This design comes from an exercise in tuning for small area on the open sky130 flow, not from production work. The RTL was checked by simulation tests, not by an equivalence proof against the original design. The series may have gaps, and a smaller design here may also do less where the tests do not look. Power figures rest on the tool's default switching activity, not on a simulated workload.

**design/flow/run.sh**
```bash
#!/bin/bash
# synth_recipe.tcl (not shown) runs the flow's synth.tcl, then flattens the netlist and writes it again
# the make line also repeats each setting of config.mk as NAME=value (left out here)
make -C /OpenROAD-flow-scripts/flow DESIGN_CONFIG=/design/flow/config.mk WORK_HOME=/design/flow/orfs CLKGATE_MAP_FILE= SYNTH_SCRIPT=/design/flow/synth_recipe.tcl finish
```
**design/flow/config.mk**
```make
export PLATFORM = sky130hd
export DESIGN_NAME = top
export DESIGN_NICKNAME = top
export VERILOG_FILES = /design/flow/design.v
export SDC_FILE = /design/flow/constraint.sdc
export NUM_CORES = 4
export LEC_CHECK = 0
export CAP_MARGIN = 20
export CORE_MARGIN = 2
export CORE_UTILIZATION = 40
export SLEW_MARGIN = 20
```
**design/flow/constraint.sdc**
```tcl
create_clock -name core_clock -period 10.0 [get_ports {clk}]
set_input_delay 2.0000 -clock core_clock [delete_from_list [all_inputs] [get_ports {clk}]]
set_output_delay 2.0000 -clock core_clock [all_outputs]
set_load 0.01 [all_outputs]
```
**design/flow/design.v**
```verilog
`timescale 1ns / 1ps
module counter#(
    parameter COUNTING_TIMES = 99999
    )
    (
    input clk,
    input rst,
    output wire counter_end
    );
    reg [31:0] counter;
    assign counter_end = (counter == COUNTING_TIMES) ? 1 : 0;
    always @(posedge clk or posedge rst)
    begin
        if (rst)
            counter <= 0;
        else if (counter_end)    
            counter <= 0;
        else
            counter <= counter + 1;
    end
endmodule
`timescale 1ns / 1ps
module button_debounce#(
    parameter COUNT = 999999
)
(
    input wire clk,
    input wire rst,
    input wire button,
    output reg valid
    );
    reg  [31:0] counter;                                             
    wire [31:0] counter_end = (counter >= COUNT) ? 1 : 0;            
    reg  [2:0]  shift_reg;                                           
    reg  count_flag;
    wire pos_edge_button;                                                                                             
    always @(posedge clk or posedge rst) 
    begin
        if (rst)
            counter <= 0;
        else if (pos_edge_button)
            counter <= 0;
        else if (counter_end)
            counter <= 0;
        else
            counter <= counter + 1;
    end
    always @(posedge clk or posedge rst)
    begin
        if (rst)
            count_flag <= 0;
        else if (pos_edge_button)
            count_flag <= 0;
        else if (counter_end)
            begin
                if (shift_reg[0])
                    count_flag <= 1;
                else
                    count_flag <= count_flag;
            end
        else
            count_flag <= count_flag;
    end
    always @(posedge clk or posedge rst)
    begin
        if (rst)
            shift_reg <= 3'b000;
        else
            shift_reg <= {shift_reg[1:0],button};
    end
    assign pos_edge_button = ~shift_reg[2] & shift_reg[1] & shift_reg[0];
    always @(posedge clk or posedge rst)
    begin
        if (rst)
            valid <= 0;
        else if (counter_end)
            valid <= shift_reg[0] && !count_flag;
        else
            valid <= 0; 
    end
endmodule
`timescale 1ns / 1ps
module uart_recv(
    input clk,
    input rst,
    input din,               
    output reg valid,        
    output reg [7:0] data   
    );
    reg [2:0] current_state;
    reg [2:0] next_state;
    localparam IDLE  = 2'b00;
    localparam START = 2'b01;
    localparam DATA  = 2'b10;
    localparam STOP  = 2'b11;
    always @(posedge clk or posedge rst)
    begin
        if (rst)
            current_state <= IDLE;
        else
            current_state <= next_state;
    end
    reg [31:0] counter;
    wire counter_end;
    wire counter_half;
    assign counter_end  = (counter == 10416) ? 1 : 0;     
    assign counter_half = (counter == 5208)  ? 1 : 0;
    always @(posedge clk or posedge rst)
    begin
        if (rst)
            counter <= 0;
        else if (current_state == IDLE)
            counter <= 0;
        else if (counter_end)
            counter <= 0;
        else
            counter <= counter + 1;
    end
    reg [3:0] counter_data;
    wire counter_data_end;
    assign counter_data_end = (counter_data == 8) ? 1 : 0;
    always @(posedge clk or posedge rst)
    begin
        if (rst)
            counter_data <= 0;
        else if (current_state == IDLE)
            counter_data <= 0;
        else if (current_state == START)
            counter_data <= 0;
        else if (current_state == DATA)                  
            begin
                if (counter_half)
                    counter_data <= counter_data + 1;
                else
                    counter_data <= counter_data;
            end
        else if (current_state == STOP)
            counter_data <= 0;
        else
            counter_data <= counter_data;
    end
    always @(*) begin
        case(current_state)
            IDLE:
                if (!din)
                    next_state = START;
                else
                    next_state = IDLE;
            START:
                if (counter_end)
                    next_state = DATA;
                else
                    next_state = START;
            DATA:
                if (counter_data_end && counter_end)
                    next_state = STOP;
                else
                    next_state = DATA;
            STOP:
                if (counter_end)
                    next_state = IDLE;
                else
                    next_state = STOP;
            default:
                next_state = IDLE;
        endcase
    end
    always @(posedge clk or posedge rst)
    begin
        if (rst)
            data <= 8'b11111111;
        else if (valid)
            data <= 8'b11111111;
        else
            begin
            case(current_state)
                IDLE:
                begin
                    data <= data;
                end
                START:
                begin
                    if (counter_half)
                        data <= {din,data[7:1]};
                    else
                        data <= data;
                end
                DATA:
                    if (counter_half && !counter_data_end)
                        data <= {din,data[7:1]};
                    else
                        data <= data;
                STOP:
                    data <= data;
                default : 
                    data <= data;
            endcase
            end
    end
    always @(posedge clk or posedge rst)
    begin
        if (rst)
            valid <= 0;
        else if (current_state == STOP && counter_half)
            valid <= 1;
        else
            valid <= 0;
    end
endmodule
`timescale 1ns / 1ps
module uart_send(
    input        clk,        
    input        rst,        
    input        valid,          
    input [7:0]  data,           
    output reg   dout            
    );
    localparam IDLE  = 2'b00;    
    localparam START = 2'b01;    
    localparam DATA  = 2'b10;    
    localparam STOP  = 2'b11;    
    reg [2:0] current_state;
    reg [2:0] next_state;
    reg [3:0] count_data;
    wire count_data_end = (count_data >= 8) ? 1 : 0;
    reg [31:0] cnt;
    wire cnt_end = (cnt >= 10416) ? 1 : 0;
    reg [7:0] data_buffer;
    always @(posedge clk or posedge rst)
    begin
        if(rst)
            current_state <= IDLE;
        else
            current_state <= next_state;
    end
    always @(posedge clk or posedge rst)
    begin
        if (rst)
            cnt <= 0;
        else if (valid)
            cnt <= 0;
        else if (current_state != IDLE || valid)
            begin
                if (cnt_end)
                    cnt <= 0;
                else
                    cnt <= cnt + 1;
            end
        else
            cnt <= 0;
    end
    always @(*) begin
        case(current_state)
            IDLE:
                if (valid)
                    next_state = START;
                else
                    next_state = IDLE;
            START:
                if (cnt_end)
                    next_state = DATA;
                else
                    next_state = START;
            DATA:
                if (count_data_end && cnt_end)
                    next_state = STOP;
                else
                    next_state = DATA;
            STOP:
                if (cnt_end)
                    next_state = IDLE;
                else if (valid)
                    next_state = START;
                else
                    next_state = STOP;
            default:
                next_state = IDLE;
        endcase
    end
    always @(posedge clk or posedge rst)
    begin
        if (rst)
            data_buffer <= 0;
        else if (valid)
            data_buffer <= data;
        else
            data_buffer <= data_buffer;
    end
    always @(posedge clk or posedge rst)
    begin
        if (rst)
            count_data <= 0;
        else if (current_state == IDLE)
        begin
            if (valid)
                count_data <= 0;
            else
                count_data <= count_data;
        end
        else if (current_state == START)
            count_data <= 0;
        else if (current_state == DATA)
        begin
            if (cnt == 0)
                count_data <= count_data + 1;
            else
                count_data <= count_data;
        end
        else if (current_state == STOP)
            count_data <= 0;
        else
            count_data <= count_data;
    end
    always @(posedge clk or posedge rst)
    begin
        if (rst)
            dout <= 1;
        else
            begin
            case(current_state)
                IDLE:   
                    dout <= 1;
                START:  
                    dout <= 0;
                DATA:
                    if(cnt == 0)
                        dout <= data_buffer[count_data];
                    else
                        dout <= dout;
                STOP:
                    dout <= 1;
                default :   
                    dout <= 1;
            endcase
            end
    end
endmodule
`timescale 1ns / 1ps
module led_display#(
    parameter ZERO              = 8'h03,
    parameter ONE               = 8'h9f,
    parameter TWO               = 8'h25,
    parameter THREE             = 8'h0d,
    parameter FOUR              = 8'h99,
    parameter FIVE              = 8'h49,
    parameter SIX               = 8'h41,
    parameter SEVEN             = 8'h1f,
    parameter EIGHT             = 8'h01,
    parameter NINE              = 8'h09,
    parameter TEN               = 8'h11,
    parameter ELEVEN            = 8'hc1,
    parameter TWELVE            = 8'he5,
    parameter THIRTEEN          = 8'h85,
    parameter FOURTEEN          = 8'h61,
    parameter FIFTEEN           = 8'h71,
    parameter NOTHING           = 8'hff,
    parameter FREQ_CLK_DIV      = 99999          
)
(
    input wire clk,
    input wire rst,
    input wire valid,
    input wire [7:0] data,
    output reg [7:0] led_en,
    output reg [7:0] led_cx 
    );
    reg [7:0] led_data;
    always @(*)
    begin
        case (data)
            8'd48: led_data = ZERO;          
            8'd49: led_data = ONE;           
            8'd50: led_data = TWO;           
            8'd51: led_data = THREE;         
            8'd52: led_data = FOUR;          
            8'd53: led_data = FIVE;          
            8'd54: led_data = SIX;           
            8'd55: led_data = SEVEN;         
            8'd56: led_data = EIGHT;         
            8'd57: led_data = NINE;          
            8'd65: led_data = TEN;           
            8'd66: led_data = ELEVEN;        
            8'd67: led_data = TWELVE;        
            8'd68: led_data = THIRTEEN;      
            8'd69: led_data = FOURTEEN;      
            8'd70: led_data = FIFTEEN;       
            default: led_data = NOTHING;     
        endcase
    end
    reg [7:0] display_buffer [7:0];
    always @(posedge clk or posedge rst)
    begin
        if (rst)
        begin
            display_buffer[0] <= NOTHING;
            display_buffer[1] <= NOTHING;
            display_buffer[2] <= NOTHING;
            display_buffer[3] <= NOTHING;
            display_buffer[4] <= NOTHING;
            display_buffer[5] <= NOTHING;
            display_buffer[6] <= NOTHING;
            display_buffer[7] <= NOTHING;
        end
        else if (valid)
        begin
            display_buffer[7] <= display_buffer[6];
            display_buffer[6] <= display_buffer[5];
            display_buffer[5] <= display_buffer[4];
            display_buffer[4] <= display_buffer[3];
            display_buffer[3] <= display_buffer[2];
            display_buffer[2] <= display_buffer[1];
            display_buffer[1] <= display_buffer[0];
            display_buffer[0] <= led_data;
        end
    end
    reg clk_div;
    wire cnt_end;
    counter #(FREQ_CLK_DIV) u_counter(
        .clk(clk),
        .rst(rst),
        .counter_end(cnt_end)
    );
    always @(posedge clk or posedge rst)
    begin
        if (rst)
            clk_div <= 0;
        else if(cnt_end)
            clk_div <= ~clk_div;
        else
            clk_div <= clk_div;
    end
    wire div_tick = cnt_end & ~clk_div;
    always @(posedge clk or posedge rst)
    begin
        if (rst)
            led_en <= 8'b11111110;
        else if (div_tick)
            led_en <= {led_en[0],led_en[7:1]};
    end
    always @(posedge clk or posedge rst)
    begin
        if (rst)
            led_cx <= NOTHING;
        else if (div_tick) begin
            case (led_en)
                8'b11111110: led_cx <= display_buffer[7];
                8'b11111101: led_cx <= display_buffer[0];
                8'b11111011: led_cx <= display_buffer[1];
                8'b11110111: led_cx <= display_buffer[2];
                8'b11101111: led_cx <= display_buffer[3];
                8'b11011111: led_cx <= display_buffer[4];
                8'b10111111: led_cx <= display_buffer[5];
                8'b01111111: led_cx <= display_buffer[6];
                default: led_cx <= NOTHING;
            endcase
        end
    end
endmodule
`timescale 1ns / 1ps
module top(
    input wire clk,
    input wire rst,
    input wire button,
    input wire uart_rx,
    input wire [7:0] data_in,
    output wire uart_tx,
    output [7:0] led_cx,
    output [7:0] led_en
    );
    wire tx;
    wire [7:0] data;
    wire valid_send;
    wire valid_recv;
    wire [7:0] u_led_cx;
    wire [7:0] u_led_en;
    uart_recv u_uart_recv(
        .rst(rst),
        .clk(clk),
        .valid(valid_recv),
        .data(data),
        .din(uart_rx)
    );
    button_debounce u_button_debounce(
        .rst(rst),
        .clk(clk),
        .valid(valid_send),
        .button(button)
    );
    uart_send u_uart_send (
        .rst(rst),
        .clk(clk),
        .valid(valid_send),
        .data(data_in),
        .dout(tx)
    );
    led_display u_led_display (
        .rst(rst),
        .clk(clk),
        .valid(valid_recv),
        .data(data),
        .led_cx(u_led_cx),
        .led_en(u_led_en)
    );
    assign uart_tx = tx;
    assign led_cx = u_led_cx;
    assign led_en = u_led_en; 
endmodule
```
run_1/met2.png
Cells faint in the background.
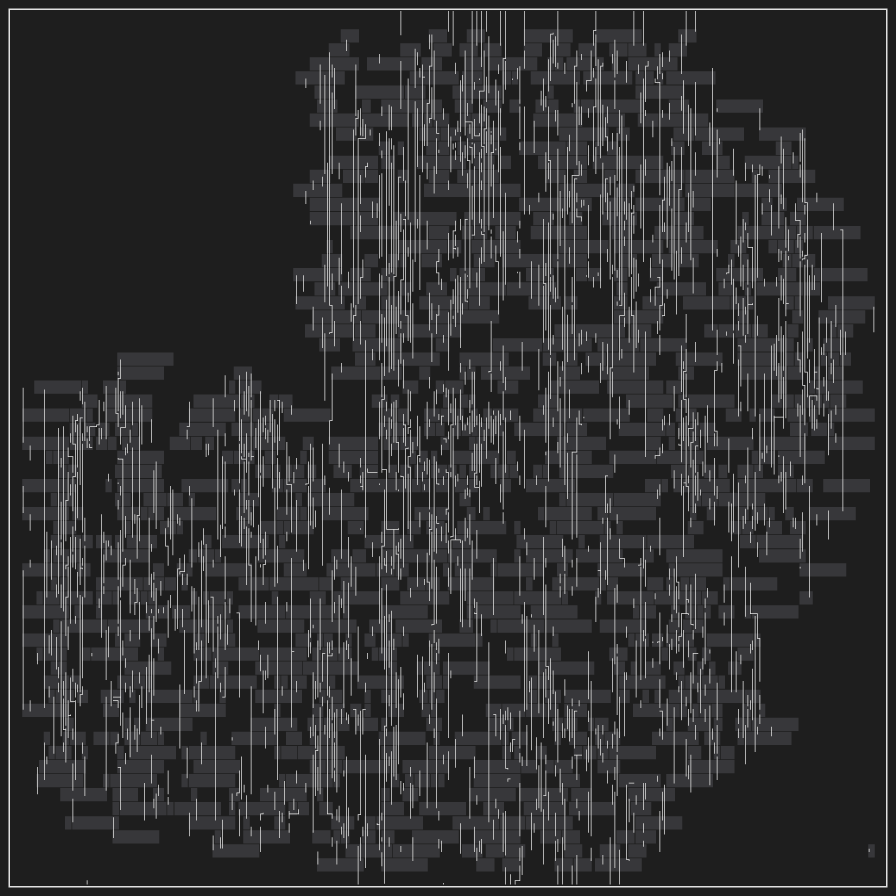
- nets with wire on the layer: 871
- wire length on this layer: 9770 um
- main direction: vertical

run_1/met1.png
The bar under the picture is 50 um long. Supply wires on this layer in gray. Cells faint in the background.
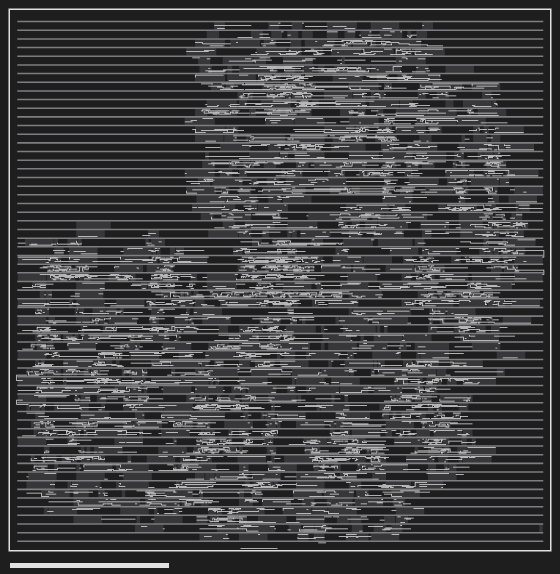
- share of all routed wire: 47%
- longest straight run: 48.8 um
- wire length on this layer: 9710 um
- main direction: horizontal
- nets with wire on the layer: 972

==> results.tsv, run 1 <==
metric	value	unit
Placeable Area	27000	um2
achievable frequency	272	MHz
power density over the cells	185	nW/um2
Place WS	5950	ps
fin nets	1060	
end point of the most critical hold path	u_button_debounce.shift_reg[2]$_DFF_PP0_	
global-route wire length before repair	36.0	mm
CP startpoint	u_led_display.led_en[1]$_DFFE_PP1P_	
WS Path Type	flop to output port	
Final ANT Viol Nets	0	
top cell type by total area after synthesis	sky130_fd_sc_hd__dfrtp_1	
vias post-DR	7425	
filler cell count	2447	
post-synthesis area per instance	11.1	um2
max FFs per register	56	
global routing usage summed across all routing layers	14.9	%
floorplan die width	170	um
initial cell density of the core	40.7	%
register-to-register setup slack	7260	ps
Cell variety after synth	69	
first drt pass iteration count	4	
wire per inst	14.8	um
MaxCap Viol Count	0	
RSZ-0062 raised after global routing	no	
cell count of the worst hold path	0	
Detailed Route WL	20.6	mm
sequential cell area	5980	um2
outcome	no timing/DRC/antenna violations	
largest cells by area after synthesis	sky130_fd_sc_hd__dfrtp_1, sky130_fd_sc_hd__dfstp_2, sky130_fd_sc_hd__mux2_2, sky130_fd_sc_hd__nor2_1, sky130_fd_sc_hd__xnor2_1	
cell with the largest stage delay on the worst path	sky130_fd_sc_hd__dfstp_2	
Std-Cell Rows	60	
Tmin final	3680	ps
signal arrival time at the worst endpoint	1680	ps
sequential area share after synthesis	54.5	%
endpoint of the worst register-to-register path	u_uart_recv.data[4]$_DFFE_PP1P_	
maximum number of pins on one net before global-route repair	108	
maximum vdd ir drop	0.142	mV
Main synth FF type	sky130_fd_sc_hd__dfrtp_1	
Worst Hold Launch	u_button_debounce.shift_reg[1]$_DFF_PP0_	
number of H-tree branching levels	1	
family of cells with the greatest summed delay on the critical path	flip-flops	
most common cell in the synthesized netlist	sky130_fd_sc_hd__dfrtp_1	
depth of the worst register-to-register path	7	
accumulated negative setup slack	0	ps
post-route clock period utilization	36.8	%
slack of the critical path	6320	ps
routability cong.	0.763	
Yosys warning count	6	
die area	28800	um2
total count of max-transition violations in the final report	0	
HPWL Detailed	12.9	mm
run_1/final_clocks.png
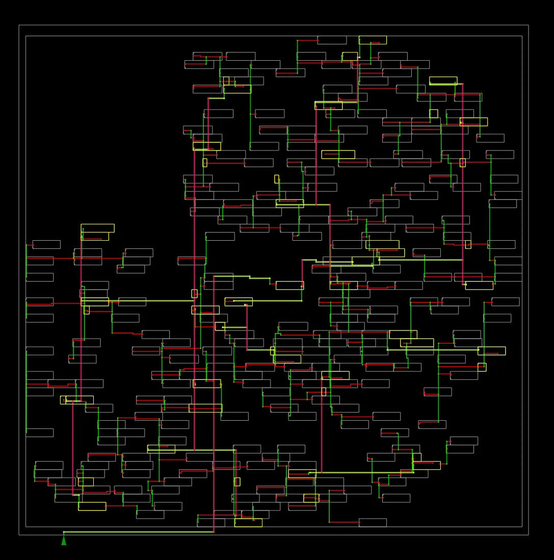
clock sink total: 235
clock latency on the worst-skew pair: 540 ps
number of buffers created by CTS: 27

run 1: power breakdown:
group | internal, mW | switching [mW] | leakage, nW
clock network | 0.646 | 0.393 | 0.462
registers | 1.01 | 0.0724 | 2.87
logic | 0.0912 | 0.105 | 1.73
total | 1.75 | 0.571 | 5.06
run 1: final cells by class:
class | count | share of cell area (%)
inverters | 28 | 0.896
flip-flops and latches | 235 | 47.6
clock buffers | 33 | 5.80
well taps | 341 | 3.40
repair buffers | 32 | 2.45
clock inverters | 17 | 1.75
multi-input cells | 710 | 38.1
run 1: layout by cell type, fill, tap and decap left out, types with 25 or more instances in the layout:
cell type                         count
sky130_fd_sc_hd__a21oi_1             25
sky130_fd_sc_hd__a22oi_1             29
sky130_fd_sc_hd__clkbuf_16           27
sky130_fd_sc_hd__clkdlybuf4s50_1     27
sky130_fd_sc_hd__conb_1              31
sky130_fd_sc_hd__dfrtp_1            155
sky130_fd_sc_hd__dfstp_2             79
sky130_fd_sc_hd__inv_1               27
sky130_fd_sc_hd__mux2_2              69
sky130_fd_sc_hd__nand2_1             47
sky130_fd_sc_hd__nand3_1             44
sky130_fd_sc_hd__nand4_1             32
sky130_fd_sc_hd__nor2_1             122
sky130_fd_sc_hd__xnor2_1             45
sky130_fd_sc_hd__xor2_1              43
run 1: stage by stage:
step           instances  hold WS [ps]  utilization (%)  area, um2  power [mW]
3_3_place_gp        1346           357             43.1      11600        1.29
5_1_grt             1396           394             46.6      12600        2.43
4_1_cts             1396           374             46.6      12600        2.35
6_report            1396           374             46.6      12600        2.32
2_1_floorplan       1017           354                -      11100        1.25
3_5_place_dp        1346           370             43.1      11600        1.30
run 1: kinds of logic (layout without fill, tap and decap cells):
| logic type | Yosys count | in the layout | synth area share (%) |
|---|---|---|---|
| AO/OA/AOI/OAI | 141 | 141 | 9.02 |
| XOR/XNOR | 88 | 88 | 7.03 |
| adder cells (fa/ha/maj) | 14 | 14 | 1.60 |
| buffers and inverters | 72 | 110 | 2.77 |
| flip-flops | 235 | 235 | 54.5 |
| multiplexers | 76 | 76 | 7.95 |
| other | 2 | 31 | 0.0685 |
| AND/OR/NAND/NOR | 360 | 360 | 17.0 |
run 1: metal layers:
metal	GRT usage [%]	up-vias	wire (um)
met5	0	-	0
met4	4.27	0	504
met3	2.19	34	631
met2	24.7	79	9770
met1	20.4	3695	9710
li1	-	3617	-
--- run 2 (changed files replaced; the others as in run 1) ---
==> design/flow/design.v <==
module counter(
    input  wire clk,
    input  wire rst,
    output wire tick
    );
    reg [17:0] s;
    assign tick = (s == 18'h1add0);
    always @(posedge clk or posedge rst)
        if (rst)
            s <= 18'h3931c;
        else
            s <= {s[16:0], ~^(s & 18'h20400)} ^ ({18{tick}} & 18'h800);
endmodule
module button_debounce(
    input  wire clk,
    input  wire rst,
    input  wire button,
    output reg  valid
    );
    reg [2:0]  shift_reg;
    reg [19:0] counter;
    reg        count_flag;
    wire pos_edge_button = ~shift_reg[2] & shift_reg[1] & shift_reg[0];
    wire counter_end = (counter == 20'hc3af5);
    always @(posedge clk or posedge rst)
        if (rst)
            counter <= 0;
        else if (pos_edge_button | counter_end)
            counter <= 0;
        else
            counter <= {counter[18:0], ~^(counter & 20'h90000)};
    always @(posedge clk or posedge rst)
        if (rst)
            count_flag <= 1'b0;
        else if (pos_edge_button)
            count_flag <= 1'b0;
        else if (counter_end & shift_reg[0])
            count_flag <= 1'b1;
    always @(posedge clk or posedge rst)
        if (rst)
            shift_reg <= 3'b000;
        else
            shift_reg <= {shift_reg[1:0], button};
    always @(posedge clk or posedge rst)
        if (rst)
            valid <= 1'b0;
        else
            valid <= counter_end & shift_reg[0] & ~count_flag;
endmodule
module uart_recv(
    input  wire       clk,
    input  wire       rst,
    input  wire       din,
    output reg        valid,
    output reg  [7:0] data
    );
    reg [3:0]  phase;
    reg [13:0] counter;
    wire idle   = phase[3] & phase[1] & phase[0];       
    wire last   = phase[3] & ~phase[1] & phase[0];      
    wire tail   = phase[3] & phase[1] & ~phase[0];      
    wire sample = (counter == 14'haa2);
    wire done   = (counter == 14'h69b);
    always @(posedge clk)
        if (idle)
            counter <= 14'hd37;
        else
            counter <= {counter[12:0], ~^(counter & 14'h2015)} ^ ({14{sample}} & 14'h8);
    always @(posedge clk)
        if (sample & ~last)
            data <= {din, data[7:1]};
    always @(posedge clk or posedge rst)
        if (rst)
            phase <= 4'd11;
        else if (idle)
            phase <= din ? 4'd11 : 4'd0;
        else if (sample | (tail & done))
            phase <= phase + 4'd1;
    always @(posedge clk or posedge rst)
        if (rst)
            valid <= 1'b0;
        else
            valid <= sample & last;
endmodule
module uart_send(
    input  wire       clk,
    input  wire       rst,
    input  wire       valid,
    input  wire [7:0] data,
    output wire       dout
    );
    reg [9:0]  sh;
    reg [13:0] cnt;
    wire bit_end = (cnt == 14'haa2);
    always @(posedge clk)
        if (valid)
            cnt <= 14'haa2;
        else
            cnt <= {cnt[12:0], ~^(cnt & 14'h2015)} ^ ({14{bit_end}} & 14'h8);
    always @(posedge clk or posedge rst)
        if (rst)
            sh <= 10'h3ff;
        else if (valid)
            sh <= {data, 1'b0, sh[0]};
        else if (bit_end)
            sh <= {1'b1, sh[9:1]};
    assign dout = sh[0];
endmodule
module led_display(
    input  wire       clk,
    input  wire       rst,
    input  wire       valid,
    input  wire [7:0] data,
    output wire [7:0] led_en,
    output wire [7:0] led_cx
    );
    wire hi3 = ~data[7] & ~data[6] &  data[5] &  data[4];
    wire hi4 = ~data[7] &  data[6] & ~data[5] & ~data[4];
    wire is_hex = hi3 & (~data[3] | (~data[2] & ~data[1]))
                | hi4 & ~data[3] & (data[2] | data[1] | data[0]) & ~(data[2] & data[1] & data[0]);
    wire [4:0] code = {5{is_hex}} & {data[4], ~data[3:0]};
    reg [4:0] b0, b1, b2, b3, b4, b5, b6, b7;
    always @(posedge clk or posedge rst)
        if (rst) begin
            b0 <= 5'd0; b1 <= 5'd0; b2 <= 5'd0; b3 <= 5'd0;
            b4 <= 5'd0; b5 <= 5'd0; b6 <= 5'd0; b7 <= 5'd0;
        end else if (valid) begin
            b7 <= b6; b6 <= b5; b5 <= b4; b4 <= b3;
            b3 <= b2; b2 <= b1; b1 <= b0; b0 <= code;
        end
    wire tick;
    counter u_counter(.clk(clk), .rst(rst), .tick(tick));
    reg [2:0] sel;
    reg [4:0] c;
    always @(posedge clk or posedge rst)
        if (rst) begin
            sel <= 3'd7;
            c   <= 5'd0;
        end else if (tick) begin
            sel <= sel - 3'd1;
            case (sel)
                3'd0: c <= b0;
                3'd1: c <= b1;
                3'd2: c <= b2;
                3'd3: c <= b3;
                3'd4: c <= b4;
                3'd5: c <= b5;
                3'd6: c <= b6;
                default: c <= b7;
            endcase
        end
    assign led_en[0] = ~(sel == 3'd7);
    assign led_en[1] = ~(sel == 3'd0);
    assign led_en[2] = ~(sel == 3'd1);
    assign led_en[3] = ~(sel == 3'd2);
    assign led_en[4] = ~(sel == 3'd3);
    assign led_en[5] = ~(sel == 3'd4);
    assign led_en[6] = ~(sel == 3'd5);
    assign led_en[7] = ~(sel == 3'd6);
    assign led_cx[7] = (c[0] & c[1] & ~c[2]) | (~c[1] & ~c[3]) | (~c[1] & c[2] & ~c[4]) | (~c[0] & c[1] & c[2] & c[3] & c[4]);
    assign led_cx[6] = (c[0] & ~c[1] & ~c[2]) | (~c[0] & c[1] & ~c[2]) | (~c[1] & ~c[4]);
    assign led_cx[5] = ~((c[0] & c[1]) | (c[1] & c[2]) | (~c[0] & c[4]) | (~c[2] & c[4]) | (c[0] & c[2] & ~c[4]));
    assign led_cx[4] = (~c[0] & ~c[1] & ~c[2]) | (~c[0] & c[1] & c[2] & c[3]) | (~c[1] & ~c[2] & ~c[4]) | (c[0] & c[1] & ~c[2] & c[4]);
    assign led_cx[3] = ~((c[0] & ~c[1]) | (c[0] & c[2]) | (c[3] & ~c[4]));
    assign led_cx[2] = (~c[0] & ~c[1]) | (c[0] & c[1] & ~c[4]) | (~c[1] & c[2] & c[4]) | (~c[0] & c[2] & c[3] & c[4]);
    assign led_cx[1] = (~c[0] & ~c[1] & ~c[2]) | (c[1] & c[2] & c[3] & c[4]);
    assign led_cx[0] = 1'b1;
endmodule
module top(
    input  wire       clk,
    input  wire       rst,
    input  wire       button,
    input  wire       uart_rx,
    input  wire [7:0] data_in,
    output wire       uart_tx,
    output wire [7:0] led_cx,
    output wire [7:0] led_en
    );
    wire [7:0] data;
    wire valid_send;
    wire valid_recv;
    uart_recv u_uart_recv(.clk(clk), .rst(rst), .din(uart_rx), .valid(valid_recv), .data(data));
    button_debounce u_button_debounce(.clk(clk), .rst(rst), .button(button), .valid(valid_send));
    uart_send u_uart_send(.clk(clk), .rst(rst), .valid(valid_send), .data(data_in), .dout(uart_tx));
    led_display u_led_display(.clk(clk), .rst(rst), .valid(valid_recv), .data(data),
                              .led_en(led_en), .led_cx(led_cx));
endmodule
==> design/flow/config.mk <==
export PLATFORM = sky130hd
export DESIGN_NAME = top
export DESIGN_NICKNAME = top
export VERILOG_FILES = /design/flow/design.v
export SDC_FILE = /design/flow/constraint.sdc
export NUM_CORES = 4
export LEC_CHECK = 0
export CAP_MARGIN = 20
export CORE_MARGIN = 2
export CORE_UTILIZATION = 60
export CTS_BUF_LIST = sky130_fd_sc_hd__clkbuf_8
export CTS_CLUSTER_DIAMETER = 200
export CTS_CLUSTER_SIZE = 40
export SLEW_MARGIN = 20
run_2/met1.png
The bar under the picture is 20 um long. Supply wires on this layer in gray. Cells faint in the background.
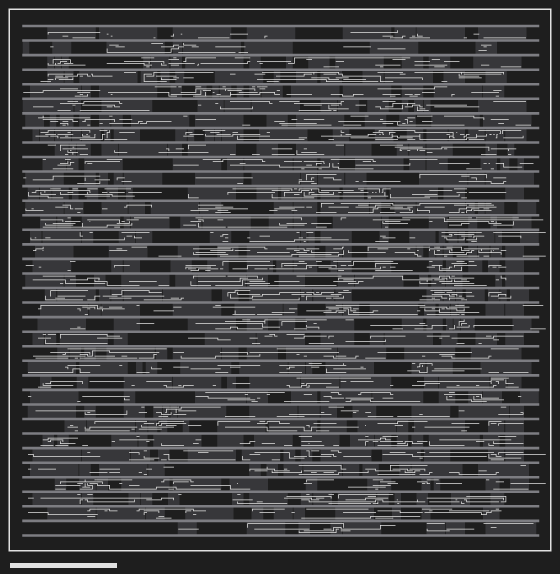
- main direction: horizontal
- longest straight run: 21.6 um

run_2/zoom.png
The bar under the picture is 10 um long. Region (10, 61) to (40, 91) um. Cells in gray, sequential cells in the stronger gray; small squares are vias.
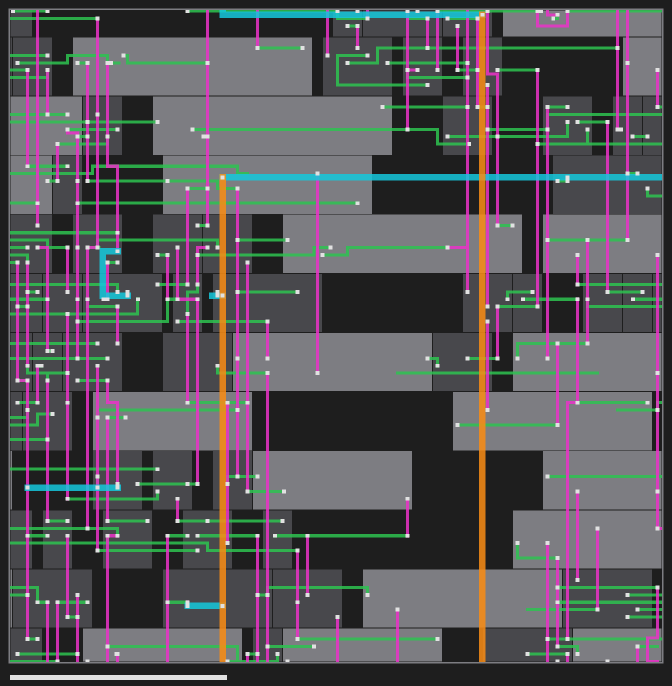
- met3: cyan
- met2: magenta
- met1: green
- met4: orange
- netlist names of flops here include: u_uart_recv.counter (4), u_uart_recv.data (3), u_led_display.b0 (2)
- cells with their middle in the window: 56
- sequential cells in the window: 15
- most frequent: dfrtp_1 (7), inv_1 (5), dfxtp_1 (4)

run_2/final_clocks.png
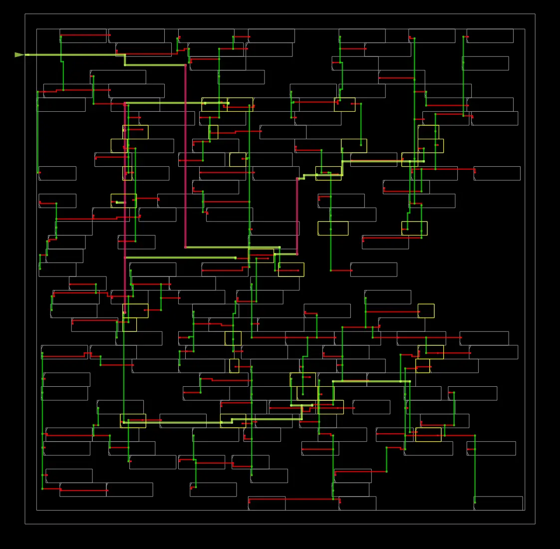
clock skew after layout: 11.6 ps
clock sink total: 142

==> run 2 against run 1 <==
Clock power fell by about 60%. Synthesized cell count fell by 55%. Worst setup slack got worse by 470 ps. Global-route usage rose by 6.2 points. Via count fell by 54%. Cell count fell by 57%. Register-to-register slack improved by 530 ps. Power fell by 50%. Fmax fell by 11%. Cell area fell by 49%. Synthesized area fell by 49%. Critical path depth rose by 3. Critical endpoint unchanged. Largest power group unchanged. Highest routed layer unchanged.
==> results.tsv, run 2 <==
metric	value	unit	change
WS Path Type	flop to output port		
Std-Cell Rows	35		-42%
Yosys warning count	5		-1
via count of the first global-routing pass	3368		
count of port buffers added during placement	27		
global-route wire length before repair	16.4	mm	-54%
Fin Hold WS	358	ps	-15.7 ps
root buffer selected by CTS	sky130_fd_sc_hd__clkbuf_8		
sequential area share after synthesis	61.8	%	+7.3 points
clock latency on the worst-skew pair	440	ps	-100 ps
largest incremental delay on the critical path	580	ps	
number of enable flip-flop cells after synthesis	8		
diodes inserted	0		
post-synthesis area per instance	12.6	um2	+14%
maximum number of pins on one net before global-route repair	80		-26%
number of buffers on the longest clock path	2		
register-to-register setup slack	7790	ps	+530 ps
Detailed Route WL	9.52	mm	-54%
most common cell in the synthesized netlist	sky130_fd_sc_hd__dfrtp_1		
CP Capture Type	output port		
commonest non-fill, non-tap cell in the layout	sky130_fd_sc_hd__dfrtp_1		
top cell type by total area after synthesis	sky130_fd_sc_hd__dfrtp_1		
Worst-path clk slew	80	ps	
layout overhead on the synthesized area	12.7	%	
cell area after technology mapping	5640	um2	
aggregate global routing overflow	0		
max FFs per register	20		-64%
achievable frequency	241	MHz	-11%
post-detailed-route via-to-cell ratio	5.74		
count of routing violations after the opening detailed-route iteration	127		
highest fanout seen on the critical path	13		
vias post-DR	3432		-54%
Place WS	6300	ps	+351 ps
wire length on met3	382	um	-39%
leading registers by flop count	u_button_debounce.counter x20, u_led_display.u_counter.s x18		
die area	10200	um2	-65%
Die Height	101	um	
Placeable Area	9200	um2	-66%
first drt pass iteration count	5		+1
family of cells with the greatest summed delay on the critical path	buffers and inverters		
Remaining DRCs	0		
Main synth FF type	sky130_fd_sc_hd__dfrtp_1		
maximum vdd ir drop	0.133	mV	-6.4%
CTS tree	yes		
post-route clock period utilization	41.5	%	+4.7 points
share of async-settable or async-resettable flops after synthesis	74.6	%	
initial cell density of the core	61.3	%	+21 points
accumulated negative setup slack	0	ps	unchanged
signal arrival time at the worst endpoint	2150	ps	+470 ps
number of buffers created by CTS	17		-37%
number of synthesized register bits	142		
largest cells by area after synthesis	sky130_fd_sc_hd__dfrtp_1, sky130_fd_sc_hd__dfstp_2, sky130_fd_sc_hd__dfxtp_1, sky130_fd_sc_hd__mux2_2, sky130_fd_sc_hd__edfxtp_1		
MaxCap Viol Count	0		unchanged
power density over the cells	182	nW/um2	-1.3%
top layer reached by signal wires	met4		
fin nets	492		-54%
HPWL Detailed	6.18	mm	-52%
Slew @ Worst Pin	943	ps	
most used cells in the layout excluding fill and tap cells	sky130_fd_sc_hd__dfrtp_1, sky130_fd_sc_hd__mux2_2, sky130_fd_sc_hd__dfxtp_1		
wire per inst	15.9	um	+7.8%
slack of the critical path	5850	ps	-472 ps
Final ANT Viol Nets	0		unchanged
Tmin final	4150	ps	+472 ps
cts-stage hold buffer count	0		
filler cell count	719		-71%
cell with the largest stage delay on the worst path	sky130_fd_sc_hd__dfstp_2		
global routing usage summed across all routing layers	21.0	%	+6.2 points
endpoints failing hold	0		
max_slew headroom	37.2	%	
reported leakage power	2.72	nW	
commonest cells in the netlist	sky130_fd_sc_hd__dfrtp_1, sky130_fd_sc_hd__mux2_2, sky130_fd_sc_hd__dfxtp_1, sky130_fd_sc_hd__and2_1, sky130_fd_sc_hd__dfstp_2		
Worst Setup Start Kind	flop		
floorplan die width	101	um	-40%
worst hold path type	flop to flop		
wire length the detailed router placed on met1	4.57	mm	-53%
number of H-tree branching levels	4		+3
routability cong.	0.828		+8.5%
Most flops, register	u_button_debounce.counter		
Post CTS Setup Buffer Count	0		
critical path cell sequence	inv_1 > ha_1 > nand2b_1 > clkdlybuf4s50_1		
Bufs and invs on worst path	2		
Cell variety after synth	64		-7.2%
outcome	no timing/DRC/antenna violations		
total count of max-transition violations in the final report	0		unchanged
Routed met2 length	4.46	mm	-54%
RSZ-0062 raised after global routing	no		
## run 2: layer usage
| metal | track usage, % | up-vias |
|---|---|---|
| met2 | 31.4 | 65 |
| met3 | 6.38 | 11 |
| met1 | 29.7 | 1715 |
| met5 | 0 | - |
| met4 | 7.17 | 0 |
| li1 | - | 1641 |
## run 2: through the flow
step	area, um2	cells	utilization [%]	total power, mW
after CTS	6350	598	69.0	1.17
after floorplan	5640	446	-	0.727
after global placement	5980	566	65.1	0.748
final	6350	598	69.0	1.16
after detailed placement	5980	566	65.1	0.752
after global routing	6350	598	69.0	1.21
## run 2: power by group
group,leakage (nW),total (mW),internal [mW],switching [mW]
Combinational,0.905,0.0818,0.0462,0.0356
Sequential,1.63,0.658,0.627,0.0309
Clock,0.186,0.417,0.180,0.236
Total,2.72,1.16,0.854,0.303
## run 2: logic make-up (layout without fill, tap and decap cells)
logic type | count (synthesis) | in the layout | share of synthesized area, %
buffers and inverters | 41 | 82 | 2.80
DFF | 142 | 142 | 61.8
other | 1 | 1 | 0.0665
and+or+nand+nor | 132 | 132 | 14.6
xor gates and xnor gates | 10 | 10 | 1.55
adders and majority gates | 6 | 6 | 1.33
muxes | 41 | 41 | 8.15
AOI/OAI and AO/OA | 73 | 73 | 9.70
## run 2: area by class of cell
class | instances | area [um2] | area share (%)
multi-input combinational | 263 | 1990 | 31.4
clock buffer | 17 | 234 | 3.68
tap | 111 | 139 | 2.19
clock inverter | 15 | 133 | 2.09
timing repair buffer | 29 | 285 | 4.49
inverter | 21 | 81.3 | 1.28
sequential | 142 | 3480 | 54.9
## run 2: worst paths after layout
check                                                        from  depth (start not counted)                                     end
max                              u_led_display.sel[0]$_DFFE_PP1N_                          4                               led_en[1]
min                        u_led_display.u_counter.s[3]$_DFF_PP1_                          0  u_led_display.u_counter.s[4]$_DFF_PP1_
max reg2reg                      u_led_display.sel[0]$_DFFE_PP1N_                          6          u_led_display.c[2]$_DFFE_PP0N_
min reg2reg                u_led_display.u_counter.s[3]$_DFF_PP1_                          0  u_led_display.u_counter.s[4]$_DFF_PP1_
max in group asynchronous                                     rst                          3         u_led_display.b3[3]$_DFFE_PP0P_
min in group asynchronous                                     rst                          2          u_led_display.c[2]$_DFFE_PP0N_
==> run 3: changes to the inputs <==
--- a/design/flow/config.mk
+++ b/design/flow/config.mk
@@ -9,6 +9,3 @@
 export CORE_MARGIN = 2
-export CORE_UTILIZATION = 60
-export CTS_BUF_LIST = sky130_fd_sc_hd__clkbuf_8
-export CTS_CLUSTER_DIAMETER = 200
-export CTS_CLUSTER_SIZE = 40
+export CORE_UTILIZATION = 40
 export SLEW_MARGIN = 20
run_3/zoom.png
The bar under the picture is 10 um long. Region (16, 77) to (46, 107) um. Cells in gray, sequential cells in the stronger gray; small squares are vias.
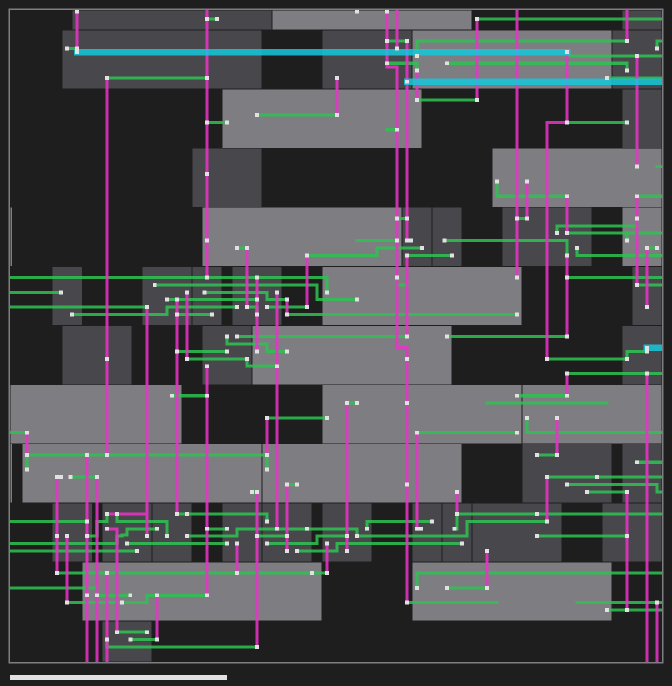
- met2: magenta
- met3: cyan
- met1: green
- netlist names of flops here include: u_led_display.b0 (5), u_led_display.b1 (3), u_uart_recv.data (3)
- cells with their middle in the window: 38
- sequential cells in the window: 13
- most frequent: dfrtp_1 (10), inv_1 (6)

run_3/met2.png
Cells faint in the background.
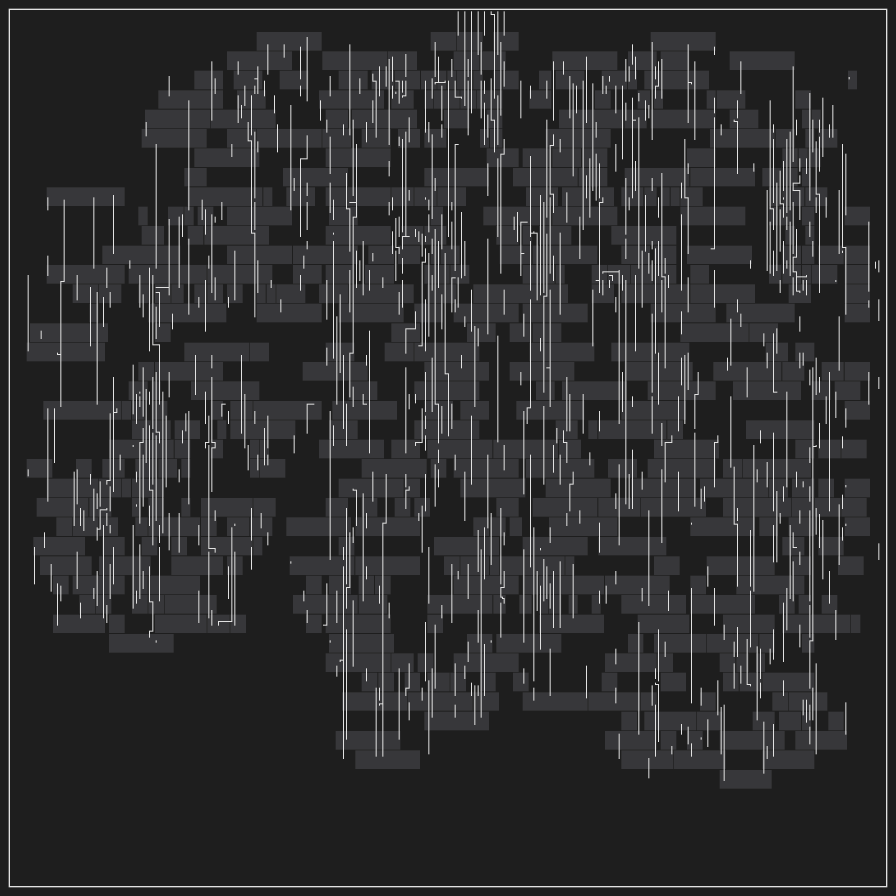
- wire length on this layer: 4120 um
- longest straight run: 38.2 um
- main direction: vertical
Global Route met2 Usage: 19.6%
Detailed Route WL: 9.64 mm

run_3/final_clocks.png
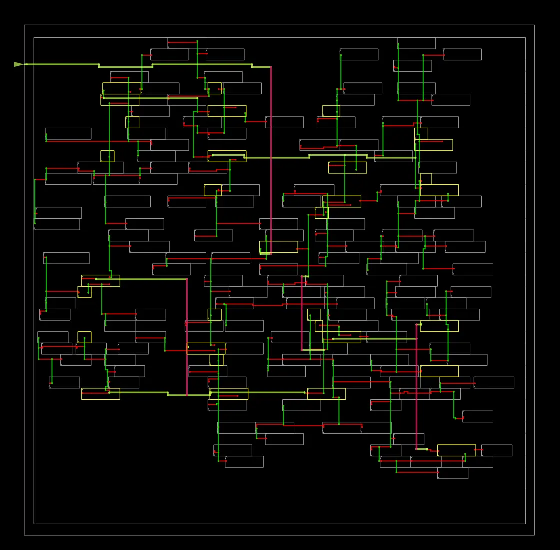
clock latency on the worst-skew pair: 420 ps
number of buffers created by CTS: 17
clock skew after layout: 7.60 ps
sequential cell count of the final layout: 142

==> run 3 against run 2 <==
Fmax grew 0.83%. First-iteration DRC count is 90% higher. Power up 16%. Sequential cell count unchanged. Cell area increased by 4.6%. Clock skew fell by 4.0 ps. Clock-buffer cell count rose by 1. Via count down 0.93%. Routed wire length rose by 1.3%. Clock power increased by 43%.
==> results.tsv, run 3 <==
metric	value	unit	change
achievable frequency	243	MHz	+0.83%
CP Capture Type	output port		
number of buffers on the longest clock path	2		unchanged
accumulated negative setup slack	0	ps	unchanged
power density over the cells	201	nW/um2	+11%
total design power	1.34	mW	+16%
first drt pass iteration count	4		-1
Fin Hold WS	364	ps	+6.00 ps
layout overhead on the synthesized area	17.9	%	
floorplan die width	123	um	+22%
cts-stage hold buffer count	0		unchanged
die area	15100	um2	+48%
area of the multi-input gates	1990	um2	unchanged
MaxCap Viol Count	0		unchanged
filler cell count	1189		+65%
register-to-register setup slack	7800	ps	about the same
most used cells in the layout excluding fill and tap cells	sky130_fd_sc_hd__dfrtp_1, sky130_fd_sc_hd__mux2_2, sky130_fd_sc_hd__dfxtp_1		
endpoints failing hold	0		unchanged
root buffer selected by CTS	sky130_fd_sc_hd__clkbuf_16		
signal arrival time at the worst endpoint	2120	ps	-30 ps
Placeable Area	13800	um2	+50%
WS Path Type	flop to output port		
sequential cell area	3480	um2	unchanged
most common cell in the synthesized netlist	sky130_fd_sc_hd__dfrtp_1		
Final ANT Viol Nets	0		unchanged
top cell type by total area after synthesis	sky130_fd_sc_hd__dfrtp_1		
count of routing violations after the opening detailed-route iteration	241		+90%
sequential area share after synthesis	61.8	%	unchanged
RSZ-0062 raised after global routing	no		
largest cells by area after synthesis	sky130_fd_sc_hd__dfrtp_1, sky130_fd_sc_hd__dfstp_2, sky130_fd_sc_hd__dfxtp_1, sky130_fd_sc_hd__mux2_2, sky130_fd_sc_hd__edfxtp_1		
max FFs per register	20		unchanged
global routing usage summed across all routing layers	14.6	%	-6.5 points
global-route wire length before repair	16.9	mm	+2.5%
max_slew headroom	45.7	%	+8.6 points
Cell variety after synth	64		unchanged
Die Height	123	um	+22%
Remaining DRCs	0		unchanged
highest fanout seen on the critical path	9		-4
Slew @ Worst Pin	804	ps	-139 ps
outcome	no timing/DRC/antenna violations		
cell with the largest stage delay on the worst path	sky130_fd_sc_hd__clkdlybuf4s50_1		
total count of max-transition violations in the final report	0		unchanged
post-synthesis area per instance	12.6	um2	unchanged
post-route clock period utilization	41.2	%	-0.34 points
post-detailed-route via-to-cell ratio	5.10		-11%
## run 3: cell type report
type | instances | share of cell area, %
timing repair buffer | 29 | 4.29
inverter | 21 | 1.22
clock buffer | 18 | 6.78
clock inverter | 14 | 1.85
sequential | 142 | 52.5
multi-input combinational | 263 | 30.0
tap | 180 | 3.39
## run 3: critical path, delay by kind of cell (launching register included)
kind | cells | cell delay, ps
AND/OR/NAND/NOR | 2 | 480
flip-flops | 1 | 480
buffers and inverters | 1 | 520
AO/OA/AOI/OAI | 1 | 210
## run 3: path summary, 6_finish.rpt
path | start | to | cells after the start
max in group asynchronous | rst | u_led_display.b2[3]$_DFFE_PP0P_ | 3
min | u_led_display.u_counter.s[15]$_DFF_PP1_ | u_led_display.u_counter.s[16]$_DFF_PP1_ | 0
max | u_led_display.c[2]$_DFFE_PP0N_ | led_cx[7] | 4
min in group asynchronous | rst | u_led_display.u_counter.s[7]$_DFF_PP0_ | 2
min reg2reg | u_led_display.u_counter.s[15]$_DFF_PP1_ | u_led_display.u_counter.s[16]$_DFF_PP1_ | 0
max reg2reg | u_led_display.sel[0]$_DFFE_PP1N_ | u_led_display.c[4]$_DFFE_PP0N_ | 6
## run 3: kinds of logic (layout without fill, tap and decap cells)
kind of cell | after synthesis | count (layout) | share of synthesized area (%)
flops | 142 | 142 | 61.8
buf+inv | 41 | 82 | 2.80
xor+xnor | 10 | 10 | 1.55
simple gates | 132 | 132 | 14.6
other cells | 1 | 1 | 0.0665
mux | 41 | 41 | 8.15
fa+ha+maj | 6 | 6 | 1.33
compound gates | 73 | 73 | 9.70
## run 3: where the power goes
group | internal (mW) | total [mW] | switching (mW)
Sequential | 0.628 | 0.661 | 0.0324
Combinational | 0.0460 | 0.0809 | 0.0349
Clock | 0.341 | 0.597 | 0.256
## run 3: metal layers
metal | part of all wire [%] | global-route usage, %
met5 | 0 | 0
met4 | 1.4 | 6.25
met3 | 3.9 | 4.88
met2 | 43 | 19.6
met1 | 52 | 21.3
## run 3: through the flow
step           setup slack (ps)  cells  utilization, %  cell area, um2
3_3_place_gp               6370    635            43.9            6070
2_1_floorplan              5250    446               -            5640
4_1_cts                    5860    667            48.0            6640
6_report                   5880    667            48.0            6640
5_1_grt                    5700    667            48.0            6640
3_5_place_dp               6310    635            43.9            6070
==> run 4: changes to the inputs <==
==> design/flow/flow/run.sh (new file) <==
#!/bin/bash
# Standard ORFS layout with smaller port buffers and a clock tree without dummy loads.
set -euo pipefail
bash standard.sh \
  BUFFER_PORTS_ARGS="-buffer_cell sky130_fd_sc_hd__buf_1" \
  CTS_ARGS="-sink_clustering_enable -repair_clock_nets -dont_use_dummy_load -buf_list sky130_fd_sc_hd__clkbuf_16 -sink_clustering_size 40 -sink_clustering_max_diameter 150" \
  finish > flow.log 2>&1
==> design/flow/standard.sh (new file) <==
#!/bin/bash
# synth_recipe.tcl (not shown) runs the flow's synth.tcl, then flattens the netlist and writes it again
# the make line also repeats each setting of config.mk as NAME=value (left out here)
make -C /OpenROAD-flow-scripts/flow DESIGN_CONFIG=/design/flow/config.mk WORK_HOME=/design/flow/orfs CLKGATE_MAP_FILE= SYNTH_SCRIPT=/design/flow/synth_recipe.tcl "${@:-finish}"
removed: design/flow/run.sh
run_4/met2.png
Cells faint in the background.
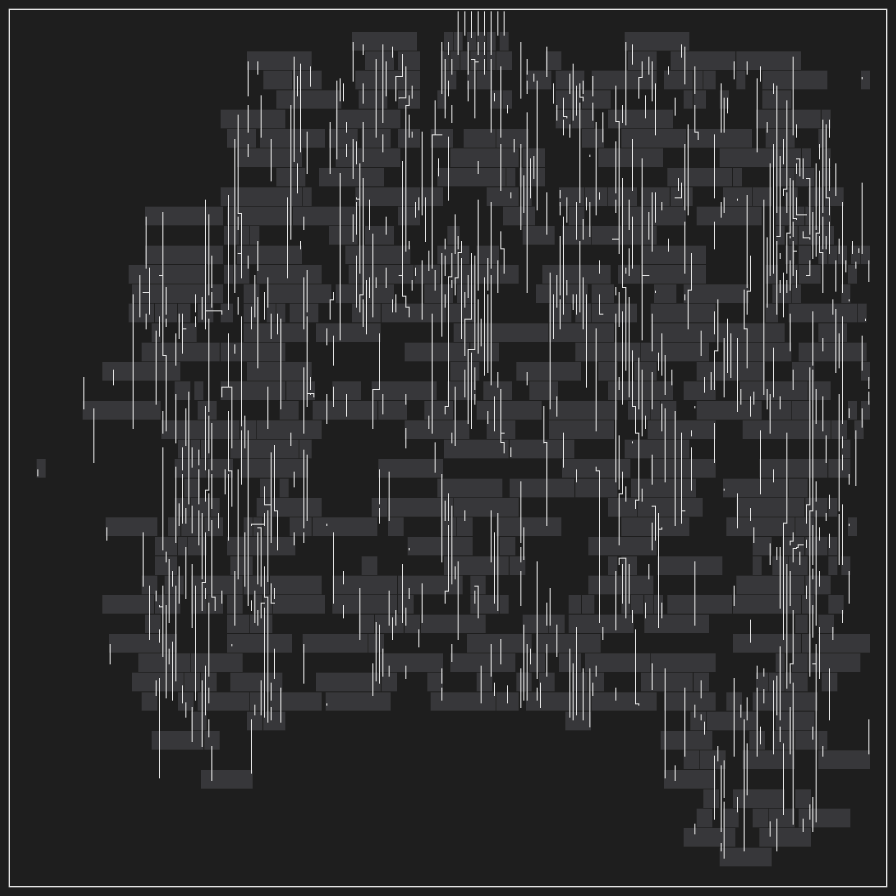
- longest straight run: 27.2 um
- share of all routed wire: 44%

run_4/met1.png
The bar under the picture is 20 um long. Supply wires on this layer in gray. Cells faint in the background.
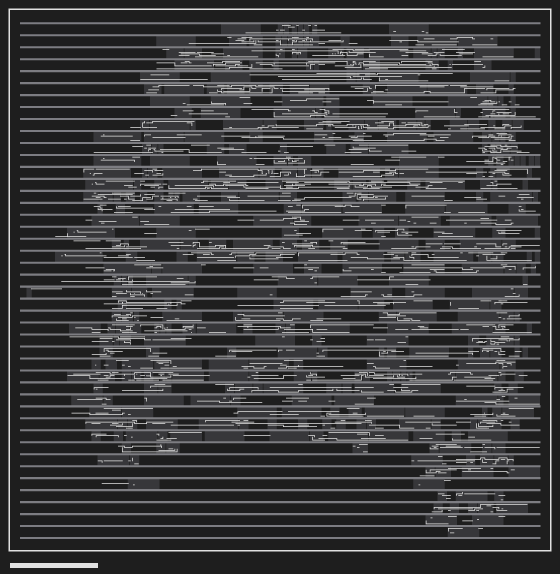
- share of all routed wire: 51%
- nets with wire on the layer: 452
- main direction: horizontal
- wire length on this layer: 4850 um
Detailed Route WL: 9.47 mm
met1 capacity usage during global routing: 20.1%
vias post-DR: 3356

run_4/final_clocks.png
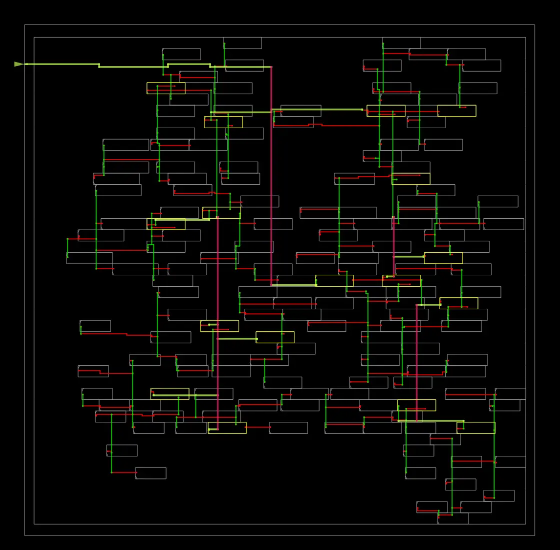
clock latency on the worst-skew pair: 410 ps
clock skew after layout: 12.3 ps

==> run 4 against run 3 <==
Non-clock buffer count did not move. Die area unchanged. Critical endpoint unchanged. Combinational power down 2%. Highest routed layer unchanged. Still clean on timing, DRC and antenna. Synthesized cell count stayed put. Fmax increased by 11%.
==> results.tsv, run 4 <==
metric	value	unit	change
outcome	no timing/DRC/antenna violations		
die area	15100	um2	unchanged
wire length the detailed router placed on met1	4.85	mm	-3.2%
slack of the critical path	6280	ps	+398 ps
post-detailed-route via-to-cell ratio	5.15		+0.98%
most used cells in the layout excluding fill and tap cells	sky130_fd_sc_hd__dfrtp_1, sky130_fd_sc_hd__mux2_2, sky130_fd_sc_hd__dfxtp_1		
Final ANT Viol Nets	0		unchanged
Comb power frac	6.5	%	+0.5 points
Slew @ Worst Pin	978	ps	+174 ps
leading registers by flop count	u_button_debounce.counter x20, u_led_display.u_counter.s x18		
CP Capture Type	output port		
post-route clock period utilization	37.2	%	-4.0 points
share of total power consumed by net switching	21.3	%	-2.8 points
final std cells w/o fill	652		-2.2%
RSZ-0062 raised after global routing	no		
sw power	262	uW	-19%
number of enable flip-flop cells after synthesis	8		
Worst-path clk slew	50	ps	
top-area cell type share of the netlist area	36.0	%	
global-route wire length before repair	16.3	mm	-3.6%
endpoints failing hold	0		unchanged
fin util	45.8	%	-2.3 points
total count of max-transition violations in the final report	0		unchanged
Cell variety after synth	64		unchanged
Placeable Area	13800	um2	unchanged
Place WS	6660	ps	+345 ps
number of buffers created by CTS	17		unchanged
Worst Setup Start Kind	flop		
top layer reached by signal wires	met4		
cts-stage hold buffer count	0		unchanged
power density over the cells	194	nW/um2	-3.7%
first drt pass iteration count	4		unchanged
global routing usage summed across all routing layers	14.1	%	-0.49 points
signal arrival time at the worst endpoint	1720	ps	-400 ps
WS Path Type	flop to output port		
total design power	1.23	mW	-8.2%
root buffer selected by CTS	sky130_fd_sc_hd__clkbuf_16		
top cell type by total area after synthesis	sky130_fd_sc_hd__dfrtp_1		
Tmin final	3720	ps	
number of buffers on the longest clock path	2		unchanged
power consumed by the clock network	487	uW	-18%
highest fanout seen on the critical path	9		unchanged
layout overhead on the synthesized area	12.3	%	
Routed met2 length	4.13	mm	+0.29%
achievable frequency	269	MHz	+11%
Post-Place Cell Area	5900	um2	-2.8%
Std-Cell Rows	43		
MaxCap Viol Count	0		unchanged
part of the power in registers	53.9	%	+4.5 points
wire length on met3	338	um	-10%
clock share of power	39.6	%	-5.0 points
sequential area share after synthesis	61.8	%	unchanged
Power Combinational	79.5	uW	-2%
Die Height	123	um	unchanged
post-synthesis area per instance	12.6	um2	unchanged
clock sink total	142		
Remaining DRCs	0		unchanged
Post CTS Setup Buffer Count	0		
Pint	966	uW	-4.8%
Cell Count Post-Placement	635		unchanged
Fin Hold WS	366	ps	+1.89 ps
largest cells by area after synthesis	sky130_fd_sc_hd__dfrtp_1, sky130_fd_sc_hd__dfstp_2, sky130_fd_sc_hd__dfxtp_1, sky130_fd_sc_hd__mux2_2, sky130_fd_sc_hd__edfxtp_1		
via count of the first global-routing pass	3274		
most common cell in the synthesized netlist	sky130_fd_sc_hd__dfrtp_1		
largest power group	registers		
final design area excluding fillers	6330	um2	-4.8%
max FFs per register	20		unchanged
worst hold path type	flop to flop		
reported leakage power	2.67	nW	
floorplan die width	123	um	unchanged
max_slew headroom	34.8	%	-11 points
Seq power	662	uW	about the same
count of routing violations after the opening detailed-route iteration	149		-38%
accumulated negative setup slack	0	ps	unchanged
run 4: changes by cell type in the layout (fill, tap and decap cells not counted):
cell,delta
sky130_fd_sc_hd__clkbuf_16,-1
sky130_fd_sc_hd__inv_8,-2
sky130_fd_sc_hd__clkinv_4,-4
sky130_fd_sc_hd__clkinvlp_4,-1
sky130_fd_sc_hd__clkinv_2,-1
sky130_fd_sc_hd__clkdlybuf4s50_1,-27
sky130_fd_sc_hd__buf_1,+27
sky130_fd_sc_hd__inv_6,-6
run 4: area by class of cell:
type | count | area (um2)
fill | 1221 | 7500
sequential | 142 | 3480
multi-input combinational | 263 | 1990
clock buffer | 17 | 425
tap | 180 | 225
timing repair buffer | 29 | 116
inverter | 21 | 81.3
run 4: critical path, cell delays in order (launching register included):
cell and delay [ps]:
sky130_fd_sc_hd__dfrtp_1 480, sky130_fd_sc_hd__nand2_1 150, sky130_fd_sc_hd__nor3b_1 330, sky130_fd_sc_hd__o22a_1 210, sky130_fd_sc_hd__buf_1 150
run 4: worst paths after layout:
path	startpoint	to	slack, ps	cells after the start
worst max-delay path	u_led_display.c[2]$_DFFE_PP0N_	led_cx[7]	6280	4
worst min register to register	u_led_display.u_counter.s[15]$_DFF_PP1_	u_led_display.u_counter.s[16]$_DFF_PP1_	370	0
worst max register to register	u_uart_recv.counter[13]$_SDFF_PP0_	u_uart_recv.data[2]$_DFFE_PP_	7780	4
max in group asynchronous	rst	u_led_display.b1[0]$_DFFE_PP0P_	7190	3
min in group asynchronous	rst	u_led_display.c[4]$_DFFE_PP0N_	1550	2
worst min-delay path	u_led_display.u_counter.s[15]$_DFF_PP1_	u_led_display.u_counter.s[16]$_DFF_PP1_	370	0
run 4: cell families (layout without fill, tap and decap cells):
| logic type | count (synthesis) | after routing | synth area share (%) |
|---|---|---|---|
| simple gates | 132 | 132 | 14.6 |
| other cells | 1 | 1 | 0.0665 |
| fa+ha+maj | 6 | 6 | 1.33 |
| buf+inv | 41 | 67 | 2.80 |
| flops | 142 | 142 | 61.8 |
| mux | 41 | 41 | 8.15 |
| xor+xnor | 10 | 10 | 1.55 |
| compound gates | 73 | 73 | 9.70 |
run 4: layer usage:
layer / up-vias / global-route usage, %
met5: - / 0
met1: 1670 / 20.1
li1: 1629 / -
met2: 45 / 19.3
met3: 12 / 4.51
met4: 0 / 6.68
==> run 5: changes to the inputs <==
==> design/flow/flow/run.sh (replaced) <==
#!/bin/bash
# Standard ORFS layout with smaller port buffers and a clock tree without dummy loads.
set -euo pipefail
bash standard.sh \
  BUFFER_PORTS_ARGS="-buffer_cell sky130_fd_sc_hd__buf_1" \
  CTS_ARGS="-sink_clustering_enable -repair_clock_nets -dont_use_dummy_load -buf_list sky130_fd_sc_hd__clkbuf_8" \
  finish > flow.log 2>&1
run_5/final_clocks.png
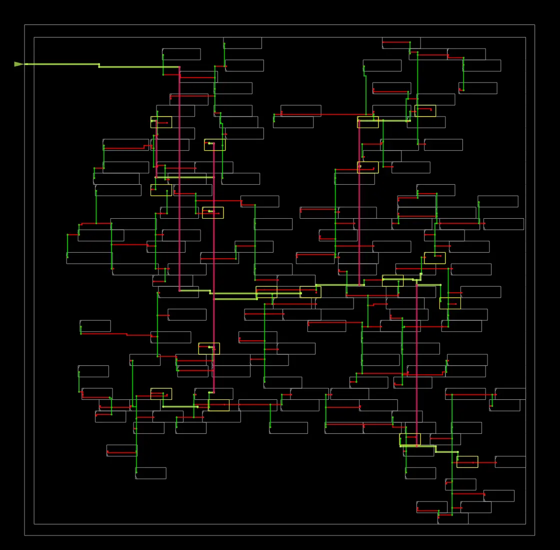
clock skew after layout: 16.4 ps
clock latency on the worst-skew pair: 420 ps
clock buffer count in the final layout: 17

run_5/met4.png
Supply wires on this layer in gray.
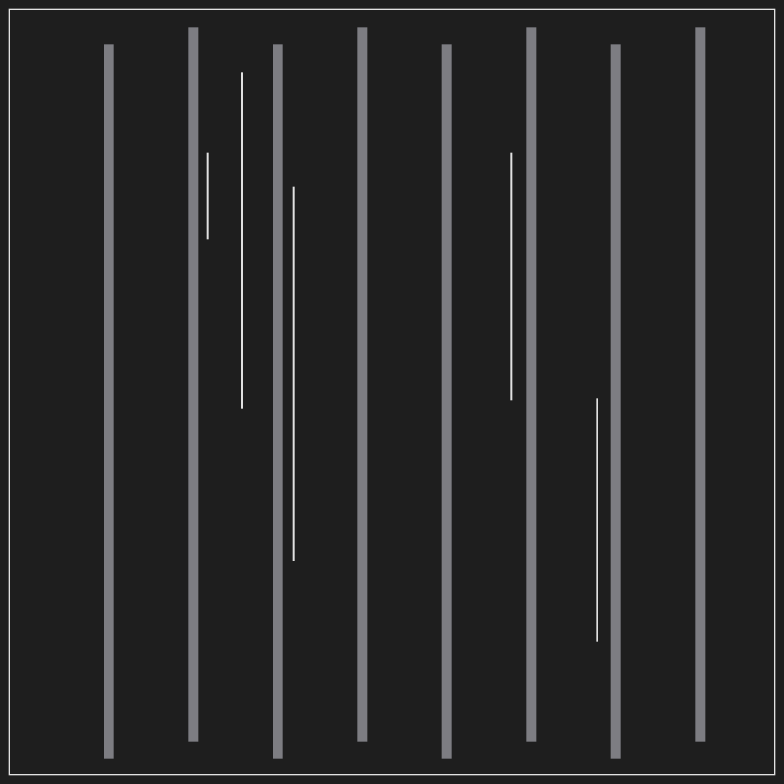
- main direction: vertical
- wire length on this layer: 205 um
- longest straight run: 59.8 um
- share of all routed wire: 2.2%
- nets with wire on the layer: 2
Detailed Route WL: 9.26 mm
vias post-DR: 3341

run_5/met2.png
Cells faint in the background.
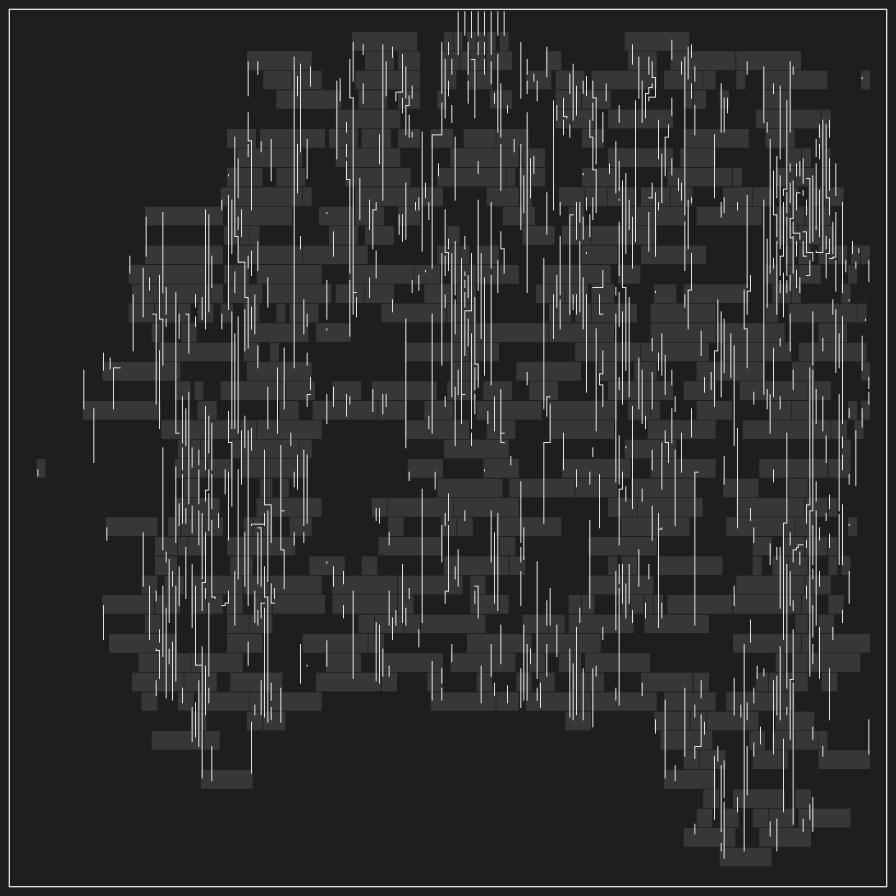
- main direction: vertical
- longest straight run: 43.5 um
- share of all routed wire: 43%
- nets with wire on the layer: 418
- wire length on this layer: 4010 um

==> run 5 against run 4 <==
Still clean. Combinational power about the same. Highest routed layer unchanged. Utilization is 1.4 points lower. Clock skew grew 4.1 ps. Largest power group unchanged.
==> results.tsv, run 5 <==
metric	value	unit	change
cell with the largest stage delay on the worst path	sky130_fd_sc_hd__dfrtp_1		
sequential area share after synthesis	61.8	%	unchanged
power density over the cells	173	nW/um2	-11%
top-level I/O count	29		
count of routing violations after the opening detailed-route iteration	185		+24%
Placeable Area	13800	um2	unchanged
number of enable flip-flop cells after synthesis	8		unchanged
reported leakage power	2.58	nW	-3.3%
share of total power consumed by net switching	22.6	%	+1.2 points
global-route wire length before repair	15.9	mm	-2.2%
largest incremental delay on the critical path	480	ps	about the same
cts-stage hold buffer count	0		unchanged
sw power	240	uW	-8.6%
Pint	821	uW	-15%
post-route clock period utilization	37.2	%	about the same
clock share of power	30.3	%	-9.3 points
initial cell density of the core	40.8	%	
first drt pass iteration count	4		unchanged
WS Path Type	flop to output port		
count of instances resized after the clock tree is built	0		
Remaining DRCs	0		unchanged
root buffer selected by CTS	sky130_fd_sc_hd__clkbuf_8		
post-synthesis area per instance	12.6	um2	unchanged
final design area excluding fillers	6130	um2	-3.0%
Main synth FF type	sky130_fd_sc_hd__dfrtp_1		
Worst-path clk slew	60	ps	about the same
Place WS	6660	ps	unchanged
Tmin final	3720	ps	+1.00 ps
diodes inserted	0		
required time at the endpoint of the critical path	8000	ps	
cell count of the worst hold path	0		unchanged
count of port buffers added during placement	27		
critical path cell sequence	nand2_1 > nor3b_1 > o22a_1 > buf_1		
Cell variety after synth	64		unchanged
most common cell in the synthesized netlist	sky130_fd_sc_hd__dfrtp_1		
number of buffers created by CTS	17		unchanged
via count of the first global-routing pass	3265		-0.27%
Slew @ Worst Pin	973	ps	-4.68 ps
part of the power in registers	62.3	%	+8.4 points
endpoints failing hold	0		unchanged
Comb power frac	7.5	%	+1.0 points
post-detailed-route via-to-cell ratio	5.12		-0.45%
Post CTS Setup Buffer Count	0		unchanged
global routing usage summed across all routing layers	13.7	%	-0.41 points
Bufs and invs on worst path	1		unchanged
number of setup violations in the final report	0		
family of cells with the greatest summed delay on the critical path	flip-flops		
MaxCap Viol Count	0		unchanged
number of antenna violations at the first check in global routing	0		
signal arrival time at the worst endpoint	1720	ps	about the same
Fin Hold WS	368	ps	+2.05 ps
depth of the worst register-to-register path	4		unchanged
maximum vdd ir drop	0.0947	mV	
register-to-register setup slack	7790	ps	about the same
Post-Place Cell Area	5900	um2	unchanged
leading registers by flop count	u_button_debounce.counter x20, u_led_display.u_counter.s x18		
total count of max-transition violations in the final report	0		unchanged
final std cells w/o fill	652		unchanged
post-synthesis cell count	446		
commonest non-fill, non-tap cell in the layout	sky130_fd_sc_hd__dfrtp_1		
accumulated negative setup slack	0	ps	unchanged
RSZ-0062 raised after global routing	no		
clock sink total	142		unchanged
most used cells in the layout excluding fill and tap cells	sky130_fd_sc_hd__dfrtp_1, sky130_fd_sc_hd__mux2_2, sky130_fd_sc_hd__dfxtp_1		
floorplan die width	123	um	unchanged
Die Height	123	um	unchanged
Std-Cell Rows	43		unchanged
end point of the most critical hold path	u_led_display.u_counter.s[16]$_DFF_PP1_		
endpoint of the worst register-to-register path	u_uart_recv.data[2]$_DFFE_PP_		
total design power	1.06	mW	-14%
layout overhead on the synthesized area	8.86	%	
Worst Setup Start Kind	flop		
worst hold path type	flop to flop		
max_slew headroom	35.1	%	+0.31 points
max FFs per register	20		unchanged
Cell Count Post-Placement	635		unchanged
CP Capture Type	output port		
origin of the critical flop-to-flop path	u_uart_recv.counter[8]$_SDFF_PP1_		
fin util	44.4	%	-1.4 points
largest cells by area after synthesis	sky130_fd_sc_hd__dfrtp_1, sky130_fd_sc_hd__dfstp_2, sky130_fd_sc_hd__dfxtp_1, sky130_fd_sc_hd__mux2_2, sky130_fd_sc_hd__edfxtp_1		
routability cong.	0.702		
Most flops, register	u_button_debounce.counter		
filler cell count	1245		+2.0%
number of H-tree branching levels	4		
number of buffers on the longest clock path	2		unchanged
slack of the critical path	6280	ps	-1.00 ps
Worst Hold Launch	u_led_display.u_counter.s[15]$_DFF_PP1_		
highest fanout seen on the critical path	9		unchanged
achievable frequency	269	MHz	about the same
outcome	no timing/DRC/antenna violations		
Final ANT Viol Nets	0		unchanged
die area	15100	um2	unchanged
wire per inst	14.2	um	
top cell type by total area after synthesis	sky130_fd_sc_hd__dfrtp_1		
top-area cell type share of the netlist area	36.0	%	unchanged
==> run 5: cell count changes in the layout (fill, tap and decap cells not counted) <==
cell and delta:
sky130_fd_sc_hd__clkbuf_16 -17, sky130_fd_sc_hd__clkbuf_8 +17
==> run 5: power groups by stage <==
stage | sequential (mW) | clock [mW] | combinational [mW]
finish | 0.660 | 0.321 | 0.0793
global route | 0.667 | 0.359 | 0.0912
CTS | 0.661 | 0.336 | 0.0817
detailed placement | 0.670 | 0 | 0.0817
global placement | 0.669 | 0 | 0.0770
floorplan | 0.660 | 0 | 0.0671
==> run 5: final cells by class <==
cell class	instances	area (um2)	area share, %
timing repair buffer	29	116	1.90
tap	180	225	3.67
sequential	142	3480	56.8
clock buffer	17	234	3.81
multi-input combinational	263	1990	32.5
inverter	21	81.3	1.33
==> run 5: routing by layer <==
layer	track usage, %	up-vias	part of all wire [%]
met5	0	-	0
met4	6.90	0	2.2
met3	3.53	15	3.1
met2	19.0	48	43
met1	19.7	1653	51
li1	-	1625	-
==> run 5: logic make-up (layout without fill, tap and decap cells) <==
family | after synthesis | in the layout | synth area share (%)
flip-flops | 142 | 142 | 61.8
AND/OR/NAND/NOR | 132 | 132 | 14.6
AO/OA/AOI/OAI | 73 | 73 | 9.70
multiplexers | 41 | 41 | 8.15
buffers and inverters | 41 | 67 | 2.80
XOR/XNOR | 10 | 10 | 1.55
adder cells (fa/ha/maj) | 6 | 6 | 1.33
other | 1 | 1 | 0.0665
==> run 5: how the worst max path moves through the flow <==
stage | start | to | slack, ps | cells after the start
floorplan | rst | u_button_debounce.count_flag$_DFFE_PP0P_ | 5250 | 1
global placement | rst | u_button_debounce.counter[11]$_DFF_PP0_ | 6700 | 3
detailed placement | rst | u_uart_recv.phase[2]$_DFFE_PP0P_ | 6660 | 3
CTS | u_led_display.c[2]$_DFFE_PP0N_ | led_cx[7] | 6260 | 4
global route | u_led_display.c[4]$_DFFE_PP0N_ | led_cx[2] | 6110 | 5
finish | u_led_display.c[4]$_DFFE_PP0N_ | led_cx[7] | 6280 | 4
==> run 5: worst reg2reg max path, stage by stage (launching register included) <==
cell and delay (ps):
sky130_fd_sc_hd__dfxtp_1 310, sky130_fd_sc_hd__nor4b_1 390, sky130_fd_sc_hd__nand4_1 250, sky130_fd_sc_hd__or2_2 370, sky130_fd_sc_hd__nor2b_1 520

==> what the ideal ports hide <==
The flow's constraints put no driver on any port. The routed layouts listed below were extracted and timed again, unchanged, in two steps. Step 1 assumes that a clkbuf_16 drives the clock port and a buf_2 every other input. Step 2, shift: input delay + t, output delay - t, t = (earliest + latest rising clock arrival at the registers) / 2. This alone moves slack from input paths to output paths. Three values: no drivers, after step 1, after step 2; two values: the first two.
run | t, ns | slack for setup (ns) | slew at the worst register clock pin (ns)
run 1 | 0.581 | 6.318 / 6.272 / 6.046 | 0.06 / 0.06
run 2 | 0.464 | 5.847 / 5.813 / 6.276 | 0.09 / 0.09
run 3 | 0.457 | 5.881 / 5.838 / 6.295 | 0.06 / 0.06
run 4 | 0.447 | 6.279 / 6.236 / 6.683 | 0.05 / 0.05
run 5 | 0.451 | 6.278 / 6.242 / 6.693 | 0.07 / 0.07
After both steps setup and hold are still met in every run listed. For run 1, which loses most, drivers alone change the setup slack by -0.046 ns; drivers and shift together by -0.272 ns. Setup slack includes reset recovery checks.
